Context: an optimization exercise on an open-source flow, tuned for a short achievable clock period and few clock cycles per item. The choices shown serve that exercise and are no tape-out recipe. Where RTL was checked, it was by simulation tests only, not by an equivalence proof against the original. Not every run is shown, and edits may drop behaviour that the tests do not exercise. No functional check of the RTL was part of runs 3, 12 and 13.

Run 1, metal 2:
(3 px per um)
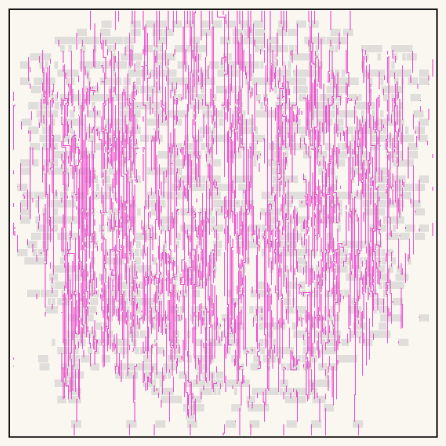
Run 1, the whole layout, all layers:
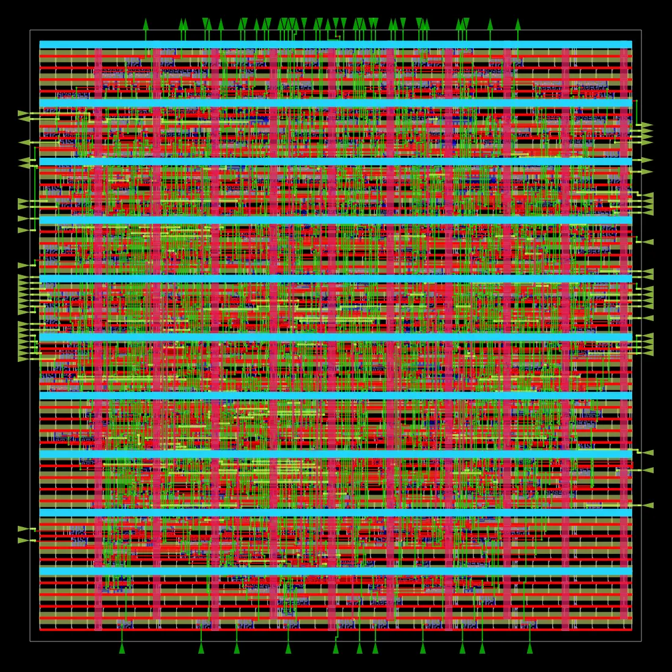
Run 1, gate-type map:
(3 px per um)
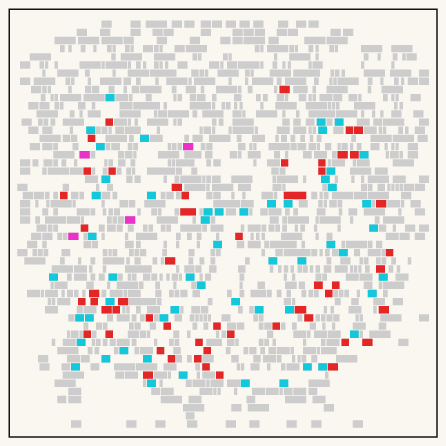
Run 1, I/O nets highlighted:
(4 px per um)
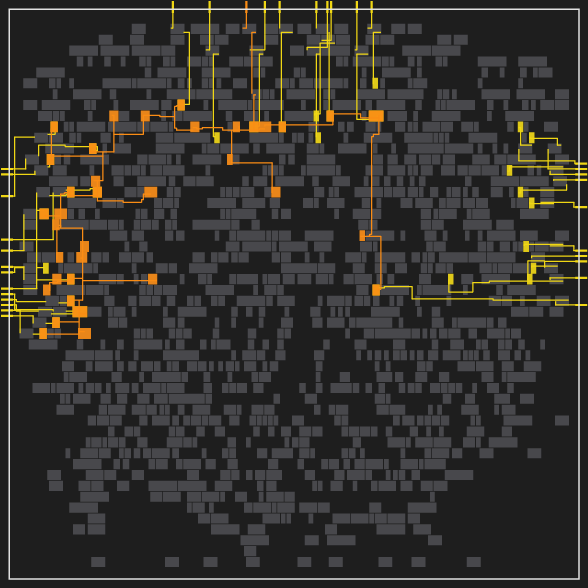
File: design.v
`timescale 1ns/10ps
module mm_gcd (
    clock,
    reset,
    a,
    b,
    c,
    start,
    finished
);
input clock;
input reset;
input [31:0] a;
input [31:0] b;
output [31:0] c;
reg [31:0] c;
input start;
output finished;
reg finished;
reg [31:0] y;
reg [31:0] x;
always @(posedge clock) begin: MM_GCD_RTL
    if (reset == 0) begin
        y <= 0;
        x <= 0;
        finished <= 1;
        c <= 0;
    end
    else begin
        if (start) begin
            finished <= 1'b0;
            x <= a;
            y <= b;
        end
        else begin
            if ((y == 0)) begin
                finished <= 1'b1;
                c <= x;
            end
            else if ((x > y)) begin
                x <= (x - y);
            end
            else begin
                y <= (y - x);
            end
        end
    end
end
endmodule
File: run.sh
#!/bin/bash
# synth_recipe.tcl (not shown) runs the flow's synth.tcl, then flattens the netlist and writes it again
# the make line also repeats each setting of config.mk as NAME=value (left out here)
make -C /OpenROAD-flow-scripts/flow DESIGN_CONFIG=/design/flow/config.mk WORK_HOME=/design/flow/orfs CLKGATE_MAP_FILE= SYNTH_SCRIPT=/design/flow/synth_recipe.tcl finish
File: config.mk
export PLATFORM = sky130hd
export DESIGN_NAME = mm_gcd
export DESIGN_NICKNAME = mm_gcd
export VERILOG_FILES = /design/flow/design.v
export SDC_FILE = /design/flow/constraint.sdc
export NUM_CORES = 4
export LEC_CHECK = 0
export CAP_MARGIN = 20
export CORE_MARGIN = 2
export CORE_UTILIZATION = 40
export SLEW_MARGIN = 20
File: constraint.sdc
create_clock -name core_clock -period 5.0 [get_ports {clock}]
set_input_delay 1.0000 -clock core_clock [delete_from_list [all_inputs] [get_ports {clock}]]
set_output_delay 1.0000 -clock core_clock [all_outputs]
set_load 0.01 [all_outputs]
==> impl_metrics.json, run 1 <==
{
  "start_kind": "flop",
  "nNetsFinal": 1185,
  "finalHoldViolations": 0,
  "slew-limit-headroom": 0.4407,
  "dieArea_um2": 20190,
  "ys_types": 80,
  "cts_htree_levels": 3,
  "drcViolationCount": 0,
  "pre_cts_slack_ns": 1.320,
  "synth_top_family_by_area": "compound AO/OA/AOI/OAI gates",
  "io_buffers": 99,
  "path_max_fanout": 8,
  "yosysMostFrequentCell": "nand2_1",
  "grt_pass1_wl_um": 40280,
  "io_pins": 100,
  "numCtsBuffers": 9,
  "cts_buffer_depth": 2,
  "synth_flop_cell": "dfxtp_1",
  "slew_viol_final": 0,
  "initial_core_util": 0.4078,
  "netlist_top_cells_count": "nand2_1 (136), a21oi_1 (127), dfxtp_1 (97)",
  "crit_chain": "inv_1, ha_1, and2_1, nand4_1, nor3_1, nand3_1, o31ai_1, a21oi_1, nor3_2, a21boi_1, a2111oi_2",
  "required_ns": 5.23,
  "fin_crit_ns": 3.692,
  "muxShareOfSynthArea": 0.005249,
  "synth_top_cell_by_area": "dfxtp_1",
  "synth_top_cell_area_share": 0.2546,
  "cts.hold.buffers_added": 0,
  "skew_ns": 0.008335,
  "path_delay_family": "simple AND/OR/NAND/NOR gates",
  "antenna_found_initial": 0,
  "slowest_stage": "nor3_2",
  "avgSynthCellArea_um2": 7.650,
  "status": "finished clean",
  "hold_path_class": "flop to flop",
  "synth_compound_area_frac": 0.3163,
  "clk_latency_ns": 0.36,
  "cts_tree": "done",
  "crit_path_end_kind": "flop",
  "seq_area_um2": 1942,
  "period_share": 0.7385,
  "gr-usage-all-layers": 0.2579,
  "cp_num_buf_inv": 1,
  "max_cap_viol_count": 0,
  "rows": 50,
  "hpwl_um": 20010,
  "ant_nets": 0,
  "grt_remaining_overflow": 0,
  "netlist_area_um2": 7627,
  "yosys.area_share.simple": 0.1719,
  "syn_nets": 1129,
  "max_stage_delay_ns": 0.68,
  "clock_tree.root_cell": "clkbuf_16",
  "grt_pass1_vias": 7247,
  "grt_max_degree": 49,
  "synth_warnings": 1,
  "setup_viol": 0,
  "synth_xor_area_frac": 0.06201,
  "worst_slew_pin_slew_ns": 0.8345,
  "fillers": 1907,
  "ys_ff_latch": 97,
  "max_freq_mhz": 270.8,
  "async_flop_share": 0,
  "dp_cells": 1275,
  "arrival_ns": 3.92,
  "critPathKind": "flop to flop",
  "multi_input_area_um2": 5076,
  "rsz0062_at_grt": "false",
  "fin_tns_setup_ns": 0,
  "timing.final.ws_setup_ns": 1.308,
  "clock-sinks": 97,
  "syn_inst": 997,
  "post_cts_buffers": 0,
  "num_vias": 7459,
  "synthToLayoutAreaGrowth_pct": 17.63,
  "drtIter0Drc": 535,
  "wire_per_inst_um": 20.17,
  "firstDrtPassIters": 5,
  "final_layout_size_suffix_gt1_frac": 0.06994,
  "diodes": 0,
  "seq_area_frac_synth": 0.2546,
  "post_cts_resized": 0,
  "gp_congestion": 0.9593,
  "synth_edf_count": 0,
  "clkTransAtPathRegs_ns": 0.07,
  "synthAdderAreaFrac": 0.1086,
  "core_area_um2": 18710,
  "viasPerCell": 5.773,
  "yosys-top-cells-area": "dfxtp_1 (25%), ha_1 (10%), a21oi_1 (8.3%)"
}
Testbench counts for the RTL of run 1, summed over its fixed seeds: cycles 348,584, items 2,400.
## Picture notes: 'metal 2'
wire length on this layer	12,300 um
share of all routed wire	47%
nets with wire on the layer	955

## Picture notes: 'the whole layout, all layers'
Post-Layout Cell Count: 1,292
total wire length: 26,060 um
Die Span X: 142.1 um
Core Util, Final: 0.4797
fin area: 8972 um^2

## Picture notes: 'gate-type map'
family	colour	cells
XOR/XNOR gates	cyan	54
AND-OR and OR-AND gates	red	53
multiplexers	magenta	4

## Picture notes: 'I/O nets highlighted'
port	colour	bits	direction	edge	end cells	buffers	wire
`reset`	orange	1	input	top	37	2	376 um
`a`	yellow	32	input	13 left, 10 right, 9 top	32	32	761 um

==> run 1: registers in the layout, summed over array words and instances, names as in the netlist <==
name,flops
finished,1
x,32
y,32
c,32
==> run 1: cell usage in the layout (no fill, tap or decap), types with 13 or more instances in the layout <==
cell type / n
clkdlybuf4s50_1: 99
nor3_1: 14
a21o_1: 26
nor2_1: 43
dfxtp_1: 97
o21ai_0: 55
nand3_1: 17
a21oi_1: 127
ha_1: 63
nand4_1: 19
nand2_1: 136
inv_1: 79
o21bai_1: 13
xor2_1: 19
xnor2_1: 35
==> run 1: layout make-up <==
cell class | count | area share
clock buffer | 10 | 0.02664
clock inverter | 6 | 0.006275
inverter | 83 | 0.03472
multi-input combinational | 755 | 0.5658
sequential | 97 | 0.2164
tap | 234 | 0.03263
timing repair buffer | 107 | 0.1176
==> run 1: through the flow <==
stage	hold slack [ns]	instance area, um^2
finish	0.4553	8972
global route	0.4720	8972
CTS	0.4567	8956
detailed placement	0.4459	8661
global placement	0.4439	8660
floorplan	0.4486	7627
==> run 1: cells by family after synthesis <==
kind of cell / count (synthesis)
compound gates: 349
simple gates: 283
buf+inv: 145
flops: 97
fa+ha+maj: 65
xor+xnor: 54
mux: 4
==> run 1: routing by layer <==
layer	up-vias	track usage	share of wire
met2	226	0.4297	0.47
met1	3524	0.3324	0.44
met3	61	0.02961	0.043
met5	-	0	0
met4	0	0.1237	0.045
li1	3648	-	-
==> run 1: final timing paths <==
path                            slack [ns]  start  endpoint  cells after the start
worst max register to register        1.31   y[3]     y[29]                     11
worst min-delay path                  0.46  c[22]     c[22]                      2
worst max-delay path                  1.31   y[3]     y[29]                     11
worst min register to register        0.46  c[22]     c[22]                      2
==> run 1: worst reg2reg max path, cell delays in order, from the launching register on <==
cell and delay, ns:
dfxtp_1 0.40, inv_1 0.07, ha_1 0.45, and2_1 0.24, nand4_1 0.14, nor3_1 0.26, nand3_1 0.15, o31ai_1 0.60
a21oi_1 0.21, nor3_2 0.68, a21boi_1 0.30, a2111oi_2 0.08
Run 1, met3 routing:
(3 px per um)
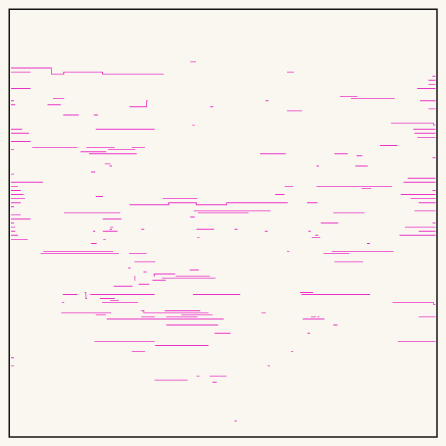

## Run 2: what changed since run 1
==> design.v (replaced) <==
`timescale 1ns/10ps
module mm_gcd (
    clock,
    reset,
    a,
    b,
    c,
    start,
    finished
);
input clock;
input reset;
input [31:0] a;
input [31:0] b;
output [31:0] c;
input start;
output finished;
reg [31:0] u;
reg [31:0] v;
reg [4:0] k;
reg fin;
reg fix;
assign finished = fin;
assign c = u << k;
function [4:0] ctz32;
    input [31:0] x;
    integer i;
    begin
        ctz32 = 5'd0;
        for (i = 31; i >= 0; i = i - 1)
            if (x[i]) ctz32 = i;
    end
endfunction
function [3:0] qsel;
    input [2:0] l;
    input [2:0] s;
    reg [3:0] lf, sf;
    integer m;
    begin
        lf = {l, 1'b1};
        sf = {s, 1'b1};
        qsel = 4'd0;
        for (m = 7; m >= 1; m = m - 2) begin
            if (((lf - m * sf) & 4'hf) == 4'd0) qsel = {1'b1, m[2:0]};
            if (((lf + m * sf) & 4'hf) == 4'd0) qsel = {1'b0, m[2:0]};
        end
    end
endfunction
function [31:0] reduce;
    input [31:0] l;
    input [31:0] s;
    reg [3:0] q;
    reg [37:0] se, ns, p, x, y, nx, ny, nl, sum, csa_c, nsum, ncsa_c;
    reg [37:0] r, nr, ar, sh;
    reg [3:0] t;
    integer i;
    begin
        q = qsel(l[3:1], s[3:1]);
        se = {6'd0, s};
        ns = ~se ^ 38'd1;                       
        case (q[2:0])
            3'd3: p = se << 1;
            3'd5: p = se << 2;
            3'd7: p = se << 3;
            default: p = 38'd0;
        endcase
        if (q[3]) begin
            x = (q[2:0] == 3'd7) ? (ns << 3) : ((q[2:0] == 3'd5) ? (ns << 2) :
                ((q[2:0] == 3'd3) ? (ns << 1) : 38'd0));
            y = (q[2:0] == 3'd7) ? se : ns;
            nx = p;
            ny = (q[2:0] == 3'd7) ? ns : se;
        end else begin
            x = p;
            y = (q[2:0] == 3'd7) ? ns : se;
            nx = (q[2:0] == 3'd7) ? (ns << 3) : ((q[2:0] == 3'd5) ? (ns << 2) :
                 ((q[2:0] == 3'd3) ? (ns << 1) : 38'd0));
            ny = (q[2:0] == 3'd7) ? se : ns;
        end
        nl = ~{6'd0, l} ^ 38'd1;                
        sum = {6'd0, l} ^ x ^ y;
        csa_c = (({6'd0, l} & x) | ({6'd0, l} & y) | (x & y)) << 1;
        r = sum + csa_c;
        nsum = nl ^ nx ^ ny;
        ncsa_c = ((nl & nx) | (nl & ny) | (nx & ny)) << 1;
        nr = nsum + ncsa_c;
        ar = r[37] ? nr : r;
        t = 4'd7;
        for (i = 10; i >= 4; i = i - 1)
            if (r[i]) t = i - 4;
        sh = (ar >> 4) >> t;
        reduce = sh[31:0];
    end
endfunction
wire [4:0] za = ctz32(a);
wire [4:0] zb = ctz32(b);
wire [31:0] ao = a >> za;
wire [31:0] bo = b >> zb;
wire a_zero = (a == 32'd0);
wire b_zero = (b == 32'd0);
wire a_pow2 = ((a & (a - 32'd1)) == 32'd0);
wire b_pow2 = ((b & (b - 32'd1)) == 32'd0);
wire gt = (u > v);
wire eq = (u == v);
wire [31:0] wu = reduce(u, v);
wire [31:0] wv = reduce(v, u);
wire [31:0] w = gt ? wu : wv;
wire w_one = gt ? (wu == 32'd1) : (wv == 32'd1);
wire [31:0] uf = u >> ctz32(u);
always @(posedge clock) begin
    if (reset == 0) begin
        fin <= 1'b1;
        fix <= 1'b0;
    end
    else if (start) begin
        fix <= 1'b0;
        if (a_zero || b_zero) begin
            fin <= 1'b1;
            u <= a | b;
            k <= 5'd0;
        end
        else begin
            k <= (za < zb) ? za : zb;
            u <= (a_pow2 || b_pow2) ? 32'd1 : ao;
            v <= bo;
            fin <= a_pow2 || b_pow2 || (a == b);
        end
    end
    else if (!fin) begin
        if (fix) begin
            fix <= 1'b0;
            if (u == 32'd0) begin
                u <= v;
                fin <= 1'b1;
            end
            else begin
                u <= uf;
                fin <= (uf == 32'd1);
            end
        end
        else if (eq) begin
            fin <= 1'b1;
        end
        else begin
            u <= w;
            v <= gt ? v : u;
            fin <= w_one;
            fix <= ~w[0];
        end
    end
end
endmodule
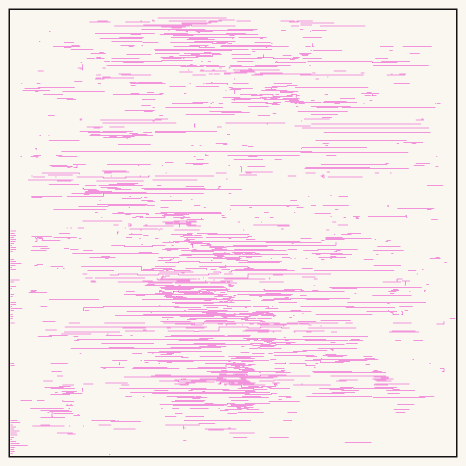
Run 2: met3 routing
(1.5 px per um)
wire length on this layer	16,000 um
nets with wire on the layer	796
longest straight run	167 um
share of all routed wire	8.7%
main direction	horizontal

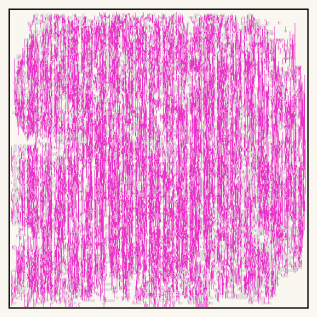
Run 2: metal 2
(1 px per um)
longest straight run	108 um
wire length on this layer	80.9 mm
main direction	vertical
share of all routed wire	44%
nets with wire on the layer	5,832

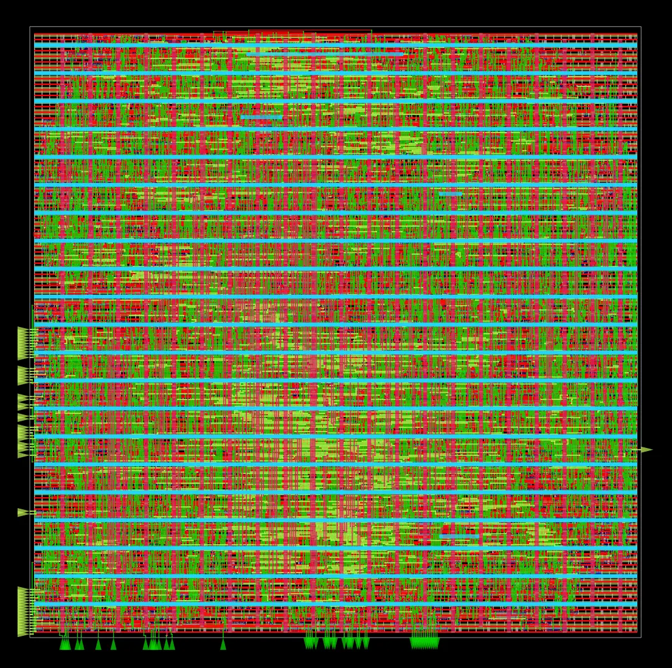
Run 2: the whole layout, all layers
die area: 88,410 um^2
Core Util, Final: 0.6040
fin area: 51,510 um^2

==> impl_metrics.json, run 2 <==
{
  "status": "finished with violations",
  "violations": "negative setup slack",
  "fin_hold_ws_ns": 0.8727,
  "grt.busiest_layer": "met2",
  "yosys-top-cells-area": "ha_1 (11%), mux2i_1 (8.5%), fa_1 (7.7%)",
  "initial_core_util": 0.4036,
  "clock-sinks": 71,
  "reg.largest.list": "u: 32 flops, v: 32 flops, k: 5 flops",
  "fin_tns_setup_ns": -94.70,
  "slowest_stage": "fa_1",
  "hold_end": "fix",
  "syn_inst": 4850,
  "grt.met2_usage": 0.6431,
  "fp.dieW_um": 297.3,
  "slew_viol_final": 0,
  "wire_per_inst_um": 24.86,
  "layout_commonest_cell": "buf_4",
  "routed_wl_um": 184200,
  "fillers": 8017,
  "firstDrtPassIters": 6,
  "skew_ns": 0.01878,
  "start_kind": "flop",
  "path_max_fanout": 19,
  "synth_top_cell_area_share": 0.1109,
  "numCtsBuffers": 9,
  "netlist_top_cells_count": "nor2_1 (517), nand2_1 (453), a21oi_1 (368)",
  "async_flop_share": 0,
  "critPathKind": "flop to flop",
  "netlist_area_um2": 34420,
  "slew-limit-headroom": 0.2480,
  "arrival_ns": 8.44,
  "drcViolationCount": 0,
  "num_vias": 45090,
  "rows": 107,
  "io_buffers": 99,
  "place_area_um2": 47970,
  "synth_warnings": 1,
  "nNetsFinal": 6761,
  "timing.final.ws_setup_ns": -3.104,
  "rsz0062_at_grt": "true",
  "clk_latency_ns": 0.39,
  "grt_pass1_wl_um": 272800,
  "clkTransAtPathRegs_ns": 0.07,
  "most-common-layout-cells": "buf_4 (1,526), nor2_1 (501), nand2_1 (447)",
  "gr-usage-all-layers": 0.4008,
  "grt_max_degree": 37,
  "setup_viol": 34,
  "antenna_found_initial": 4,
  "worst_slew_pin_slew_ns": 1.127,
  "yosysMostFrequentCell": "nor2_1",
  "max_stage_delay_ns": 0.55,
  "hold_path_class": "flop to flop",
  "hpwl_um": 154100,
  "required_ns": 5.33,
  "grt_remaining_overflow": 0,
  "max_cap_viol_count": 0,
  "max_freq_mhz": 123.4,
  "io_pins": 100,
  "avgSynthCellArea_um2": 7.096,
  "grt.met1_usage": 0.5020,
  "reg2reg_depth": 35,
  "syn_nets": 5355,
  "gp_congestion": 1.038,
  "r2r_start": "u[2]",
  "path_delay_family": "compound AO/OA/AOI/OAI gates",
  "seq_area_frac_synth": 0.06136,
  "core_area_um2": 85280,
  "rrSetupSlack_ns": -3.10,
  "cts_tree": "done",
  "final_layout_size_suffix_gt1_frac": 0.3388,
  "viasPerCell": 6.085,
  "cts_buffer_depth": 2
}
Testbench counts for the RTL of run 2, summed over its fixed seeds: cycles 20,152, items 2,400.
## run 2: area by class of cell
class	count	area (um^2)	area share
timing repair buffer	1708	13870	0.2693
inverter	330	1256	0.02439
sequential	71	2112	0.04101
clock buffer	10	229.0	0.004446
tap	1144	1431	0.02779
multi-input combinational	4136	32480	0.6307
antenna	4	10.01	0.0001943
clock inverter	6	115.1	0.002235
## run 2: kinds of logic (layout without fill, tap and decap cells)
kind of cell / after synthesis / count (layout) / synth area share
DFF: 71 / 71 / 0.06136
buffers and inverters: 644 / 2054 / 0.07438
xor gates and xnor gates: 220 / 220 / 0.05598
muxes: 343 / 343 / 0.1059
AOI/OAI and AO/OA: 1593 / 1594 / 0.3084
and+or+nand+nor: 1537 / 1537 / 0.2046
adders and majority gates: 442 / 442 / 0.1894
other: 0 / 4 / 0
## run 2: worst max path at each step
| stage | startpoint | endpoint | slack (ns) | cells past startpoint |
|---|---|---|---|---|
| finish | u[2] | fin | -3.10 | 35 |
| floorplan | v[2] | fin | -3.37 | 36 |
| global route | u[2] | fin | -3.37 | 35 |
| global placement | u[2] | u[3] | -3.54 | 36 |
| detailed placement | u[2] | u[3] | -3.77 | 36 |
| CTS | u[2] | fin | -3.04 | 38 |
## run 2: through the flow
step | std cells
3_5_place_dp | 7318
4_1_cts | 7388
3_3_place_gp | 7318
5_1_grt | 7405
6_report | 7409
2_1_floorplan | 4850
## run 2: tightest hold or removal path, stage by stage (launching register included)
cell and delay (ns):
dfxtp_1 0.53, a21oi_1 0.25, nor2_1 0.05
## run 2: timing repair
action / in CTS / in global routing
buffers inserted: 52 / 18
hold buffers: 0 / 0
cloned: 2 / 0
pin swaps: 79 / 80
setup endpoints to repair: 34 / 53
gates resized for setup: 268 / 253
## run 2: metal layers
metal  vias up  wire length, um  share of wire
met1     21640            74100           0.40
met2      2153            80860           0.44
met3       507            16040          0.087
li1      20780                -              -
met5         -              119        0.00065
met4         8            13050          0.071
Run 2, clock tree after CTS:
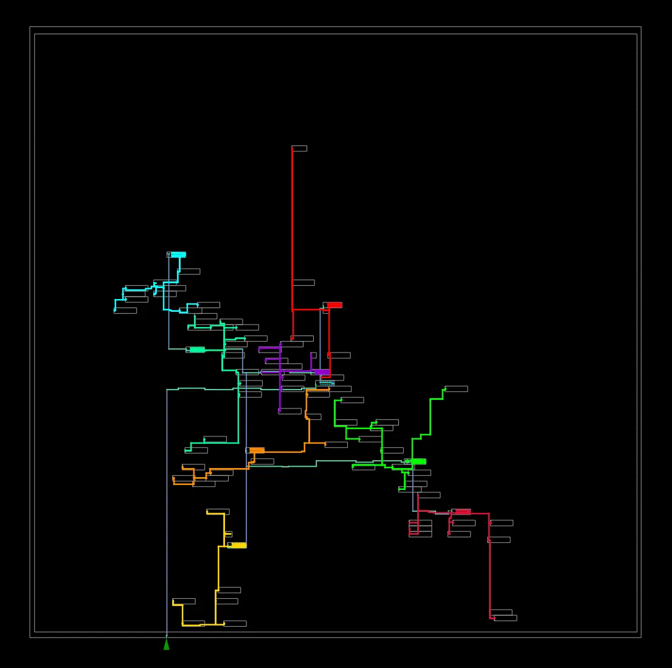

## Run 3: what changed since run 2
==> design.v (replaced) <==
`timescale 1ns/10ps
module mm_gcd (
    clock,
    reset,
    a,
    b,
    c,
    start,
    finished
);
input clock;
input reset;
input [31:0] a;
input [31:0] b;
output [31:0] c;
input start;
output finished;
reg [32:0] u;      
reg [32:0] v;      
reg [4:0] k;
reg fin;
reg fix;
wire [31:0] mag = u[32] ? {~u[31:1], 1'b1} : u[31:0];
assign finished = fin;
assign c = mag << k;
function [4:0] ctz32;
    input [31:0] x;
    integer i;
    begin
        ctz32 = 5'd0;
        for (i = 31; i >= 0; i = i - 1)
            if (x[i]) ctz32 = i;
    end
endfunction
function [5:0] ctz33;
    input [32:0] x;
    integer i;
    begin
        ctz33 = 6'd0;
        for (i = 32; i >= 0; i = i - 1)
            if (x[i]) ctz33 = i;
    end
endfunction
function [42:0] step;
    input [32:0] l;
    input [32:0] s;
    reg [34:0] le, y, z, r, need;
    reg [2:0] t;
    reg more, unit;
    integer i;
    begin
        le = {{2{l[32]}}, l};
        y = {{2{s[32]}}, s};
        if (l[1] == s[1])
            y = ~y ^ 35'd1;                 
        z = le ^ y ^ ((le | y) << 1);
        more = (z[9:2] == 8'd0);
        t = 3'd7;
        for (i = 8; i >= 2; i = i - 1)
            if (z[i]) t = i - 2;
        unit = 1'b0;
        for (i = 2; i < 10; i = i + 1) begin
            need = ((le & y) | ((le | y) & ~(35'd1 << i))) << 1;
            if (t == i - 2 && (le ^ y ^ (35'd1 << i)) == need) unit = 1'b1;
            need = ((le & y) | ((le | y) & ~(-(35'd1 << i)))) << 1;
            if (t == i - 2 && (le ^ y ^ (-(35'd1 << i))) == need) unit = 1'b1;
        end
        r = le + y;
        step = {r[34:2], t, more, unit};
    end
endfunction
wire [4:0] za = ctz32(a);
wire [4:0] zb = ctz32(b);
wire [31:0] ao = a >> za;
wire [31:0] bo = b >> zb;
wire a_zero = (a == 32'd0);
wire b_zero = (b == 32'd0);
wire a_pow2 = ((a & (a - 32'd1)) == 32'd0);
wire b_pow2 = ((b & (b - 32'd1)) == 32'd0);
wire [33:0] sum_uv = {u[32], u} + {v[32], v};
wire [33:0] dif_uv = {u[32], u} - {v[32], v};
wire gt = (sum_uv[33] == dif_uv[33]);           
wire eq = (u == v) || (u[32:1] == ~v[32:1]);   
wire [32:0] ru, rv;
wire [2:0] tu, tv;
wire mu, mv, nu, nv;
assign {ru, tu, mu, nu} = step(u, v);
assign {rv, tv, mv, nv} = step(v, u);
wire [32:0] wu = $signed(ru) >>> tu;
wire [32:0] wv = $signed(rv) >>> tv;
wire ou = nu && !mu;
wire ov = nv && !mv;
wire [5:0] zu = ctz33(u);
wire [32:0] uf = $signed(u) >>> zu;
always @(posedge clock) begin
    if (reset == 0) begin
        fin <= 1'b1;
        fix <= 1'b0;
    end
    else if (start) begin
        fix <= 1'b0;
        if (a_zero || b_zero) begin
            fin <= 1'b1;
            u <= {1'b0, a | b};
            k <= 5'd0;
        end
        else begin
            k <= (za < zb) ? za : zb;
            u <= (a_pow2 || b_pow2) ? 33'd1 : {1'b0, ao};
            v <= {1'b0, bo};
            fin <= a_pow2 || b_pow2 || (a == b);
        end
    end
    else if (!fin) begin
        if (fix) begin
            fix <= 1'b0;
            if (u == 33'd0) begin
                u <= v;
                fin <= 1'b1;
            end
            else begin
                u <= uf;
                fin <= (uf == 33'd1) || (uf == {33{1'b1}});
            end
        end
        else if (eq) begin
            fin <= 1'b1;
        end
        else if (gt) begin
            u <= wu;
            fin <= ou && !mu;
            fix <= mu;
        end
        else begin
            u <= wv;
            v <= u;
            fin <= ov && !mv;
            fix <= mv;
        end
    end
end
endmodule
--- a/config.mk
+++ b/config.mk
@@ -8,4 +8,6 @@
 export CAP_MARGIN = 20
 export CORE_MARGIN = 2
 export CORE_UTILIZATION = 40
+export SETUP_SLACK_MARGIN = 0.3
 export SLEW_MARGIN = 20
+export TNS_END_PERCENT = 100
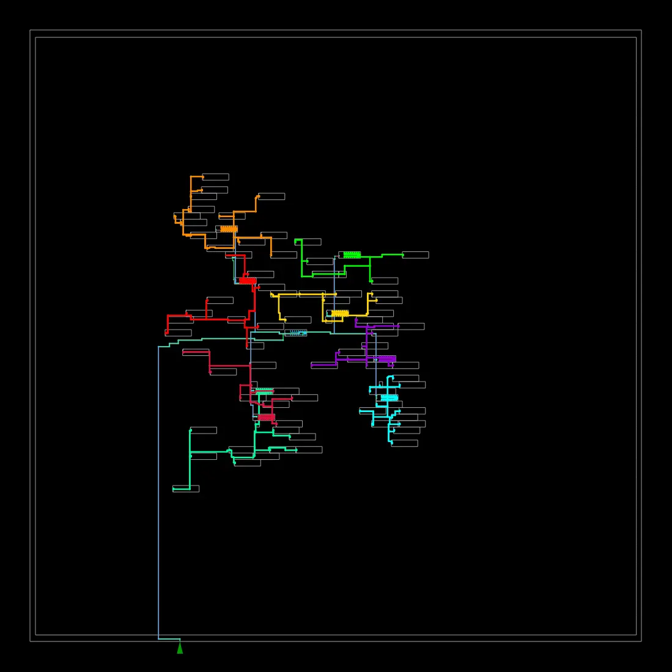
Run 3: clock tree after CTS
Seq Cell Count: 73
TritonCTS sink count: 73
H-tree Lvls: 3
total CTS buffers: 9

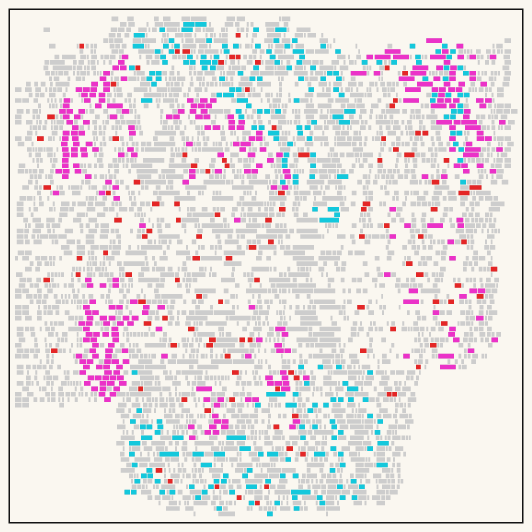
Run 3: gate-type map
(2 px per um)
family	colour	cells
multiplexers	magenta	305
XOR/XNOR gates	cyan	227
AND-OR and OR-AND gates	red	113

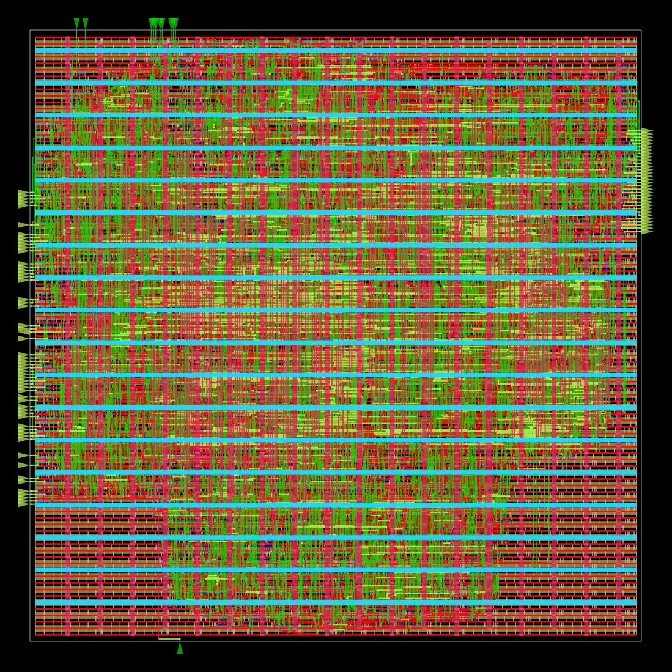
Run 3: the whole layout, all layers
row cnt: 92
Post-Layout Cell Count: 4,547
Core Util, Final: 0.4945

==> impl_metrics.json, run 3 <==
{
  "reg.largest.list": "u: 33 flops, v: 33 flops, k: 5 flops",
  "ant_nets": 0,
  "core_area_um2": 62970,
  "fillers": 6302,
  "dieArea_um2": 65560,
  "clk_latency_ns": 0.36,
  "avgSynthCellArea_um2": 7.439,
  "io_pins": 100,
  "place_area_um2": 29410,
  "synth_top_cell_by_area": "ha_1",
  "most-common-layout-cells": "buf_4 (387), inv_1 (294), nor2_1 (263)",
  "cts_tree": "done",
  "max_stage_delay_ns": 0.81,
  "arrival_ns": 5.15,
  "ys_types": 120,
  "crit_path_end_kind": "flop",
  "worst_slew_pin_slew_ns": 1.057,
  "syn_nets": 3777,
  "fin_hold_ws_ns": 0.6804,
  "cts.hold.buffers_added": 0,
  "clock_tree.root_cell": "clkbuf_16",
  "critPathKind": "flop to flop",
  "wire_per_inst_um": 28.19,
  "yosys-top-cells-area": "ha_1 (12%), mux2i_1 (9.7%), edfxtp_1 (8.4%)",
  "netlist_top_cells_count": "inv_1 (297), nor2_1 (267), nand2_1 (249)",
  "hpwl_um": 104100,
  "grt_pass1_vias": 27580,
  "seq_area_um2": 2172,
  "slew_viol_final": 0,
  "hold_path_class": "flop to flop",
  "grt_remaining_overflow": 0,
  "pre_cts_slack_ns": -0.03545,
  "drcViolationCount": 0,
  "min_from": "fin",
  "io_buffers": 99,
  "viasPerCell": 6.499,
  "syn_inst": 3416,
  "required_ns": 5.28,
  "slowest_stage": "edfxtp_1",
  "firstDrtPassIters": 9,
  "period_share": 0.9742,
  "drtIter0Drc": 4174,
  "yosysMostFrequentCell": "inv_1",
  "gr-usage-all-layers": 0.3730,
  "initial_core_util": 0.4036,
  "synth_flop_cell": "edfxtp_1",
  "multi_input_area_um2": 22060,
  "rsz0062_at_grt": "true",
  "synth_top_cell_area_share": 0.1152,
  "finalHoldViolations": 0,
  "slew-limit-headroom": 0.2950,
  "dp_cells": 4489,
  "gp_congestion": 1.091,
  "setup_viol": 0,
  "diodes": 0,
  "synth_warnings": 1,
  "ys_ff_latch": 73,
  "grt_max_degree": 45,
  "crit_chain": "nor2b_1, o21a_1, a211o_1, nand3_1, o211ai_1, o32ai_1, a221oi_2, nand4_1, o31a_1, nor4b_2, nand4_1, a31oi_1",
  "max_cap_viol_count": 0,
  "timing.final.ws_setup_ns": 0.1291,
  "grt_pass1_wl_um": 184300,
  "num_vias": 29550,
  "critical_path.most_common_cell": "nand4_1",
  "layout_commonest_cell": "buf_4",
  "cts_buffer_depth": 2,
  "seq_area_frac_synth": 0.08548,
  "routed_wl_um": 128200,
  "antenna_found_initial": 2,
  "nNetsFinal": 4057,
  "r2r_start": "u[9]",
  "max_freq_mhz": 205.3,
  "status": "finished clean",
  "async_flop_share": 0,
  "netlist_area_um2": 25410,
  "fp.dieW_um": 256.0,
  "skew_ns": 0.009990,
  "startpoint": "u[9]",
  "path_max_fanout": 8
}
run 3: cell count changes in the layout (fill, tap and decap cells not counted), moves of 29 or more:
cell / change
a221oi_2: -36
nand2_1: -201
buf_4: -1139
nand3_1: -33
a22oi_1: -53
nor2_1: -238
o211ai_1: -46
a21oi_1: -94
ha_4: -29
buf_12: -38
ha_1: -40
a21o_1: -34
o21ai_0: -141
fa_1: -77
run 3: worst max-delay path, delay by kind of cell, from the launching register on:
| family | cells | cell delay, ns |
|---|---|---|
| AOI/OAI and AO/OA | 7 | 2.53 |
| DFF | 1 | 0.81 |
| and+or+nand+nor | 5 | 1.45 |
run 3: kinds of logic after synthesis:
kind of cell               share of synthesized area
buffers and inverters                        0.08622
DFF                                          0.08548
adders and majority gates                     0.1633
and+or+nand+nor                               0.1834
muxes                                         0.1333
xor gates and xnor gates                     0.07824
AOI/OAI and AO/OA                             0.2701
run 3: path summary, 6_finish.rpt:
check / endpoint / slack (ns) / cells after the start
min reg2reg: fix / 0.68 / 2
max: fin / 0.13 / 12
min: fix / 0.68 / 2
max reg2reg: fin / 0.13 / 12
run 3: layer usage:
layer  up-vias  wire, um  global-route usage
met5         -         0                   0
met4         0     12660              0.2934
met3       552     11960             0.06001
met2      1880     55300              0.5810
met1     14020     48250              0.4586
li1      13100         -                   -
run 3: stage by stage:
step | util | setup TNS [ns]
global placement | 0.4671 | 0
CTS | 0.4758 | 0
global route | 0.4945 | 0
detailed placement | 0.4671 | -0.03545
floorplan | - | 0
finish | 0.4945 | 0
run 3: final cells by class:
type | count | share of cell area
Clock buffer | 9 | 0.007233
Clock inverter | 7 | 0.002974
Inverter | 302 | 0.03641
Multi-Input combinational cell | 2799 | 0.7087
Sequential cell | 73 | 0.06976
Tap cell | 846 | 0.03400
Timing Repair Buffer | 511 | 0.1410
run 3: timing repair:
item | CTS | global route
pin swaps | 4 | 48
buffers inserted | 4 | 34
gates resized for setup | 25 | 172
hold endpoints to repair | 0 | 0
setup endpoints to repair | 15 | 36
gates cloned | 2 | 2
Run 3, metal 2:
(1.5 px per um)
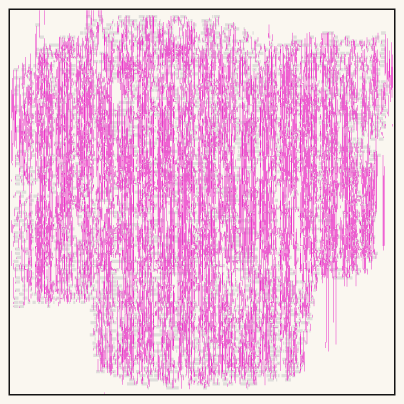

## Run 4: what changed since run 3
--- a/design.v
+++ b/design.v
@@ -86,12 +86,15 @@
 wire mu, mv, nu, nv;
 assign {ru, tu, mu, nu} = step(u, v);
 assign {rv, tv, mv, nv} = step(v, u);
-wire [32:0] wu = $signed(ru) >>> tu;
-wire [32:0] wv = $signed(rv) >>> tv;
+wire [39:0] wux = {{7{ru[32]}}, ru} >> tu;      
+wire [32:0] wu = wux[32:0];
+wire [39:0] wvx = {{7{rv[32]}}, rv} >> tv;
+wire [32:0] wv = wvx[32:0];
 wire ou = nu && !mu;
 wire ov = nv && !mv;
 wire [5:0] zu = ctz33(u);
-wire [32:0] uf = $signed(u) >>> zu;
+wire [65:0] ufx = {{33{u[32]}}, u} >> zu;
+wire [32:0] uf = ufx[32:0];                    
 always @(posedge clock) begin
     if (reset == 0) begin
         fin <= 1'b1;
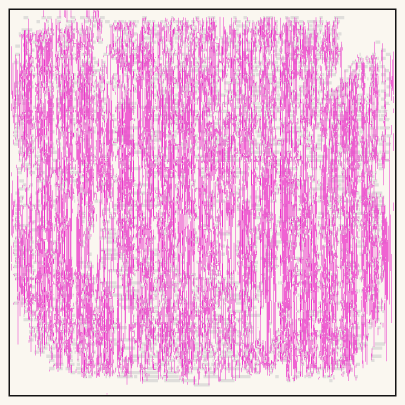
Run 4: metal 2
(1.5 px per um)
nets with wire on the layer	3,553
wire length on this layer	63.0 mm
longest straight run	112 um

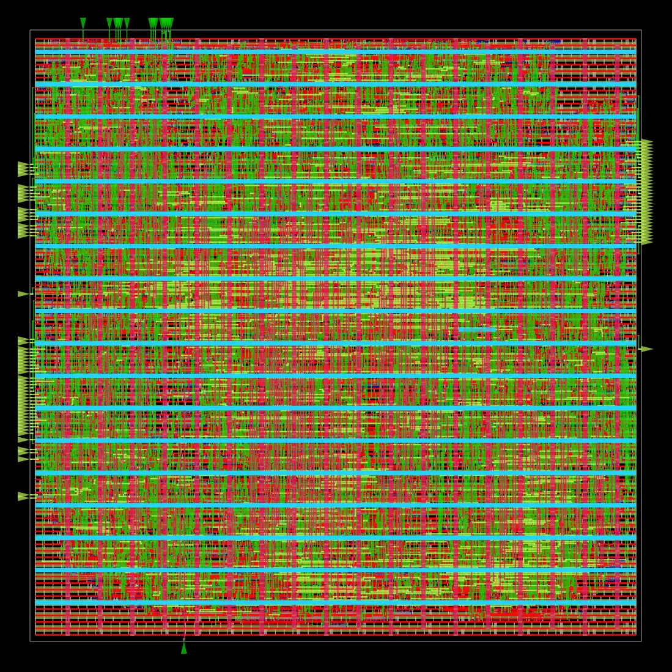
Run 4: the whole layout, all layers
Post-Layout Cell Count: 4,775
Core Util, Final: 0.5174

==> impl_metrics.json, run 4 <==
{
  "drtIter0Drc": 3698,
  "start_kind": "flop",
  "syn_inst": 3487,
  "crit_end": "fin",
  "finalHoldViolations": 0,
  "routed_wl_um": 140500,
  "crit_path_end_kind": "flop",
  "place_area_um2": 31020,
  "max_freq_mhz": 207.4,
  "path_max_fanout": 7,
  "status": "finished clean",
  "clock_tree.root_cell": "clkbuf_16",
  "setup_viol": 0,
  "num_vias": 30640,
  "wire_per_inst_um": 29.42,
  "cts_htree_levels": 3,
  "synth_warnings": 1,
  "max_cap_viol_count": 0,
  "yosys-top-cells-area": "ha_1 (11%), edfxtp_1 (8.3%), mux2i_1 (7.9%)",
  "clk_latency_ns": 0.39,
  "cts_tree": "done",
  "yosysMostFrequentCell": "a21oi_1",
  "io_buffers": 99,
  "multi_input_area_um2": 22090,
  "clkTransAtPathRegs_ns": 0.07,
  "ys_types": 115,
  "fp.dieW_um": 256.7,
  "rrSetupSlack_ns": 0.18,
  "cts_buffer_depth": 2,
  "clock-sinks": 73,
  "antenna_found_initial": 6,
  "period_share": 0.9645,
  "skew_ns": 0.01713,
  "netlist_top_cells_count": "a21oi_1 (304), inv_1 (301), nand2_1 (270)",
  "netlist_area_um2": 25540,
  "critPathKind": "flop to flop",
  "avgSynthCellArea_um2": 7.323,
  "most-common-layout-cells": "buf_4 (528), inv_1 (299), a21oi_1 (287)",
  "hold_path_class": "flop to flop",
  "seq_area_um2": 2172,
  "pre_cts_slack_ns": -0.1031,
  "reg2reg_depth": 20,
  "startpoint": "u[1]",
  "nNetsFinal": 4281,
  "synth_top_cell_area_share": 0.1146,
  "layout_commonest_cell": "buf_4",
  "grt_pass1_vias": 29060,
  "grt_pass1_wl_um": 200300,
  "gp_congestion": 1.109,
  "gr-usage-all-layers": 0.4109
}
Testbench counts for the RTL of run 4, summed over its fixed seeds: cycles 28,447, items 2,400.
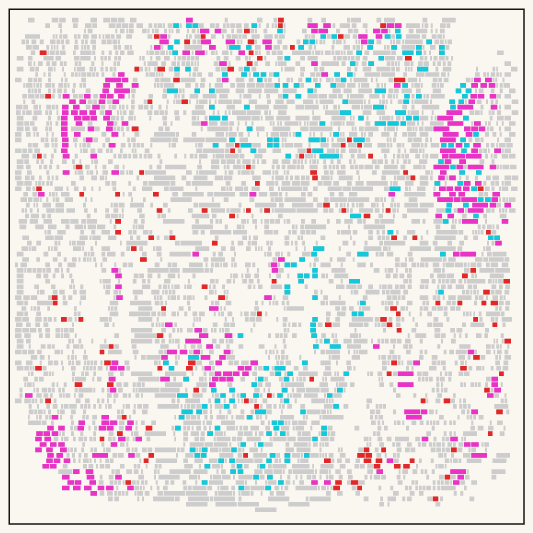
Run 4: gate-type map
(2 px per um)
family	colour	cells
XOR/XNOR gates	cyan	226
AND-OR and OR-AND gates	red	143
multiplexers	magenta	266

==> run 4: layout make-up <==
type / instances / share of cell area
tap: 846 / 0.03243
clock buffer: 9 / 0.006901
inverter: 308 / 0.03542
antenna: 4 / 0.0003067
clock inverter: 7 / 0.003795
sequential: 73 / 0.06655
multi-input combinational: 2859 / 0.6767
timing repair buffer: 669 / 0.1778
==> run 4: kinds of logic after synthesis <==
family	count (synthesis)	synth area share
buffers and inverters	556	0.08604
flip-flops	73	0.08506
adder cells (fa/ha/maj)	299	0.1636
XOR/XNOR	226	0.07751
multiplexers	266	0.1193
AND/OR/NAND/NOR	1013	0.1943
AO/OA/AOI/OAI	1054	0.2741
==> run 4: critical path, stage by stage, from the launching register on <==
cell	delay (ns)
edfxtp_1	0.44
ha_4	0.37
buf_12	0.13
buf_12	0.13
buf_4	0.11
xor2_1	0.18
ha_1	0.18
inv_1	0.05
fa_1	0.46
nor4_1	0.27
nand4_1	0.30
or4b_4	0.60
or3_1	0.33
or3_1	0.31
o31ai_1	0.07
nand2_1	0.09
a31oi_2	0.18
o21ba_4	0.19
a41o_1	0.09
o21ai_0	0.10
a21oi_1	0.17
==> run 4: per-layer routing <==
layer  vias to the layer above  global-route usage  wire length, um
met5                         -                   0               13
met4                         2              0.2868            12120
met3                       501             0.07216            12720
met2                      1794              0.6654            63040
met1                     14700              0.4940            52600
li1                      13650                   -                -
==> run 4: what timing repair did <==
| action | 4_1_cts | 5_1_grt |
|---|---|---|
| buffers inserted | 11 | 29 |
| hold buffers | 0 | 0 |
| gates cloned | 1 | 3 |
| resized for setup | 30 | 148 |
| endpoints found under the setup margin | 26 | 66 |
| pin swaps | 5 | 28 |
==> run 4: worst min-delay path by stage <==
stage	end	startpoint	slack, ns
floorplan	fix	fin	0.52
global placement	fix	fin	0.57
detailed placement	fix	fin	0.57
CTS	fix	fin	0.58
global route	fix	fin	0.64
finish	fix	fin	0.59
==> run 4: stage by stage <==
step | setup TNS, ns | instances | utilization
6_report | 0 | 4775 | 0.5174
5_1_grt | -0.0008997 | 4771 | 0.5172
4_1_cts | 0 | 4739 | 0.5018
3_5_place_dp | -0.1840 | 4711 | 0.4917
3_3_place_gp | -0.07402 | 4711 | 0.4917
2_1_floorplan | 0 | 3487 | -
Run 4, I/O nets highlighted:
(2 px per um)
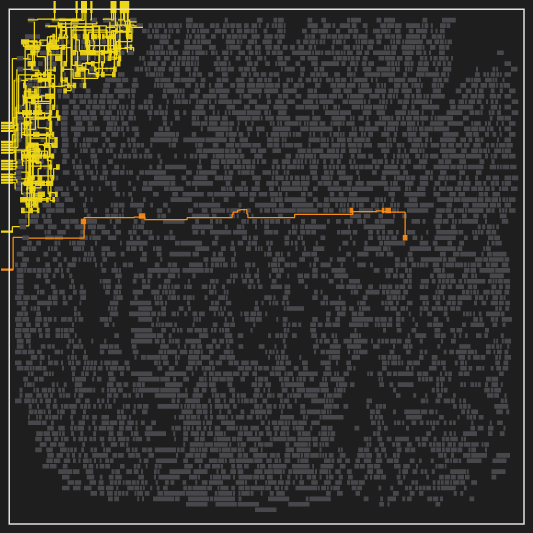

## Run 5: what changed since run 4
--- a/design.v
+++ b/design.v
@@ -20,6 +20,7 @@
 reg [4:0] k;
 reg fin;
 reg fix;
+reg bneg;          
 wire [31:0] mag = u[32] ? {~u[31:1], 1'b1} : u[31:0];
 assign finished = fin;
 assign c = mag << k;
@@ -41,32 +42,41 @@
             if (x[i]) ctz33 = i;
     end
 endfunction
-function [42:0] step;
+function [43:0] step;
     input [32:0] l;
     input [32:0] s;
-    reg [34:0] le, y, z, r, need;
+    input neg;
+    reg [34:0] le, y, p, g, z, r, need;
+    reg [7:0] sel;
     reg [2:0] t;
-    reg more, unit;
+    reg more, unit, none, w1;
     integer i;
     begin
         le = {{2{l[32]}}, l};
-        y = {{2{s[32]}}, s};
-        if (l[1] == s[1])
-            y = ~y ^ 35'd1;                 
-        z = le ^ y ^ ((le | y) << 1);
+        y = {{2{s[32]}}, s} ^ {{34{neg}}, 1'b0};    
+        p = le ^ y;
+        g = le & y;
+        z = p ^ ((le | y) << 1);
         more = (z[9:2] == 8'd0);
-        t = 3'd7;
-        for (i = 8; i >= 2; i = i - 1)
-            if (z[i]) t = i - 2;
+        none = 1'b1;
+        for (i = 0; i < 7; i = i + 1) begin
+            sel[i] = z[i+2] & none;
+            none = none & ~z[i+2];
+        end
+        sel[7] = none;
+        t = {sel[4] | sel[5] | sel[6] | sel[7], sel[2] | sel[3] | sel[6] | sel[7],
+             sel[1] | sel[3] | sel[5] | sel[7]};
         unit = 1'b0;
+        w1 = 1'b0;
         for (i = 2; i < 10; i = i + 1) begin
             need = ((le & y) | ((le | y) & ~(35'd1 << i))) << 1;
-            if (t == i - 2 && (le ^ y ^ (35'd1 << i)) == need) unit = 1'b1;
+            unit = unit | (sel[i-2] & ((p ^ (35'd1 << i)) == need));
             need = ((le & y) | ((le | y) & ~(-(35'd1 << i)))) << 1;
-            if (t == i - 2 && (le ^ y ^ (-(35'd1 << i))) == need) unit = 1'b1;
+            unit = unit | (sel[i-2] & ((p ^ (-(35'd1 << i))) == need));
+            w1 = w1 | (sel[i-2] & (p[i+1] ^ g[i]));
         end
         r = le + y;
-        step = {r[34:2], t, more, unit};
+        step = {r[34:2], t, more, unit, w1};
     end
 endfunction
 wire [4:0] za = ctz32(a);
@@ -83,9 +93,9 @@
 wire eq = (u == v) || (u[32:1] == ~v[32:1]);   
 wire [32:0] ru, rv;
 wire [2:0] tu, tv;
-wire mu, mv, nu, nv;
-assign {ru, tu, mu, nu} = step(u, v);
-assign {rv, tv, mv, nv} = step(v, u);
+wire mu, mv, nu, nv, w1u, w1v;
+assign {ru, tu, mu, nu, w1u} = step(u, v, bneg);
+assign {rv, tv, mv, nv, w1v} = step(v, u, bneg);
 wire [39:0] wux = {{7{ru[32]}}, ru} >> tu;      
 wire [32:0] wu = wux[32:0];
 wire [39:0] wvx = {{7{rv[32]}}, rv} >> tv;
@@ -112,6 +122,7 @@
             u <= (a_pow2 || b_pow2) ? 33'd1 : {1'b0, ao};
             v <= {1'b0, bo};
             fin <= a_pow2 || b_pow2 || (a == b);
+            bneg <= (ao[1] == bo[1]);
         end
     end
     else if (!fin) begin
@@ -124,6 +135,7 @@
             else begin
                 u <= uf;
                 fin <= (uf == 33'd1) || (uf == {33{1'b1}});
+                bneg <= (uf[1] == v[1]);
             end
         end
         else if (eq) begin
@@ -133,12 +145,14 @@
             u <= wu;
             fin <= ou && !mu;
             fix <= mu;
+            bneg <= (w1u == v[1]);
         end
         else begin
             u <= wv;
             v <= u;
             fin <= ov && !mv;
             fix <= mv;
+            bneg <= (w1v == u[1]);
         end
     end
 end
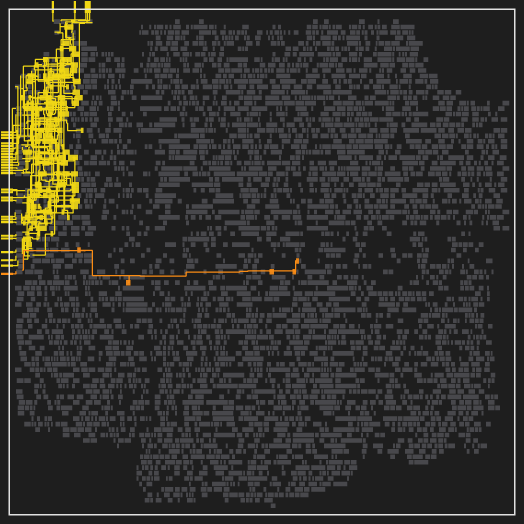
Run 5: I/O nets highlighted
(2 px per um)
port	colour	bits	direction	edge	end cells	buffers	wire
`reset`	orange	1	input	left	5	1	179 um
`a`	yellow	32	input	27 left, 5 top	128	57	2,900 um

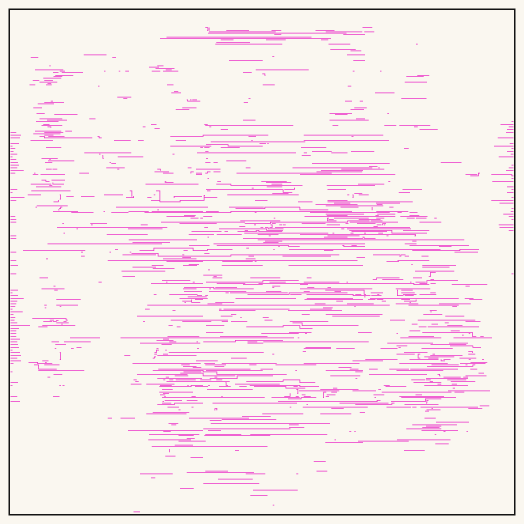
Run 5: met3 routing
(2 px per um)
wire length on this layer	10,400 um
main direction	horizontal
nets with wire on the layer	635
longest straight run	125 um
share of all routed wire	8.6%

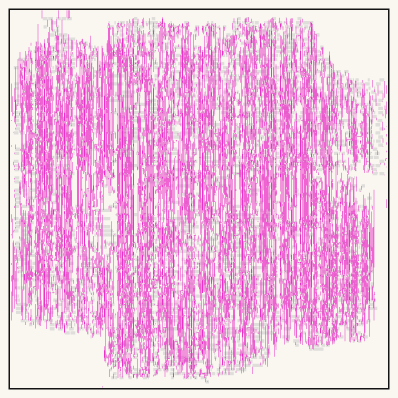
Run 5: metal 2
(1.5 px per um)
share of all routed wire	45%
wire length on this layer	54.2 mm
longest straight run	106 um
nets with wire on the layer	3,328

==> impl_metrics.json, run 5 <==
{
  "most-common-layout-cells": "buf_4 (441), nor2_1 (306), inv_1 (301)",
  "yosysMostFrequentCell": "nor2_1",
  "rsz0062_at_grt": "true",
  "r2r_start": "u[2]",
  "crit_end": "u[23]",
  "reg2reg_depth": 17,
  "syn_nets": 3714,
  "arrival_ns": 4.75,
  "gr-usage-all-layers": 0.3697,
  "dieArea_um2": 63480,
  "synth_warnings": 1,
  "status": "finished clean",
  "rows": 90,
  "rrSetupSlack_ns": 0.33,
  "ys_types": 109,
  "cts_htree_levels": 3,
  "clkTransAtPathRegs_ns": 0.07,
  "async_flop_share": 0,
  "fin_tns_setup_ns": 0,
  "rr_endpoint": "u[23]",
  "drcViolationCount": 0,
  "yosys-top-cells-area": "ha_1 (12%), mux2i_1 (9.4%), edfxtp_1 (8.8%)",
  "grt_pass1_vias": 26580,
  "pre_cts_slack_ns": -0.06813,
  "seq_area_frac_synth": 0.08955,
  "netlist_top_cells_count": "nor2_1 (312), inv_1 (301), nand2_1 (287)",
  "slew-limit-headroom": 0.3758,
  "max_freq_mhz": 214.1,
  "diodes": 0,
  "synth_top_cell_area_share": 0.1191,
  "place_area_um2": 28850,
  "utilization": 0.5019,
  "finalHoldViolations": 0,
  "required_ns": 5.08,
  "synth_edf_count": 72,
  "period_share": 0.9341,
  "hold_path_class": "flop to flop",
  "drtIter0Drc": 3345,
  "fp.dieW_um": 251.9,
  "gp_congestion": 1.103,
  "cts.hold.buffers_added": 0,
  "layout_commonest_cell": "buf_4",
  "wire_per_inst_um": 27.04,
  "fin_crit_ns": 4.671,
  "synth_top_cell_by_area": "ha_1",
  "syn_inst": 3353,
  "critical_path.most_common_cell": "buf_4",
  "grt_max_degree": 53,
  "cts_tree": "done",
  "ys_ff_latch": 74,
  "num_vias": 28390,
  "numCtsBuffers": 9,
  "cts_buffer_depth": 2,
  "final_layout_size_suffix_gt1_frac": 0.1913,
  "setup_viol": 0,
  "crit_chain": "inv_1, ha_1, xnor2_1, nor2_1, nand2_1, buf_4, nor3_1, buf_4, nor3_4, buf_4, mux2i_1, buf_4, buf_4, nand2_1, a31o_2, a21oi_1, o221ai_1"
}
Testbench counts for the RTL of run 5, summed over its fixed seeds: cycles 28,447, items 2,400.
## run 5: per-layer routing
layer	vias to the layer above	share of wire	track usage
li1	12870	-	-
met1	13560	0.40	0.4705
met2	1579	0.45	0.5990
met3	374	0.086	0.05396
met4	4	0.069	0.2081
met5	-	0.00019	0
## run 5: what timing repair did
action / in CTS / in global routing
gates resized for setup: 18 / 137
pin swaps: 4 / 27
buffers inserted: 18 / 42
endpoints found under the setup margin: 22 / 36
cloned: 1 / 2
## run 5: final cells by class
cell class | instances | area (um^2)
timing repair buffer | 563 | 4725
clock inverter | 5 | 55.05
sequential | 74 | 2202
fill | 6044 | 30180
inverter | 306 | 1149
tap | 782 | 978.4
multi-input combinational | 2753 | 21060
clock buffer | 11 | 232.7
## run 5: worst min path at each step
stage,startpoint,depth (start not counted),endpoint
finish,fin,2,fix
global placement,fin,2,fix
floorplan,fin,2,fix
detailed placement,fin,2,fix
CTS,fin,2,fix
global route,fin,2,fix
## run 5: cell families after synthesis
group           count (synthesis)  share of synthesized area
buf+inv                       527                    0.08604
mux                           270                     0.1221
simple gates                  990                     0.1918
xor+xnor                      229                    0.08156
compound gates                966                     0.2598
fa+ha+maj                     297                     0.1691
flops                          74                    0.08955
## run 5: worst max-delay path, delay by kind of cell (launching register included)
kind / cells / cell delay, ns
buf+inv: 6 / 1.20
compound gates: 3 / 0.67
mux: 1 / 0.31
xor+xnor: 1 / 0.34
simple gates: 5 / 0.65
fa+ha+maj: 1 / 0.51
flops: 1 / 0.70
## run 5: metrics by stage
stage | std cells
finish | 4494
global route | 4494
CTS | 4449
detailed placement | 4414
global placement | 4414
floorplan | 3353
Run 5, gate-type map:
(2 px per um)
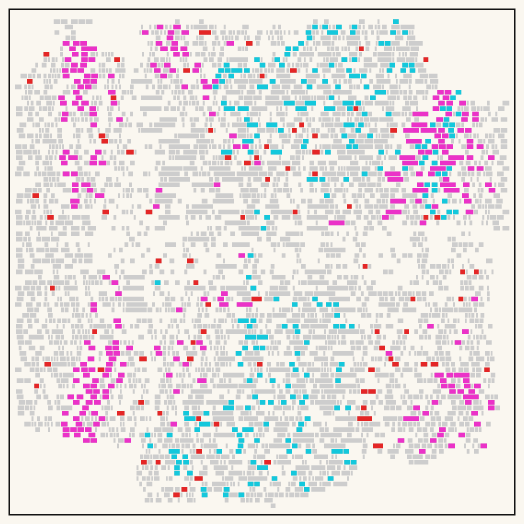

## Run 6: what changed since run 5
--- a/config.mk
+++ b/config.mk
@@ -7,7 +7,7 @@
 export LEC_CHECK = 0
 export CAP_MARGIN = 20
 export CORE_MARGIN = 2
-export CORE_UTILIZATION = 40
-export SETUP_SLACK_MARGIN = 0.3
+export CORE_UTILIZATION = 30
+export SETUP_SLACK_MARGIN = 1.0
 export SLEW_MARGIN = 20
 export TNS_END_PERCENT = 100
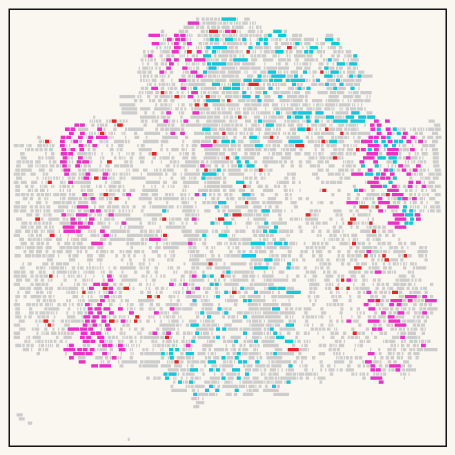
Run 6: gate-type map
(1.5 px per um)
family	colour	cells
AND-OR and OR-AND gates	red	83
XOR/XNOR gates	cyan	229
multiplexers	magenta	270

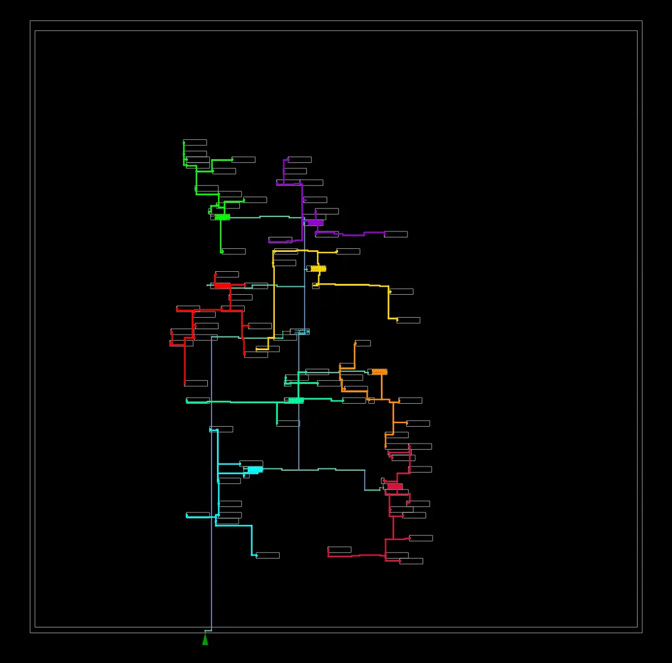
Run 6: clock tree after CTS
Root Driver: clkbuf_16
Seq Cell Count: 74

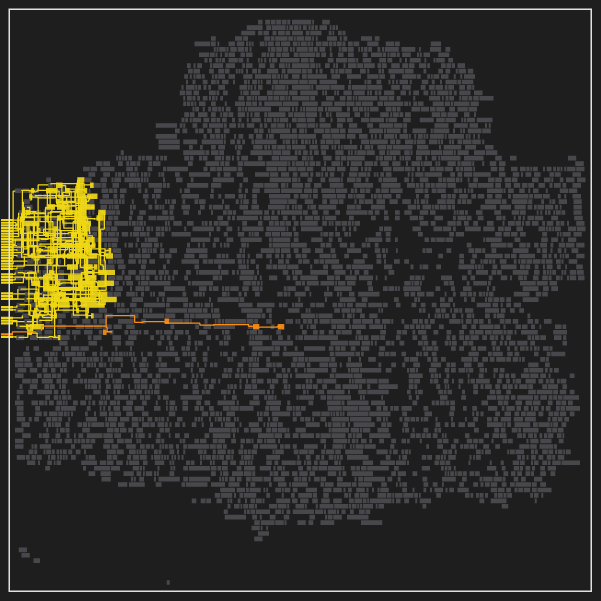
Run 6: I/O nets highlighted
(2 px per um)
port	colour	bits	direction	edge	end cells	buffers	wire
`reset`	orange	1	input	left	5	1	158 um
`a`	yellow	32	input	left	128	62	3,190 um

==> impl_metrics.json, run 6 <==
{
  "status": "finished clean",
  "rrSetupSlack_ns": 0.46,
  "netlist_top_cells_count": "nor2_1 (312), inv_1 (301), nand2_1 (287)",
  "cts_tree": "done",
  "rows": 104,
  "numCtsBuffers": 9,
  "synth_top_cell_by_area": "ha_1",
  "setup_viol": 0,
  "rsz0062_at_grt": "true",
  "fp.dieW_um": 290.3,
  "slew-limit-headroom": 0.2500,
  "ys_types": 109,
  "worst_slew_pin_slew_ns": 1.121,
  "multi_input_area_um2": 23440,
  "routed_wl_um": 136000,
  "synth_top_cell_area_share": 0.1191,
  "hold_depth": 2,
  "grt_max_degree": 57,
  "path_delay_family": "simple AND/OR/NAND/NOR gates",
  "seq_area_um2": 2202,
  "r2r_start": "bneg",
  "async_flop_share": 0,
  "synth_edf_count": 72,
  "antenna_found_initial": 1,
  "fillers": 7824,
  "yosys-top-cells-area": "ha_1 (12%), mux2i_1 (9.4%), edfxtp_1 (8.8%)",
  "viasPerCell": 5.998,
  "fin_area_um2": 36310,
  "max_stage_delay_ns": 0.53,
  "gr-usage-all-layers": 0.2954,
  "drcViolationCount": 0,
  "critical_path.most_common_cell": "buf_12",
  "ys_ff_latch": 74,
  "fin_crit_ns": 4.544,
  "hold_end": "fix",
  "num_vias": 30330,
  "firstDrtPassIters": 6,
  "skew_ns": 0.009548,
  "cts_htree_levels": 3,
  "arrival_ns": 4.66,
  "synth_warnings": 1,
  "clkTransAtPathRegs_ns": 0.07,
  "cts.hold.buffers_added": 0,
  "crit_path_end_kind": "flop",
  "gp_congestion": 1.064,
  "place_area_um2": 30250,
  "finalHoldViolations": 0,
  "clock-sinks": 74,
  "cp_num_buf_inv": 6,
  "io_pins": 100,
  "grt_remaining_overflow": 0,
  "hold_path_class": "flop to flop",
  "ant_nets": 0,
  "final_layout_size_suffix_gt1_frac": 0.3412,
  "critPathKind": "flop to flop",
  "syn_nets": 3714,
  "avgSynthCellArea_um2": 7.334,
  "max_freq_mhz": 220.1,
  "reg2reg_depth": 20,
  "clk_latency_ns": 0.38,
  "seq_area_frac_synth": 0.08955,
  "start_kind": "flop",
  "path_max_fanout": 12,
  "slowest_stage": "or4b_4",
  "syn_inst": 3353,
  "drtIter0Drc": 3386,
  "grt_pass1_wl_um": 187100,
  "layout_commonest_cell": "buf_4",
  "netlist_area_um2": 24590,
  "fin_hold_ws_ns": 0.7536,
  "nNetsFinal": 4351,
  "slew_viol_final": 0,
  "dieArea_um2": 84280,
  "hpwl_um": 106700,
  "grt_pass1_vias": 27810,
  "reg.largest.list": "u: 33 flops, v: 33 flops, k: 5 flops",
  "cts_buffer_depth": 2,
  "wire_per_inst_um": 26.89,
  "initial_core_util": 0.3043,
  "yosysMostFrequentCell": "nor2_1",
  "io_buffers": 99,
  "rr_endpoint": "u[25]",
  "max_cap_viol_count": 0
}
-- run 6: cell counts after synthesis --
No cell type changed its count.
-- run 6: what timing repair did --
item | 4_1_cts | 5_1_grt
setup endpoints to repair | 120 | 164
endpoints found under the hold margin | 0 | 0
pin swaps | 41 | 190
buffers inserted | 66 | 159
gates resized for setup | 135 | 665
gates cloned | 3 | 14
-- run 6: layout make-up --
| type | count | share of cell area |
|---|---|---|
| antenna | 1 | 0.00006892 |
| clock buffer | 10 | 0.006306 |
| clock inverter | 6 | 0.001826 |
| inverter | 306 | 0.03246 |
| multi-input combinational | 2752 | 0.6455 |
| sequential | 74 | 0.06065 |
| tap | 1060 | 0.03653 |
| timing repair buffer | 847 | 0.2166 |
-- run 6: worst max path at each step --
| stage | from | end | slack, ns | cells after the start |
|---|---|---|---|---|
| 6_report | bneg | u[25] | 0.46 | 20 |
| 5_1_grt | bneg | u[25] | 0.36 | 18 |
| 4_1_cts | bneg | u[25] | 0.38 | 20 |
| 3_5_place_dp | bneg | u[23] | -0.17 | 21 |
| 3_3_place_gp | bneg | u[23] | -0.17 | 21 |
| 2_1_floorplan | b[14] | k[0] | 0.91 | 11 |
-- run 6: logic make-up (layout without fill, tap and decap cells) --
group           Yosys count  count (layout)  synth area share
buf+inv                 527            1169           0.08604
simple gates            990             990            0.1918
compound gates          966             966            0.2598
xor+xnor                229             229           0.08156
flops                    74              74           0.08955
other cells               0               1                 0
mux                     270             270            0.1221
fa+ha+maj               297             297            0.1691
-- run 6: routing by layer --
metal | wire, um | part of all wire | up-vias | GRT usage
met5 | 0 | 0 | - | 0
met2 | 58450 | 0.43 | 1923 | 0.4558
met1 | 53490 | 0.39 | 14520 | 0.3838
li1 | - | - | 13430 | -
met4 | 10720 | 0.079 | 0 | 0.1860
met3 | 13300 | 0.098 | 458 | 0.04795
-- run 6: per-stage QoR --
step / worst slack, ns / instances / utilization / setup TNS (ns)
global placement: -0.1659 / 4797 / 0.3743 / -0.2804
CTS: 0.3773 / 4882 / 0.3935 / 0
finish: 0.4558 / 5056 / 0.4493 / 0
global route: 0.3552 / 5056 / 0.4493 / 0
floorplan: 0.9146 / 3353 / - / 0
detailed placement: -0.1659 / 4797 / 0.3743 / -0.4209
Run 6, the whole layout, all layers:
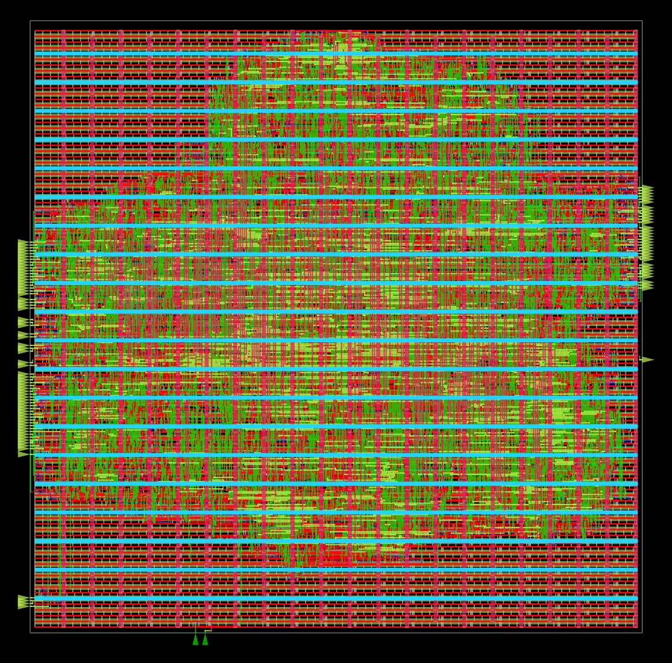

## Run 7: what changed since run 6
--- a/config.mk
+++ b/config.mk
@@ -7,7 +7,7 @@
 export LEC_CHECK = 0
 export CAP_MARGIN = 20
 export CORE_MARGIN = 2
-export CORE_UTILIZATION = 30
-export SETUP_SLACK_MARGIN = 1.0
+export CORE_UTILIZATION = 35
+export SETUP_SLACK_MARGIN = 0.6
 export SLEW_MARGIN = 20
 export TNS_END_PERCENT = 100
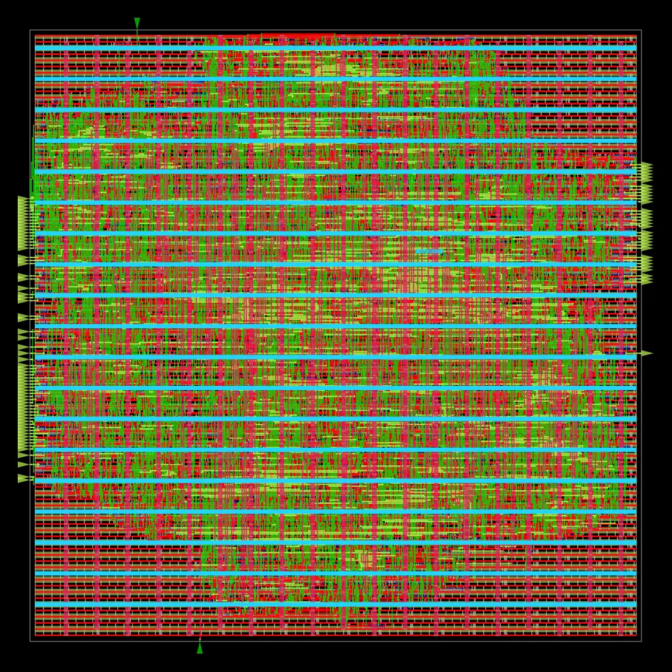
Run 7: the whole layout, all layers
num ports: 100
total wire length: 131,000 um
die area: 72,400 um^2
fin area: 33,910 um^2

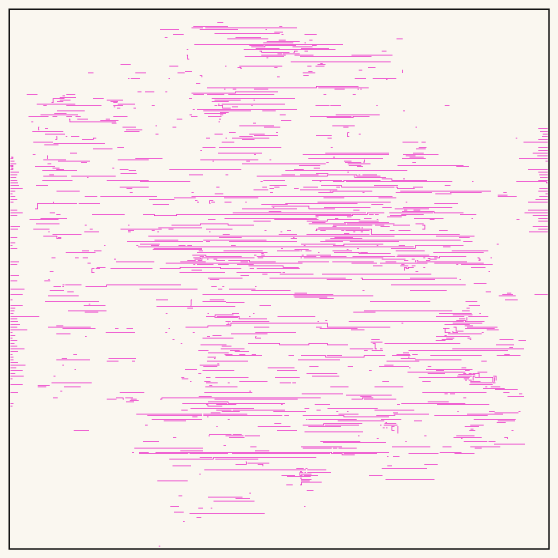
Run 7: met3 routing
(2 px per um)
longest straight run	138 um
wire length on this layer	11,100 um
share of all routed wire	8.5%
nets with wire on the layer	712
main direction	horizontal

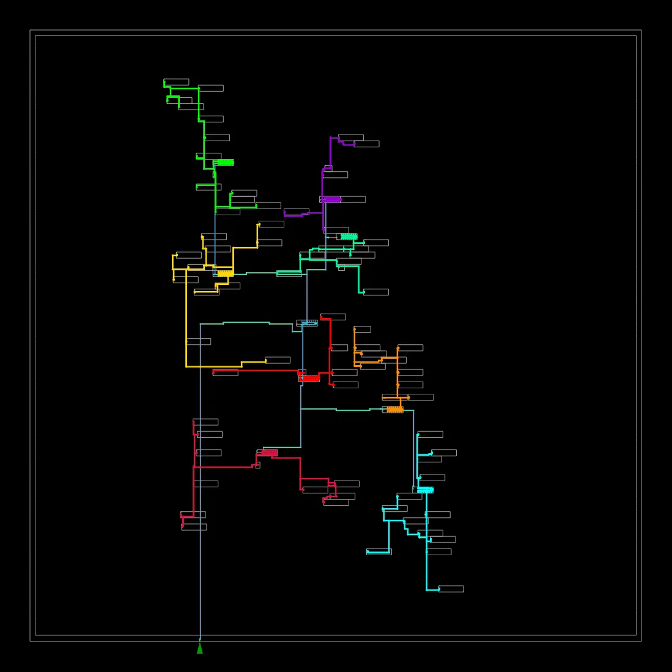
Run 7: clock tree after CTS
TritonCTS sink count: 74

==> impl_metrics.json, run 7 <==
{
  "path_max_fanout": 8,
  "cp_num_buf_inv": 6,
  "grt.met1_usage": 0.4320,
  "ys_ff_latch": 74,
  "most-common-layout-cells": "buf_4 (604), nor2_1 (298), inv_1 (286)",
  "timing.final.ws_setup_ns": 0.4934,
  "hold_path_class": "flop to flop",
  "hpwl_um": 105000,
  "startpoint": "bneg",
  "io_buffers": 99,
  "synth_top_cell_area_share": 0.1191,
  "synth_top_family_by_area": "compound AO/OA/AOI/OAI gates",
  "path_delay_family": "compound AO/OA/AOI/OAI gates",
  "skew_ns": 0.01623,
  "status": "finished clean",
  "cts_htree_levels": 3,
  "slowest_stage": "edfxtp_1",
  "grt_remaining_overflow": 0,
  "muxShareOfSynthArea": 0.1221,
  "synth_flop_cell": "edfxtp_1",
  "ys_types": 109,
  "setup_viol": 0,
  "antenna_found_initial": 3,
  "arrival_ns": 4.72,
  "finalHoldViolations": 0,
  "syn_nets": 3714,
  "cts_tree": "done",
  "yosys-top-cells-area": "ha_1 (12%), mux2i_1 (9.4%), edfxtp_1 (8.8%)",
  "clkTransAtPathRegs_ns": 0.06,
  "crit_cells": 22,
  "synth_compound_area_frac": 0.2598,
  "syn_inst": 3353,
  "netlist_top_cells_count": "nor2_1 (312), inv_1 (301), nand2_1 (287)",
  "firstDrtPassIters": 8,
  "async_flop_share": 0,
  "gp_congestion": 1.068,
  "grt.met2_usage": 0.5619,
  "period_share": 0.9013,
  "reg2reg_depth": 22,
  "synthAdderAreaFrac": 0.1691,
  "final_layout_size_suffix_gt1_frac": 0.2876,
  "synth_edf_count": 72,
  "crit_end": "u[28]",
  "viasPerCell": 6.116,
  "max_freq_mhz": 221.9,
  "slew_viol_final": 0,
  "max_cap_viol_count": 0,
  "wire_per_inst_um": 26.98,
  "critPathKind": "flop to flop",
  "yosysMostFrequentCell": "nor2_1",
  "crit_path_end_kind": "flop",
  "pre_cts_slack_ns": -0.1737,
  "use_met3": 0.04968,
  "rsz0062_at_grt": "true",
  "numCtsBuffers": 9,
  "clk_latency_ns": 0.38,
  "num_vias": 29690,
  "avgSynthCellArea_um2": 7.334,
  "drtIter0Drc": 3118,
  "slew-limit-headroom": 0.4344,
  "core_area_um2": 69790,
  "clock_tree.root_cell": "clkbuf_16",
  "netlist_area_um2": 24590,
  "drcViolationCount": 0,
  "reg.largest.list": "u: 33 flops, v: 33 flops, k: 5 flops",
  "rows": 97,
  "grt_pass1_vias": 27950,
  "yosys.area_share.simple": 0.1918,
  "grt_pass1_wl_um": 185500,
  "multi_input_area_um2": 22510,
  "seq_area_um2": 2202,
  "synth_top_cell_by_area": "ha_1"
}
run 7: logic make-up (layout without fill, tap and decap cells):
| family | Yosys count | in the layout |
|---|---|---|
| compound gates | 966 | 968 |
| flops | 74 | 74 |
| other cells | 0 | 3 |
| xor+xnor | 229 | 229 |
| fa+ha+maj | 297 | 297 |
| simple gates | 990 | 990 |
| mux | 270 | 270 |
| buf+inv | 527 | 1084 |
run 7: worst min-delay path by stage:
stage	startpoint	slack (ns)	endpoint
global route	fin	0.71	fix
global placement	fin	0.69	fix
CTS	fin	0.69	fix
floorplan	fin	0.57	fix
finish	fin	0.70	fix
detailed placement	fin	0.68	fix
run 7: stage by stage:
step / util / cells / setup TNS, ns
after global routing: 0.4859 / 4853 / 0
after detailed placement: 0.4277 / 4670 / -0.4724
after CTS: 0.4590 / 4781 / 0
final: 0.4860 / 4855 / 0
after floorplan: - / 3353 / 0
after global placement: 0.4277 / 4670 / -0.2345
run 7: timing repair:
| item | CTS | global route |
|---|---|---|
| setup endpoints to repair | 77 | 95 |
| setup buffers | 90 | 69 |
| pin swaps | 61 | 109 |
| gates resized for setup | 241 | 280 |
| gates cloned | 5 | 2 |
run 7: metal layers:
metal	vias to the layer above	wire, um
met3	469	11080
met4	2	11060
li1	13260	-
met5	-	10
met1	14210	50730
met2	1752	58120
run 7: area by class of cell:
cell class / instances / area share
clock inverter: 6 / 0.001882
inverter: 306 / 0.03398
tap: 940 / 0.03468
multi-input combinational: 2754 / 0.6638
clock buffer: 10 / 0.006752
antenna: 3 / 0.0002214
timing repair buffer: 762 / 0.1937
sequential: 74 / 0.06493
Run 7, metal 2:
(1.5 px per um)
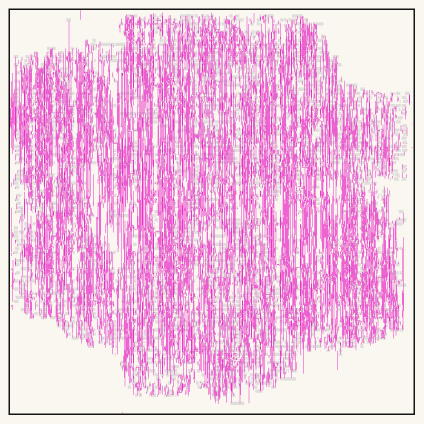

## Run 8: what changed since run 7
--- a/config.mk
+++ b/config.mk
@@ -8,6 +8,7 @@
 export CAP_MARGIN = 20
 export CORE_MARGIN = 2
 export CORE_UTILIZATION = 35
+export PLACE_DENSITY = 0.75
 export SETUP_SLACK_MARGIN = 0.6
 export SLEW_MARGIN = 20
 export TNS_END_PERCENT = 100
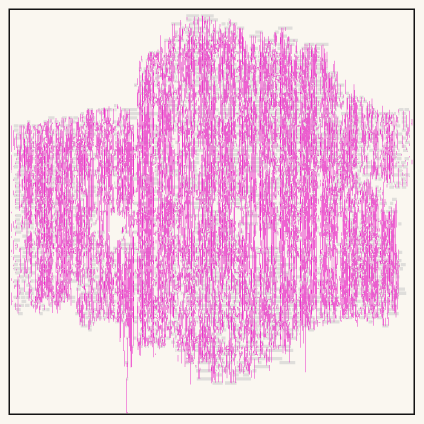
Run 8: metal 2
(1.5 px per um)
wire length on this layer	51.5 mm
nets with wire on the layer	3,543
main direction	vertical
share of all routed wire	42%
longest straight run	86.7 um

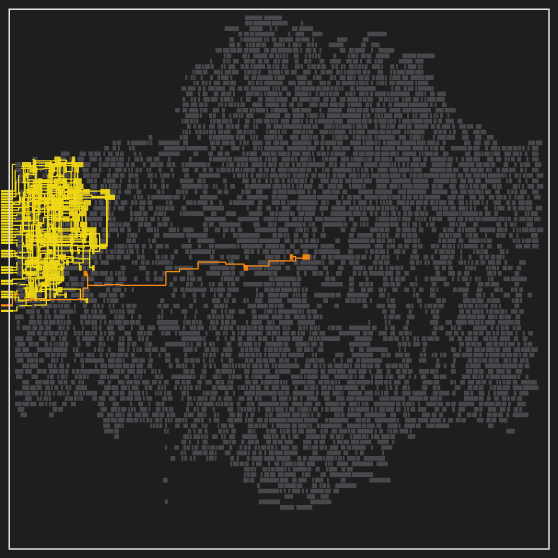
Run 8: I/O nets highlighted
(2 px per um)
port	colour	bits	direction	edge	end cells	buffers	wire
`reset`	orange	1	input	left	5	1	187 um
`a`	yellow	32	input	left	128	54	3,120 um

==> impl_metrics.json, run 8 <==
{
  "status": "finished clean",
  "cts_htree_levels": 3,
  "reg.largest.list": "u: 33 flops, v: 33 flops, k: 5 flops",
  "viasPerCell": 6.332,
  "seq_area_frac_synth": 0.08955,
  "avgSynthCellArea_um2": 7.334,
  "fin_tns_setup_ns": 0,
  "max_freq_mhz": 218.0,
  "final_layout_size_suffix_gt1_frac": 0.2655,
  "period_share": 0.9176,
  "syn_nets": 3714,
  "finalHoldViolations": 0,
  "diodes": 0,
  "antenna_found_initial": 1,
  "startpoint": "u[22]",
  "timing.final.ws_setup_ns": 0.4121,
  "start_kind": "flop",
  "io_pins": 100,
  "path_max_fanout": 7,
  "dieArea_um2": 72400,
  "yosys-top-cells-area": "ha_1 (12%), mux2i_1 (9.4%), edfxtp_1 (8.8%)",
  "grt_remaining_overflow": 0,
  "ant_nets": 0,
  "fp.dieW_um": 269.1,
  "fin_area_um2": 33020,
  "crit_end": "fin",
  "num_vias": 30010,
  "slew-limit-headroom": 0.2965,
  "grt_pass1_vias": 27160,
  "hpwl_um": 96670,
  "initial_core_util": 0.3524,
  "nNetsFinal": 4156,
  "skew_ns": 0.01491
}
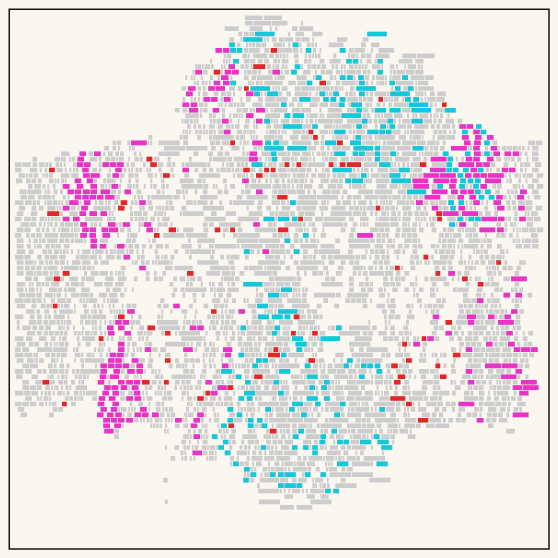
Run 8: gate-type map
(2 px per um)
family	colour	cells
AND-OR and OR-AND gates	red	83
multiplexers	magenta	270
XOR/XNOR gates	cyan	229

run 8: worst min path at each step:
stage	from	endpoint	cells after the start
2_1_floorplan	fin	fix	2
3_3_place_gp	fin	fix	2
3_5_place_dp	fin	fix	2
4_1_cts	fin	fix	2
5_1_grt	fin	fix	2
6_report	fin	fix	2
run 8: cell families after synthesis:
group           synth area share
fa+ha+maj                 0.1691
mux                       0.1221
xor+xnor                 0.08156
buf+inv                  0.08604
flops                    0.08955
simple gates              0.1918
compound gates            0.2598
run 8: cell type report:
type                    instances  area [um^2]  area share
multi-input cells            2754        22540      0.6826
repair buffers                650         5642      0.1709
flip-flops and latches         74         2202     0.06669
well taps                     940         1176     0.03562
inverters                     306         1152     0.03490
clock buffers                   9        225.2    0.006821
clock inverters                 7        83.83    0.002539
run 8: critical path, delay by kind of cell (launching register included):
kind | cells | cell delay [ns]
AOI/OAI and AO/OA | 6 | 1.47
buffers and inverters | 6 | 0.91
DFF | 1 | 0.56
muxes | 2 | 0.23
and+or+nand+nor | 5 | 1.34
run 8: routing by layer:
layer  GRT usage  vias up  wire [um]
met5           0        -          0
met4      0.1946        0      10340
met3     0.07461      576      15580
met2      0.4877     2268      51540
met1      0.4094    14130      46240
li1            -    13040          -
run 8: repair_timing:
item / in CTS / in global routing
setup buffers: 37 / 94
setup endpoints to repair: 46 / 75
gates resized for setup: 103 / 397
cloned: 1 / 7
pin swaps: 31 / 131
Run 8, the whole layout, all layers:
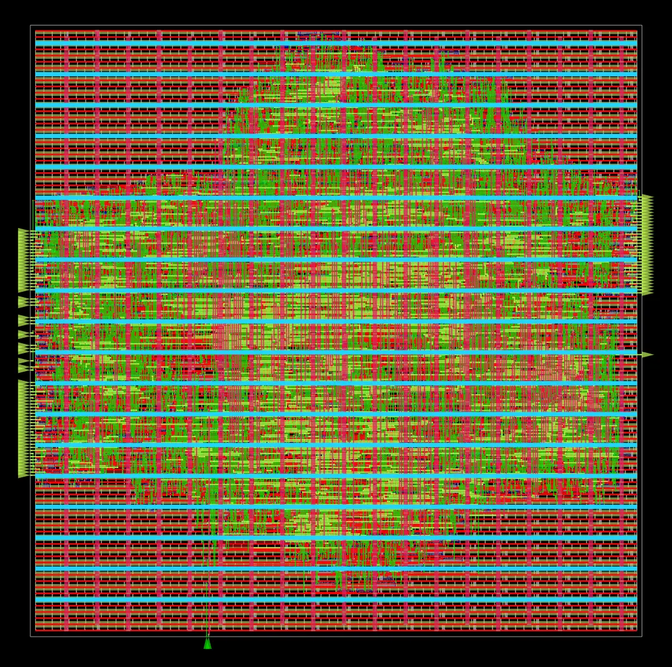

## Run 9: what changed since run 8
==> config.mk (replaced) <==
export PLATFORM = sky130hd
export DESIGN_NAME = mm_gcd
export DESIGN_NICKNAME = mm_gcd
export VERILOG_FILES = /design/flow/design.v
export SDC_FILE = /design/flow/constraint.sdc
export NUM_CORES = 4
export LEC_CHECK = 0
export ABC_AREA = 0
export CAP_MARGIN = 30
export CORE_MARGIN = 2
export CORE_UTILIZATION = 40
export SETUP_SLACK_MARGIN = 0.8
export SLEW_MARGIN = 30
export TNS_END_PERCENT = 100
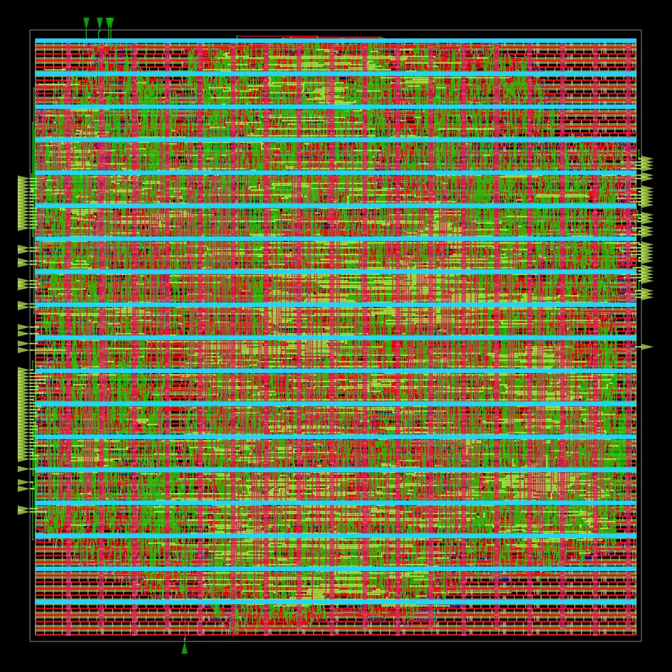
Run 9: the whole layout, all layers
fin area: 34,840 um^2
Core Util, Final: 0.5751
total wire length: 131,700 um

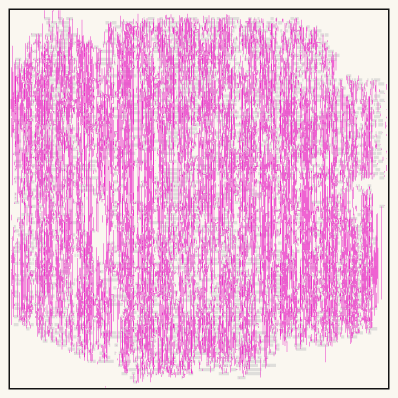
Run 9: metal 2
(1.5 px per um)
main direction	vertical
share of all routed wire	44%

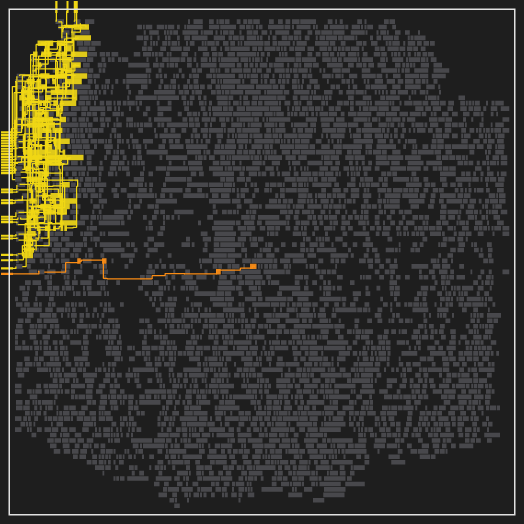
Run 9: I/O nets highlighted
(2 px per um)
port	colour	bits	direction	edge	end cells	buffers	wire
`a`	yellow	32	input	28 left, 4 top	128	56	2,980 um
`reset`	orange	1	input	left	5	1	144 um

==> impl_metrics.json, run 9 <==
{
  "status": "finished clean",
  "pre_cts_slack_ns": 0.03491,
  "arrival_ns": 4.80,
  "period_share": 0.9032,
  "cts_buffer_depth": 2,
  "drcViolationCount": 0,
  "required_ns": 5.28,
  "setup_viol": 0,
  "clock-sinks": 74,
  "synth_top_cell_area_share": 0.1191,
  "syn_nets": 3714,
  "wire_per_inst_um": 27.96,
  "grt_remaining_overflow": 0,
  "die_y_um": 251.9,
  "core_area_um2": 60580,
  "antenna_found_initial": 3,
  "start_kind": "flop",
  "synthToLayoutAreaGrowth_pct": 41.69,
  "most-common-layout-cells": "buf_4 (599), inv_1 (283), nor2_1 (283)",
  "cts_htree_levels": 3,
  "synth_flop_cell": "edfxtp_1",
  "skew_ns": 0.01011,
  "critPathKind": "flop to flop",
  "timing.final.ws_setup_ns": 0.4841,
  "dieArea_um2": 63480,
  "slew-limit-headroom": 0.5275,
  "netlist_top_cells_count": "nor2_1 (312), inv_1 (301), nand2_1 (287)",
  "fin_hold_ws_ns": 0.7248,
  "io_buffers": 99,
  "synth_warnings": 1,
  "finalHoldViolations": 0,
  "grt_pass1_vias": 28420,
  "reg.largest.list": "u: 33 flops, v: 33 flops, k: 5 flops",
  "gr-usage-all-layers": 0.3937,
  "max_freq_mhz": 221.4,
  "netlist_area_um2": 24590,
  "ys_types": 109,
  "ant_nets": 0,
  "fillers": 5605,
  "gp_congestion": 1.085,
  "worst_slew_pin_slew_ns": 0.7087,
  "grt_max_degree": 55,
  "yosys-top-cells-area": "ha_1 (12%), mux2i_1 (9.4%), edfxtp_1 (8.8%)",
  "async_flop_share": 0,
  "final_layout_size_suffix_gt1_frac": 0.3284,
  "seq_area_frac_synth": 0.08955,
  "avgSynthCellArea_um2": 7.334,
  "clock_tree.root_cell": "clkbuf_16",
  "fin_crit_ns": 4.516,
  "yosysMostFrequentCell": "nor2_1",
  "initial_core_util": 0.4059,
  "fp.dieW_um": 251.9,
  "syn_inst": 3353,
  "clk_latency_ns": 0.37,
  "rsz0062_at_grt": "true",
  "firstDrtPassIters": 9,
  "hold_path_class": "flop to flop",
  "fin_tns_setup_ns": 0,
  "hpwl_um": 103300,
  "num_vias": 30190,
  "path_max_fanout": 11,
  "rows": 90,
  "max_cap_viol_count": 0,
  "io_pins": 100,
  "synth_edf_count": 72,
  "slew_viol_final": 0,
  "rrSetupSlack_ns": 0.48,
  "synth_top_cell_by_area": "ha_1",
  "numCtsBuffers": 9,
  "drtIter0Drc": 3596,
  "crit_path_end_kind": "flop",
  "grt_pass1_wl_um": 185900,
  "layout_commonest_cell": "buf_4",
  "ys_ff_latch": 74,
  "cts_tree": "done",
  "clkTransAtPathRegs_ns": 0.06,
  "nNetsFinal": 4281,
  "viasPerCell": 6.412
}
-- run 9: cell type report --
| class | count | area (um^2) | area share |
|---|---|---|---|
| diodes | 2 | 5.005 | 0.0001436 |
| clock buffers | 10 | 229.0 | 0.006572 |
| clock inverters | 6 | 67.56 | 0.001939 |
| inverters | 306 | 1156 | 0.03318 |
| multi-input cells | 2754 | 23410 | 0.6718 |
| flip-flops and latches | 74 | 2202 | 0.06320 |
| well taps | 782 | 978.4 | 0.02808 |
| repair buffers | 775 | 6795 | 0.1950 |
-- run 9: worst paths after layout --
path	startpoint	to	depth (start not counted)
max	bneg	fin	17
max reg2reg	bneg	fin	17
min	fin	fix	2
min reg2reg	fin	fix	2
-- run 9: per-stage QoR --
| stage | area, um^2 | cells |
|---|---|---|
| floorplan | 24640 | 3353 |
| global placement | 29360 | 4474 |
| detailed placement | 29380 | 4475 |
| CTS | 32260 | 4616 |
| global route | 34840 | 4707 |
| finish | 34840 | 4709 |
-- run 9: critical path, stage by stage (launching register included) --
cell	delay (ns)
edfxtp_1	0.42
buf_6	0.15
buf_12	0.17
buf_8	0.17
xor2_2	0.23
inv_1	0.10
ha_1	0.44
xor2_1	0.30
nand4_1	0.19
nor4_1	0.42
nand3_1	0.33
nor4_2	0.31
a31oi_1	0.14
o221ai_1	0.24
a21oi_1	0.16
nor4_1	0.31
nor4_1	0.11
a221oi_2	0.23
-- run 9: metal layers --
layer	up-vias	wire, um	GRT usage
met5	-	0	0
met2	1980	58220	0.6341
met1	14390	48890	0.4823
met3	546	12570	0.05860
li1	13280	-	-
met4	0	11990	0.2788
-- run 9: what timing repair did --
item                                    in CTS  in global routing
pin swaps                                   93                153
hold buffers                                 0                  0
setup buffers                              117                 89
endpoints found under the setup margin      99                107
cloned                                       8                  2
gates resized for setup                    371                409
-- run 9: cells by family after synthesis --
kind of cell             after synthesis  synth area share
AND/OR/NAND/NOR                      990            0.1918
AO/OA/AOI/OAI                        966            0.2598
buffers and inverters                527           0.08604
adder cells (fa/ha/maj)              297            0.1691
multiplexers                         270            0.1221
XOR/XNOR                             229           0.08156
flip-flops                            74           0.08955
Run 9, clock tree after CTS:
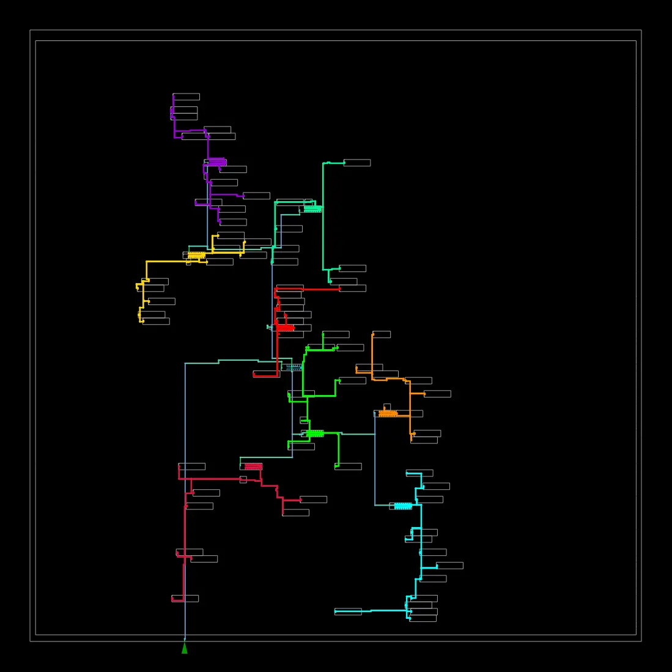

## Run 10: what changed since run 9
--- a/design.v
+++ b/design.v
@@ -46,14 +46,16 @@
     input [32:0] l;
     input [32:0] s;
     input neg;
-    reg [34:0] le, y, p, g, z, r, need;
+    reg [34:0] le, se, sn, y, p, g, z, r, need;
     reg [7:0] sel;
     reg [2:0] t;
     reg more, unit, none, w1;
     integer i;
     begin
         le = {{2{l[32]}}, l};
-        y = {{2{s[32]}}, s} ^ {{34{neg}}, 1'b0};    
+        se = {{2{s[32]}}, s};
+        sn = ~se ^ 35'd1;                           
+        y = neg ? sn : se;
         p = le ^ y;
         g = le & y;
         z = p ^ ((le | y) << 1);
@@ -73,6 +75,10 @@
             unit = unit | (sel[i-2] & ((p ^ (35'd1 << i)) == need));
             need = ((le & y) | ((le | y) & ~(-(35'd1 << i)))) << 1;
             unit = unit | (sel[i-2] & ((p ^ (-(35'd1 << i))) == need));
+            need = ((le & y) | ((le | y) & ~(se << i))) << 1;
+            unit = unit | (sel[i-2] & ((p ^ (se << i)) == need));
+            need = ((le & y) | ((le | y) & ~(sn << i))) << 1;
+            unit = unit | (sel[i-2] & ((p ^ (sn << i)) == need));
             w1 = w1 | (sel[i-2] & (p[i+1] ^ g[i]));
         end
         r = le + y;
==> config.mk (replaced) <==
export PLATFORM = sky130hd
export DESIGN_NAME = mm_gcd
export DESIGN_NICKNAME = mm_gcd
export VERILOG_FILES = /design/flow/design.v
export SDC_FILE = /design/flow/constraint.sdc
export NUM_CORES = 4
export LEC_CHECK = 0
export CAP_MARGIN = 20
export CORE_MARGIN = 2
export CORE_UTILIZATION = 35
export SETUP_SLACK_MARGIN = 0.6
export SLEW_MARGIN = 20
export TNS_END_PERCENT = 100
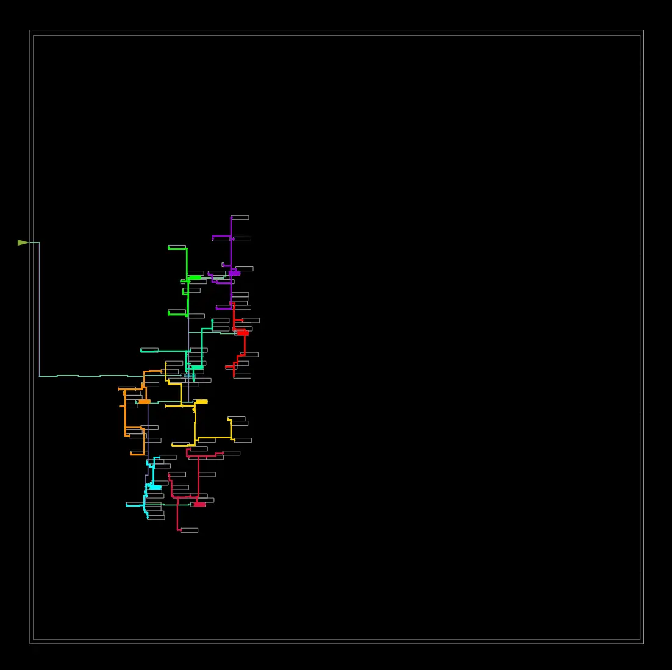
Run 10: clock tree after CTS

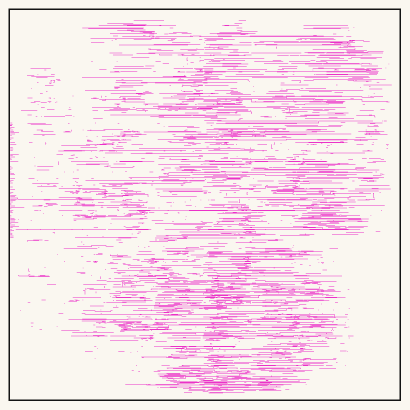
Run 10: met3 routing
(1 px per um)
main direction	horizontal
wire length on this layer	34.1 mm
longest straight run	175 um

==> impl_metrics.json, run 10 <==
{
  "status": "finished clean",
  "slew_viol_final": 0,
  "cts_htree_levels": 3,
  "routed_wl_um": 313000,
  "antenna_found_initial": 9,
  "drcViolationCount": 0,
  "fin_crit_ns": 4.710,
  "clkTransAtPathRegs_ns": 0.05,
  "drtIter0Drc": 6867,
  "skew_ns": 0.01185,
  "fin_area_um2": 67230,
  "grt_pass1_vias": 53640,
  "avgSynthCellArea_um2": 9.428,
  "ant_nets": 0,
  "rrSetupSlack_ns": 0.29,
  "clock-sinks": 74,
  "num_vias": 52810,
  "slowest_stage": "fa_1",
  "yosysMostFrequentCell": "fa_1",
  "synth_top_cell_area_share": 0.3533,
  "slew-limit-headroom": 0.3245,
  "most-common-layout-cells": "buf_4 (962), fa_1 (907), xnor2_1 (585)",
  "rows": 141,
  "final_layout_size_suffix_gt1_frac": 0.2509,
  "fillers": 14270,
  "gr-usage-all-layers": 0.4047,
  "grt_max_degree": 55,
  "setup_viol": 0,
  "fp.dieW_um": 389.5,
  "synthToLayoutAreaGrowth_pct": 29.24,
  "synth_top_cell_by_area": "fa_1",
  "seq_area_frac_synth": 0.04233,
  "yosys-top-cells-area": "fa_1 (35%), xnor2_1 (10%), xor2_1 (8.7%)",
  "rsz0062_at_grt": "true",
  "wire_per_inst_um": 37.01,
  "hpwl_um": 248100,
  "synth_flop_cell": "edfxtp_1",
  "crit_chain": "buf_12, buf_16, xor2_1, inv_2, buf_6, fa_1, xor2_2, nor4_4, nand4_1, nor4_2, buf_4, o211ai_1, a31oi_2, o41ai_4, nand4_1, a31oi_1, o2bb2ai_1, a31oi_1",
  "crit_path_end_kind": "flop",
  "fin_tns_setup_ns": 0,
  "finalHoldViolations": 0,
  "max_stage_delay_ns": 0.52,
  "cts.hold.buffers_added": 0,
  "worst_slew_pin_slew_ns": 1.013,
  "initial_core_util": 0.3523,
  "required_ns": 5.28,
  "viasPerCell": 6.245,
  "gp_congestion": 1.090,
  "hold_path_class": "flop to flop",
  "dp_cells": 8289,
  "cp_num_buf_inv": 5,
  "async_flop_share": 0,
  "numCtsBuffers": 9,
  "path_delay_family": "compound AO/OA/AOI/OAI gates",
  "period_share": 0.9419,
  "io_buffers": 99,
  "core_area_um2": 147700,
  "path_max_fanout": 12,
  "cts_tree": "done",
  "netlist_top_cells_count": "fa_1 (918), xnor2_1 (611), xor2_1 (516)",
  "synth_warnings": 1,
  "firstDrtPassIters": 8,
  "dieArea_um2": 151700,
  "reg.largest.list": "u: 33 flops, v: 33 flops, k: 5 flops",
  "cts_buffer_depth": 2,
  "grt_pass1_wl_um": 428600,
  "ys_types": 101,
  "synth_edf_count": 72,
  "arrival_ns": 4.99,
  "die_y_um": 389.5,
  "syn_inst": 5518,
  "grt_remaining_overflow": 0,
  "nNetsFinal": 7741,
  "place_area_um2": 63400,
  "ys_ff_latch": 74,
  "layout_commonest_cell": "buf_4",
  "utilization": 0.4553,
  "max_cap_viol_count": 0,
  "max_freq_mhz": 212.3,
  "clk_latency_ns": 0.36,
  "io_pins": 100
}
Testbench counts for the RTL of run 10, summed over its fixed seeds: cycles 27,934, items 2,400.
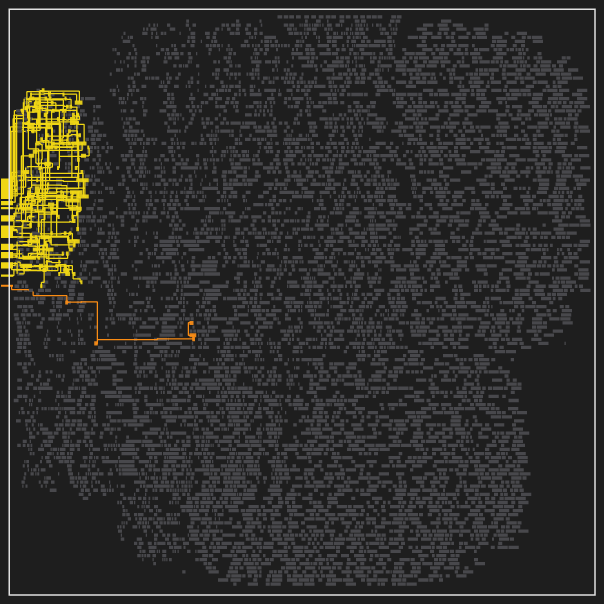
Run 10: I/O nets highlighted
(1.5 px per um)
port	colour	bits	direction	edge	end cells	buffers	wire
`reset`	orange	1	input	left	6	1	176 um
`a`	yellow	32	input	left	132	63	3,700 um

run 10: changes by cell type after synthesis, moves of 23 or more:
cell     previous run  this run
xnor2_1            95       611
nand2_1           287       319
a21oi_1           255       305
nand3_1            76        99
nand4_1            39       188
xor2_1            134       516
nor4_1             63       174
nor3_1             63        89
o21ai_0           176       205
fa_1               60       918
run 10: path summary, 6_finish.rpt:
check,start,to,depth (start not counted)
min reg2reg,fin,fix,2
min,fin,fix,2
max reg2reg,bneg,fin,18
max,bneg,fin,18
run 10: stage by stage:
step           hold WS (ns)  setup WS, ns
3_3_place_gp         0.6212      -0.04585
3_5_place_dp         0.6377     -0.008494
2_1_floorplan        0.6245        0.4059
5_1_grt              0.7037        0.2853
6_report             0.6646        0.2903
4_1_cts              0.6515        0.5199
run 10: repair_timing:
| action | in CTS | in global routing |
|---|---|---|
| gates cloned | 2 | 2 |
| pin swaps | 32 | 51 |
| setup endpoints to repair | 95 | 99 |
| setup buffers | 86 | 62 |
| resized for setup | 217 | 252 |
run 10: final cells by class:
| type | instances | area [um^2] | share of cell area |
|---|---|---|---|
| clock buffer | 10 | 229.0 | 0.003406 |
| clock inverter | 4 | 45.04 | 0.0006700 |
| sequential | 74 | 2202 | 0.03275 |
| tap | 1930 | 2415 | 0.03592 |
| antenna | 2 | 5.005 | 0.00007444 |
| inverter | 291 | 1209 | 0.01798 |
| multi-input combinational | 4922 | 49880 | 0.7419 |
| timing repair buffer | 1224 | 11250 | 0.1673 |
run 10: cells by family after synthesis:
family / synth area share
multiplexers: 0.06155
adder cells (fa/ha/maj): 0.4103
flip-flops: 0.04233
AND/OR/NAND/NOR: 0.1288
AO/OA/AOI/OAI: 0.1283
buffers and inverters: 0.03899
XOR/XNOR: 0.1897
run 10: per-layer routing:
layer | global-route usage | wire length [um]
met1 | 0.5053 | 116800
met2 | 0.6105 | 133700
met3 | 0.1039 | 34100
met4 | 0.2831 | 28390
met5 | 0 | 93
run 10: tightest hold or removal path: stages, from the launching register on:
cell	delay [ns]
dfxtp_1	0.36
a22oi_1	0.20
nor2_1	0.06
## Run 11: what changed since run 10
--- a/config.mk
+++ b/config.mk
@@ -8,6 +8,7 @@
 export CAP_MARGIN = 20
 export CORE_MARGIN = 2
 export CORE_UTILIZATION = 35
+export GPL_TIMING_DRIVEN = 1
 export SETUP_SLACK_MARGIN = 0.6
 export SLEW_MARGIN = 20
 export TNS_END_PERCENT = 100
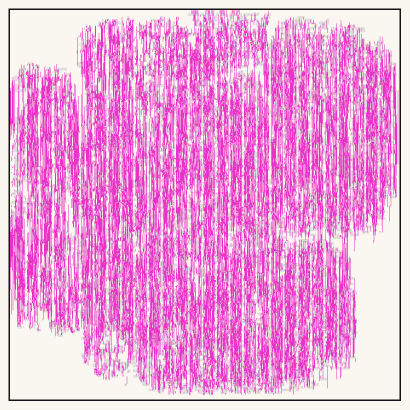
Run 11: metal 2
(1 px per um)
wire length on this layer	134 mm
share of all routed wire	43%

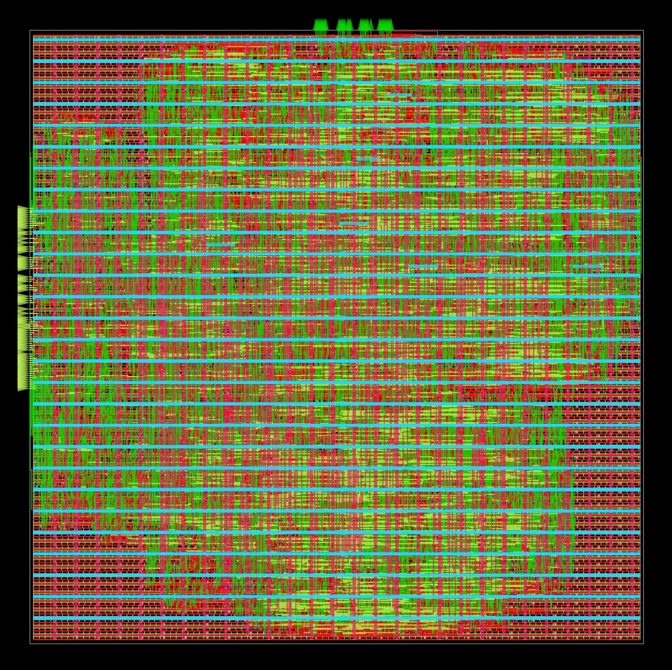
Run 11: the whole layout, all layers
Die Span X: 389.5 um
Post-Layout Cell Count: 8,457

==> impl_metrics.json, run 11 <==
{
  "status": "finished clean",
  "grt_remaining_overflow": 0,
  "grt_max_degree": 55,
  "antenna_found_initial": 9,
  "grt_pass1_wl_um": 428600,
  "core_area_um2": 147700,
  "io_pins": 100,
  "num_vias": 52810,
  "io_buffers": 99,
  "netlist_area_um2": 52020,
  "initial_core_util": 0.3523,
  "layout_commonest_cell": "buf_4",
  "clk_latency_ns": 0.36,
  "yosysMostFrequentCell": "fa_1",
  "viasPerCell": 6.245,
  "slew-limit-headroom": 0.3245,
  "multi_input_area_um2": 49880,
  "gr-usage-all-layers": 0.4047,
  "hpwl_um": 248100,
  "clock_tree.root_cell": "clkbuf_16",
  "fin_tns_setup_ns": 0,
  "grt_pass1_vias": 53640,
  "grt.met2_usage": 0.6105,
  "r2r_start": "bneg",
  "synth_flop_cell": "edfxtp_1",
  "start_kind": "flop",
  "top_layer_used": "met5",
  "grt.met1_usage": 0.5053,
  "hold_depth": 2,
  "cts_buffer_depth": 2,
  "synth_top_family_by_area": "adder cells",
  "dieArea_um2": 151700,
  "cts_htree_levels": 3,
  "setup_viol": 0,
  "synthToLayoutAreaGrowth_pct": 29.24,
  "wl_met1_um": 116800,
  "synth_warnings": 1,
  "rows": 141,
  "syn_inst": 5518,
  "synth_top_cell_by_area": "fa_1",
  "synthAdderAreaFrac": 0.4103,
  "reg2reg_depth": 18,
  "drtIter0Drc": 6867,
  "seq_area_um2": 2202,
  "yosys.area_share.simple": 0.1288,
  "async_flop_share": 0,
  "max_cap_viol_count": 0,
  "final_layout_size_suffix_gt1_frac": 0.2509,
  "drcViolationCount": 0,
  "clock-sinks": 74,
  "rr_endpoint": "fin",
  "hold_end": "fix",
  "synth_top_cell_area_share": 0.3533,
  "muxShareOfSynthArea": 0.06155,
  "fillers": 14270,
  "max_freq_mhz": 212.3,
  "ys_ff_latch": 74,
  "avgSynthCellArea_um2": 9.428,
  "crit_path_end_kind": "flop",
  "rrSetupSlack_ns": 0.29
}
-- run 11: how the worst max path moves through the flow --
stage                      from  slack [ns]     to
after detailed placement   u[2]      -0.008    fin
final                      bneg        0.29    fin
after floorplan           u[11]        0.41  u[26]
after CTS                  bneg        0.52    fin
after global placement     b[2]       -0.05   bneg
after global routing       bneg        0.29    fin
-- run 11: timing repair --
item,CTS,global route
endpoints found under the setup margin,95,99
gates resized for setup,217,252
hold buffers,0,0
buffers inserted,86,62
gates cloned,2,2
pin swaps,32,51
-- run 11: critical path: stages, from the launching register on --
cell and delay (ns):
edfxtp_1 0.41, buf_12 0.18, buf_16 0.17, xor2_1 0.20, inv_2 0.20, buf_6 0.28
fa_1 0.52, xor2_2 0.25, nor4_4 0.33, nand4_1 0.19, nor4_2 0.33, buf_4 0.17
o211ai_1 0.23, a31oi_2 0.40, o41ai_4 0.12, nand4_1 0.20, a31oi_1 0.13, o2bb2ai_1 0.13
a31oi_1 0.14
-- run 11: layout make-up --
class	instances	area share
Inverter	291	0.01798
Clock buffer	10	0.003406
Multi-Input combinational cell	4922	0.7419
Clock inverter	4	0.0006700
Timing Repair Buffer	1224	0.1673
Tap cell	1930	0.03592
Sequential cell	74	0.03275
Antenna cell	2	0.00007444
-- run 11: cell families (layout without fill, tap and decap cells) --
kind of cell / count (synthesis) / after routing
compound gates: 1040 / 1040
xor+xnor: 1127 / 1127
fa+ha+maj: 1156 / 1156
buf+inv: 522 / 1529
flops: 74 / 74
mux: 279 / 279
other cells: 0 / 2
simple gates: 1320 / 1320
-- run 11: stage by stage --
| step | std cells | hold slack (ns) | worst slack [ns] | area [um^2] |
|---|---|---|---|---|
| after floorplan | 5518 | 0.6245 | 0.4059 | 52620 |
| after global placement | 8288 | 0.6212 | -0.04585 | 63380 |
| final | 8457 | 0.6646 | 0.2903 | 67230 |
| after global routing | 8455 | 0.7037 | 0.2853 | 67230 |
| after CTS | 8391 | 0.6515 | 0.5199 | 65550 |
| after detailed placement | 8289 | 0.6377 | -0.008494 | 63400 |
--- run 12: outline of the changes from run 11 ---
design.v: 165 -> 245 lines; modules unchanged: 0
  mm_gcd: edited, 164 -> 244 lines
--- a/config.mk
+++ b/config.mk
@@ -8,7 +8,4 @@
 export CAP_MARGIN = 20
 export CORE_MARGIN = 2
-export CORE_UTILIZATION = 35
-export GPL_TIMING_DRIVEN = 1
-export SETUP_SLACK_MARGIN = 0.6
+export CORE_UTILIZATION = 40
 export SLEW_MARGIN = 20
-export TNS_END_PERCENT = 100
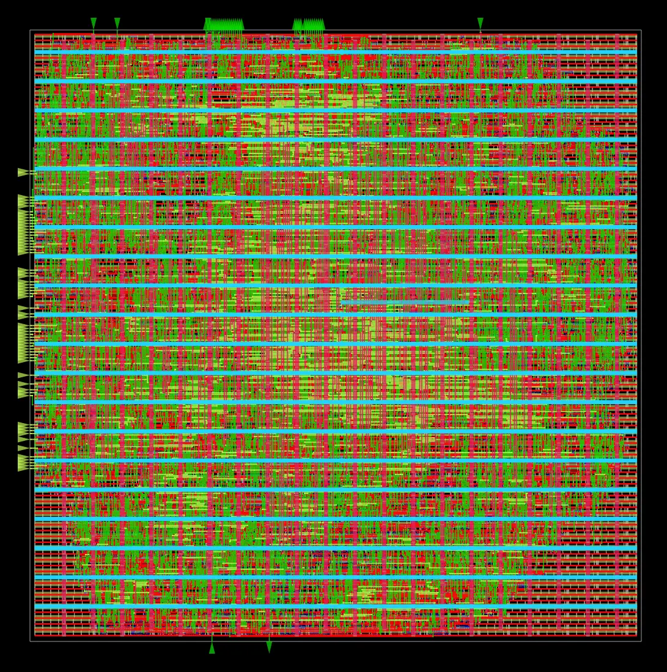
Run 12: the whole layout, all layers
Die Span X: 285.0 um
Die H: 285.0 um
fin area: 46,640 um^2
Post-Layout Cell Count: 6,493

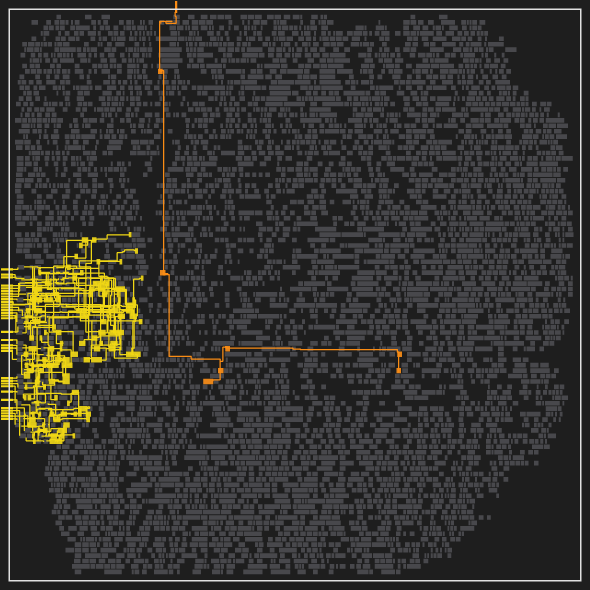
Run 12: I/O nets highlighted
(2 px per um)
port	colour	bits	direction	edge	end cells	buffers	wire
`reset`	orange	1	input	top	7	2	349 um
`a`	yellow	32	input	left	148	70	3,020 um

==> impl_metrics.json, run 12 <==
{
  "ys_ff_latch": 83,
  "grt_pass1_vias": 37760,
  "async_flop_share": 0,
  "viasPerCell": 6.199,
  "fin_crit_ns": 5.629,
  "timing.final.ws_setup_ns": -0.6293,
  "yosys-top-cells-area": "ha_1 (9.3%), mux2i_1 (9.1%), edfxtp_1 (7.7%)",
  "crit_path_end_kind": "flop",
  "io_pins": 100,
  "initial_core_util": 0.4018,
  "critPathKind": "flop to flop",
  "netlist_top_cells_count": "nor2_1 (346), nand2_1 (338), a21oi_1 (321)",
  "gr-usage-all-layers": 0.3808,
  "grt_pass1_wl_um": 237400,
  "rr_endpoint": "fin",
  "period_share": 1.126,
  "setup_viol": 73,
  "cts.hold.buffers_added": 0,
  "worst_slew_pin_slew_ns": 0.9929,
  "grt_max_degree": 62,
  "synthToLayoutAreaGrowth_pct": 47.65,
  "clkTransAtPathRegs_ns": 0.08,
  "netlist_area_um2": 31590,
  "critical_path.most_common_cell": "buf_4",
  "syn_nets": 4640,
  "finalHoldViolations": 0,
  "hold_depth": 2,
  "hpwl_um": 133700,
  "yosysMostFrequentCell": "nor2_1",
  "rows": 103,
  "synth_flop_cell": "edfxtp_1",
  "final_layout_size_suffix_gt1_frac": 0.3670,
  "num_vias": 40250,
  "status": "finished with violations",
  "synth_top_cell_area_share": 0.09308,
  "arrival_ns": 5.94,
  "clock_tree.root_cell": "clkbuf_16",
  "utilization": 0.5933,
  "dieArea_um2": 81240,
  "seq_area_um2": 2472,
  "slew_viol_final": 0,
  "multi_input_area_um2": 29210,
  "wl_met1_um": 64930,
  "hold_path_class": "flop to flop",
  "rrSetupSlack_ns": -0.63,
  "slew-limit-headroom": 0.3381,
  "drtIter0Drc": 4586,
  "clock-sinks": 83,
  "violations": "negative setup slack",
  "cts_tree": "done",
  "synth_warnings": 1,
  "seq_area_frac_synth": 0.07827,
  "fillers": 7289,
  "avgSynthCellArea_um2": 7.429,
  "crit_chain": "buf_4, a222oi_1, inv_1, fa_1, nor2b_4, and4b_2, fa_2, and3b_2, nor4_4, o32a_1, buf_6, a221oi_4, buf_4, xnor2_2, or3b_4, or4_4, nor4_4, nand4b_1, o32ai_2, buf_4, o21ai_4, a21oi_2",
  "place_area_um2": 43610,
  "synth_edf_count": 81,
  "firstDrtPassIters": 7,
  "path_max_fanout": 8,
  "clk_latency_ns": 0.38,
  "rsz0062_at_grt": "true",
  "met3_length_um": 14340,
  "top_layer_used": "met5",
  "core_area_um2": 78610,
  "antenna_found_initial": 4,
  "max_cap_viol_count": 0,
  "gp_congestion": 1.086,
  "max_stage_delay_ns": 0.53,
  "reg.largest.list": "u: 33 flops, v: 33 flops",
  "io_buffers": 99,
  "cts_htree_levels": 3,
  "reg2reg_depth": 22,
  "syn_inst": 4252,
  "layout_commonest_cell": "buf_4",
  "drcViolationCount": 0,
  "max_freq_mhz": 177.6,
  "routed_wl_um": 162600,
  "numCtsBuffers": 9,
  "min_from": "fix",
  "most-common-layout-cells": "buf_4 (1,352), nor2_1 (342), nand2_1 (334)",
  "ant_nets": 0,
  "ys_types": 115,
  "nNetsFinal": 5824,
  "slowest_stage": "fa_1",
  "required_ns": 5.31,
  "cts_buffer_depth": 2,
  "hold_end": "u[5]"
}
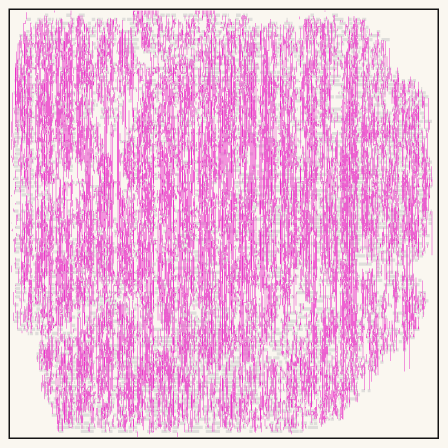
Run 12: metal 2
(1.5 px per um)
longest straight run	79.7 um
main direction	vertical
share of all routed wire	44%
nets with wire on the layer	4,935

==> run 12: cells by family after synthesis <==
kind of cell             after synthesis  share of synthesized area
AO/OA/AOI/OAI                       1419                     0.3110
XOR/XNOR                             285                    0.07926
adder cells (fa/ha/maj)              325                     0.1488
buffers and inverters                606                    0.07585
flip-flops                            83                    0.07827
multiplexers                         353                     0.1276
AND/OR/NAND/NOR                     1181                     0.1792
==> run 12: worst max-delay path by stage <==
stage	startpoint	end	slack, ns	cells after the start
final	qv[4]	fin	-0.63	22
after detailed placement	qv[1]	fin	-1.00	22
after global routing	qv[3]	qv[3]	-0.83	26
after global placement	qv[2]	fin	-0.99	21
after CTS	qv[1]	fin	-0.67	22
after floorplan	v[1]	u[28]	-0.54	22
==> run 12: per-stage QoR <==
stage                     instances  worst slack (ns)  hold slack (ns)  setup TNS, ns
after floorplan                4252           -0.5431           0.7260         -6.567
after global placement         6400           -0.9854           0.8985         -24.88
after detailed placement       6400            -1.003           0.9050         -26.62
after CTS                      6454           -0.6660           0.9332         -15.67
after global routing           6493           -0.8289           0.9300         -25.66
final                          6493           -0.6293           0.9491         -17.23
==> run 12: cell type report <==
cell class,instances,share of cell area
multi-input cells,3563,0.6262
repair buffers,1536,0.2665
flip-flops and latches,83,0.05301
well taps,1050,0.02817
inverters,243,0.02001
clock buffers,10,0.004909
clock inverters,6,0.001073
diodes,2,0.0001073
==> run 12: repair_timing <==
action	in CTS	in global routing
gates cloned	1	0
gates resized for setup	256	244
endpoints found under the setup margin	77	80
hold endpoints to repair	0	0
pin swaps	109	123
buffers inserted	49	40
==> run 12: critical path: cells and delay by family, from the launching register on <==
kind	cells	cell delay, ns
AOI/OAI and AO/OA	6	1.42
DFF	1	0.46
xor gates and xnor gates	1	0.06
buffers and inverters	5	0.82
and+or+nand+nor	8	1.89
adders and majority gates	2	0.89
==> run 12: routing by layer <==
| layer | track usage | vias up |
|---|---|---|
| met5 | 0.005814 | - |
| met4 | 0.2281 | 2 |
| met3 | 0.06584 | 497 |
| met2 | 0.6009 | 2148 |
| met1 | 0.4863 | 19260 |
| li1 | - | 18340 |
Run 12, gate-type map:
(1.5 px per um)
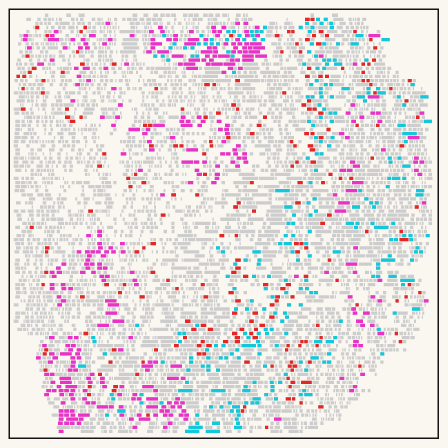

## Run 13: what changed since run 12
--- a/config.mk
+++ b/config.mk
@@ -8,4 +8,6 @@
 export CAP_MARGIN = 20
 export CORE_MARGIN = 2
 export CORE_UTILIZATION = 40
+export SETUP_SLACK_MARGIN = 0.3
 export SLEW_MARGIN = 20
+export TNS_END_PERCENT = 100
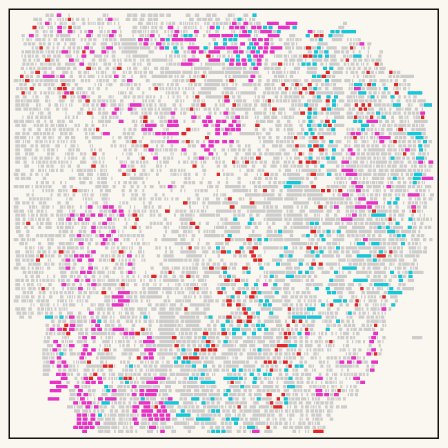
Run 13: gate-type map
(1.5 px per um)
family	colour	cells
AND-OR and OR-AND gates	red	237
XOR/XNOR gates	cyan	285
multiplexers	magenta	353

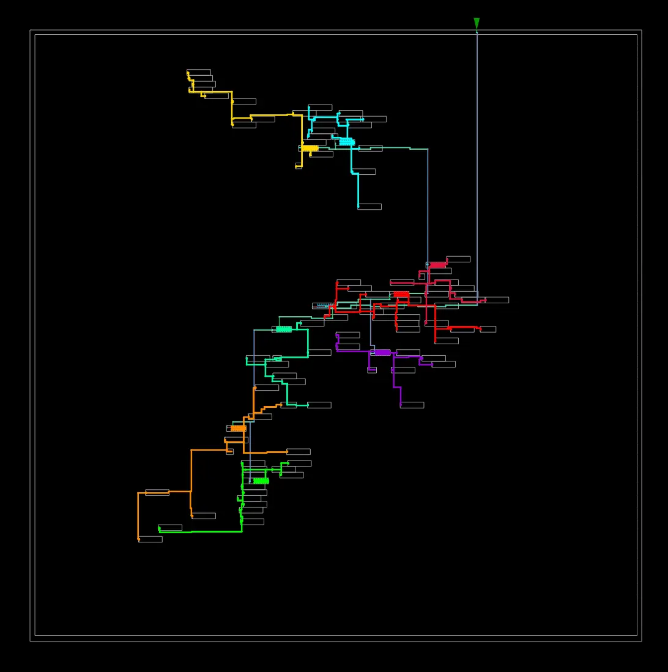
Run 13: clock tree after CTS
Seq Cell Count: 83
TritonCTS sink count: 83

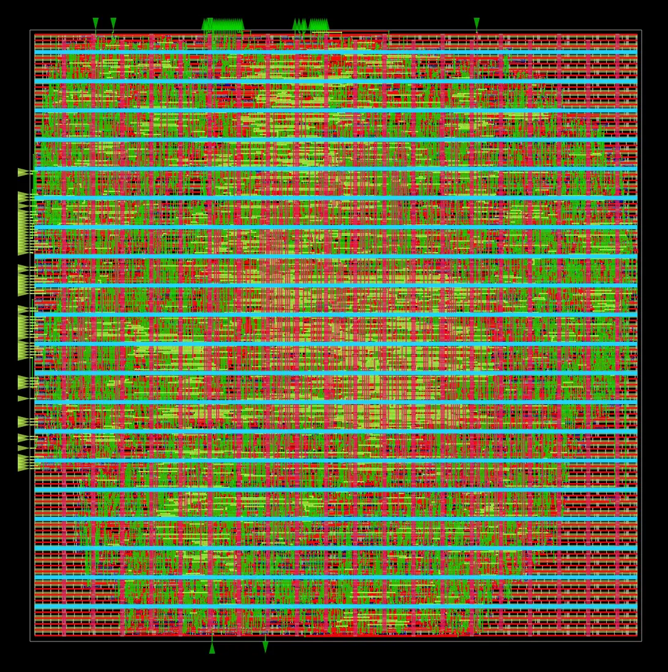
Run 13: the whole layout, all layers
Core Util, Final: 0.5936
row cnt: 103
Post-Layout Cell Count: 6,479
die area: 81,240 um^2
fin area: 46,670 um^2

==> impl_metrics.json, run 13 <==
{
  "ys_ff_latch": 83,
  "io_buffers": 99,
  "firstDrtPassIters": 8,
  "required_ns": 5.31,
  "viasPerCell": 6.192,
  "wl_met2_um": 70130,
  "grt_remaining_overflow": 0,
  "max_freq_mhz": 174.0,
  "status": "finished with violations",
  "reg.largest.list": "u: 33 flops, v: 33 flops",
  "hold_depth": 3,
  "clk_latency_ns": 0.39,
  "min_from": "fix",
  "num_vias": 40120,
  "fin_crit_ns": 5.748,
  "violations": "negative setup slack",
  "critPathKind": "flop to flop",
  "grt.met1_usage": 0.4809,
  "grt_pass1_vias": 37850,
  "ys_types": 115,
  "ant_nets": 0,
  "arrival_ns": 6.06,
  "synth_top_cell_by_area": "ha_1",
  "most-common-layout-cells": "buf_4 (1,334), nor2_1 (331), nand2_1 (327)",
  "setup_viol": 42,
  "r2r_start": "u[1]",
  "fin_hold_ws_ns": 0.9298,
  "yosys-top-cells-area": "ha_1 (9.3%), mux2i_1 (9.1%), edfxtp_1 (7.7%)",
  "timing.final.ws_setup_ns": -0.7485,
  "gr-usage-all-layers": 0.3764,
  "clock_tree.root_cell": "clkbuf_16",
  "nNetsFinal": 5810,
  "cts_tree": "done",
  "cts_buffer_depth": 2,
  "path_max_fanout": 3,
  "hpwl_um": 130800,
  "synthToLayoutAreaGrowth_pct": 47.73,
  "wl_met1_um": 63490,
  "drtIter0Drc": 4500
}
run 13: what timing repair did:
| item | CTS | global route |
|---|---|---|
| gates cloned | 2 | 2 |
| hold endpoints to repair | 0 | 0 |
| resized for setup | 299 | 197 |
| pin swaps | 108 | 81 |
| endpoints found under the setup margin | 82 | 82 |
| buffers inserted | 60 | 44 |
run 13: stage by stage:
stage / worst slack [ns]
after global routing: -0.9012
final: -0.7485
after floorplan: -0.5378
after detailed placement: -0.8902
after global placement: -0.8652
after CTS: -0.6112
run 13: final cells by class:
class	count	area (um^2)	area share
clock buffer	9	225.2	0.004826
sequential	83	2472	0.05298
inverter	243	928.4	0.01989
multi-input combinational	3563	29290	0.6277
clock inverter	7	83.83	0.001796
timing repair buffer	1522	12350	0.2646
antenna	2	5.005	0.0001072
tap	1050	1314	0.02815
run 13: cells by family after synthesis:
| family | synth area share |
|---|---|
| flops | 0.07827 |
| compound gates | 0.3110 |
| simple gates | 0.1792 |
| buf+inv | 0.07585 |
| fa+ha+maj | 0.1488 |
| xor+xnor | 0.07926 |
| mux | 0.1276 |
run 13: critical path, cell delays in order, from the launching register on:
cell and delay (ns):
edfxtp_1 0.53, xor2_2 0.26, a222oi_1 0.29, inv_1 0.09
fa_1 0.55, nor2b_4 0.07, and4b_2 0.30, fa_2 0.36
and3b_2 0.27, nor4_2 0.04, buf_4 0.15, o32a_1 0.37
a221oi_4 0.35, xnor2_1 0.13, or3b_2 0.47, or4_4 0.44
nor4_4 0.16, nand4b_1 0.17, o32ai_2 0.29, buf_4 0.16
o21ai_1 0.06, a21oi_1 0.18
run 13: worst max-delay path by stage:
stage / endpoint / slack [ns] / from / depth (start not counted)
6_report: fin / -0.75 / u[1] / 21
3_5_place_dp: fin / -0.89 / qv[2] / 21
4_1_cts: fin / -0.61 / qv[1] / 22
2_1_floorplan: u[28] / -0.54 / v[1] / 22
5_1_grt: fin / -0.90 / qu[4] / 23
3_3_place_gp: qv[0] / -0.87 / qv[2] / 22

==> port drivers added, routing unchanged <==
No port has a modelled driver above. Below, the same layouts with a new extraction and two added sets of constraints. Step 1 (the two cells are an assumption about what drives the block):
set clk [get_ports {clock}]
set_driving_cell -lib_cell sky130_fd_sc_hd__clkbuf_16 $clk
set_driving_cell -lib_cell sky130_fd_sc_hd__buf_2 [delete_from_list [all_inputs] $clk]
Step 2, shift: input delay + t, output delay - t, t = (earliest + latest rising clock arrival at the registers) / 2. This alone moves slack from input paths to output paths. a / b / c = ideal ports / drivers / drivers and shift; a / b = the first two.
run | t, ns | setup WS [ns] | worst data-port slew with drivers (ns) | cell pins on the clock port's net
run 1 | 0.396 | 1.308 / 1.308 / 1.308 | 0.04 | 1
run 2 | 0.447 | -3.104 / -3.104 / -3.104 | 0.04 | 1
run 3 | 0.406 | 0.129 / 0.129 / 0.033 | 0.05 | 1
run 4 | 0.441 | 0.178 / 0.178 / -0.006 | 0.05 | 1
run 5 | 0.417 | 0.329 / 0.329 / 0.097 | 0.05 | 1
run 6 | 0.431 | 0.456 / 0.456 / 0.419 | 0.05 | 1
run 7 | 0.431 | 0.493 / 0.493 / 0.159 | 0.06 | 1
run 8 | 0.422 | 0.412 / 0.412 / 0.222 | 0.04 | 1
run 9 | 0.418 | 0.484 / 0.484 / 0.386 | 0.05 | 1
run 10 | 0.412 | 0.290 / 0.290 / 0.233 | 0.07 | 1
run 11 | 0.412 | 0.290 / 0.290 / 0.233 | 0.07 | 1
run 12 | 0.441 | -0.629 / -0.629 / -0.633 | 0.04 | 1
run 13 | 0.443 | -0.748 / -0.748 / -0.748 | 0.05 | 1
With both steps, setup timing fails in run 4, where it was met with ideal ports. The setup slack of run 7, which loses most, moves by 0.000 ns with the drivers and by -0.334 ns with both steps.
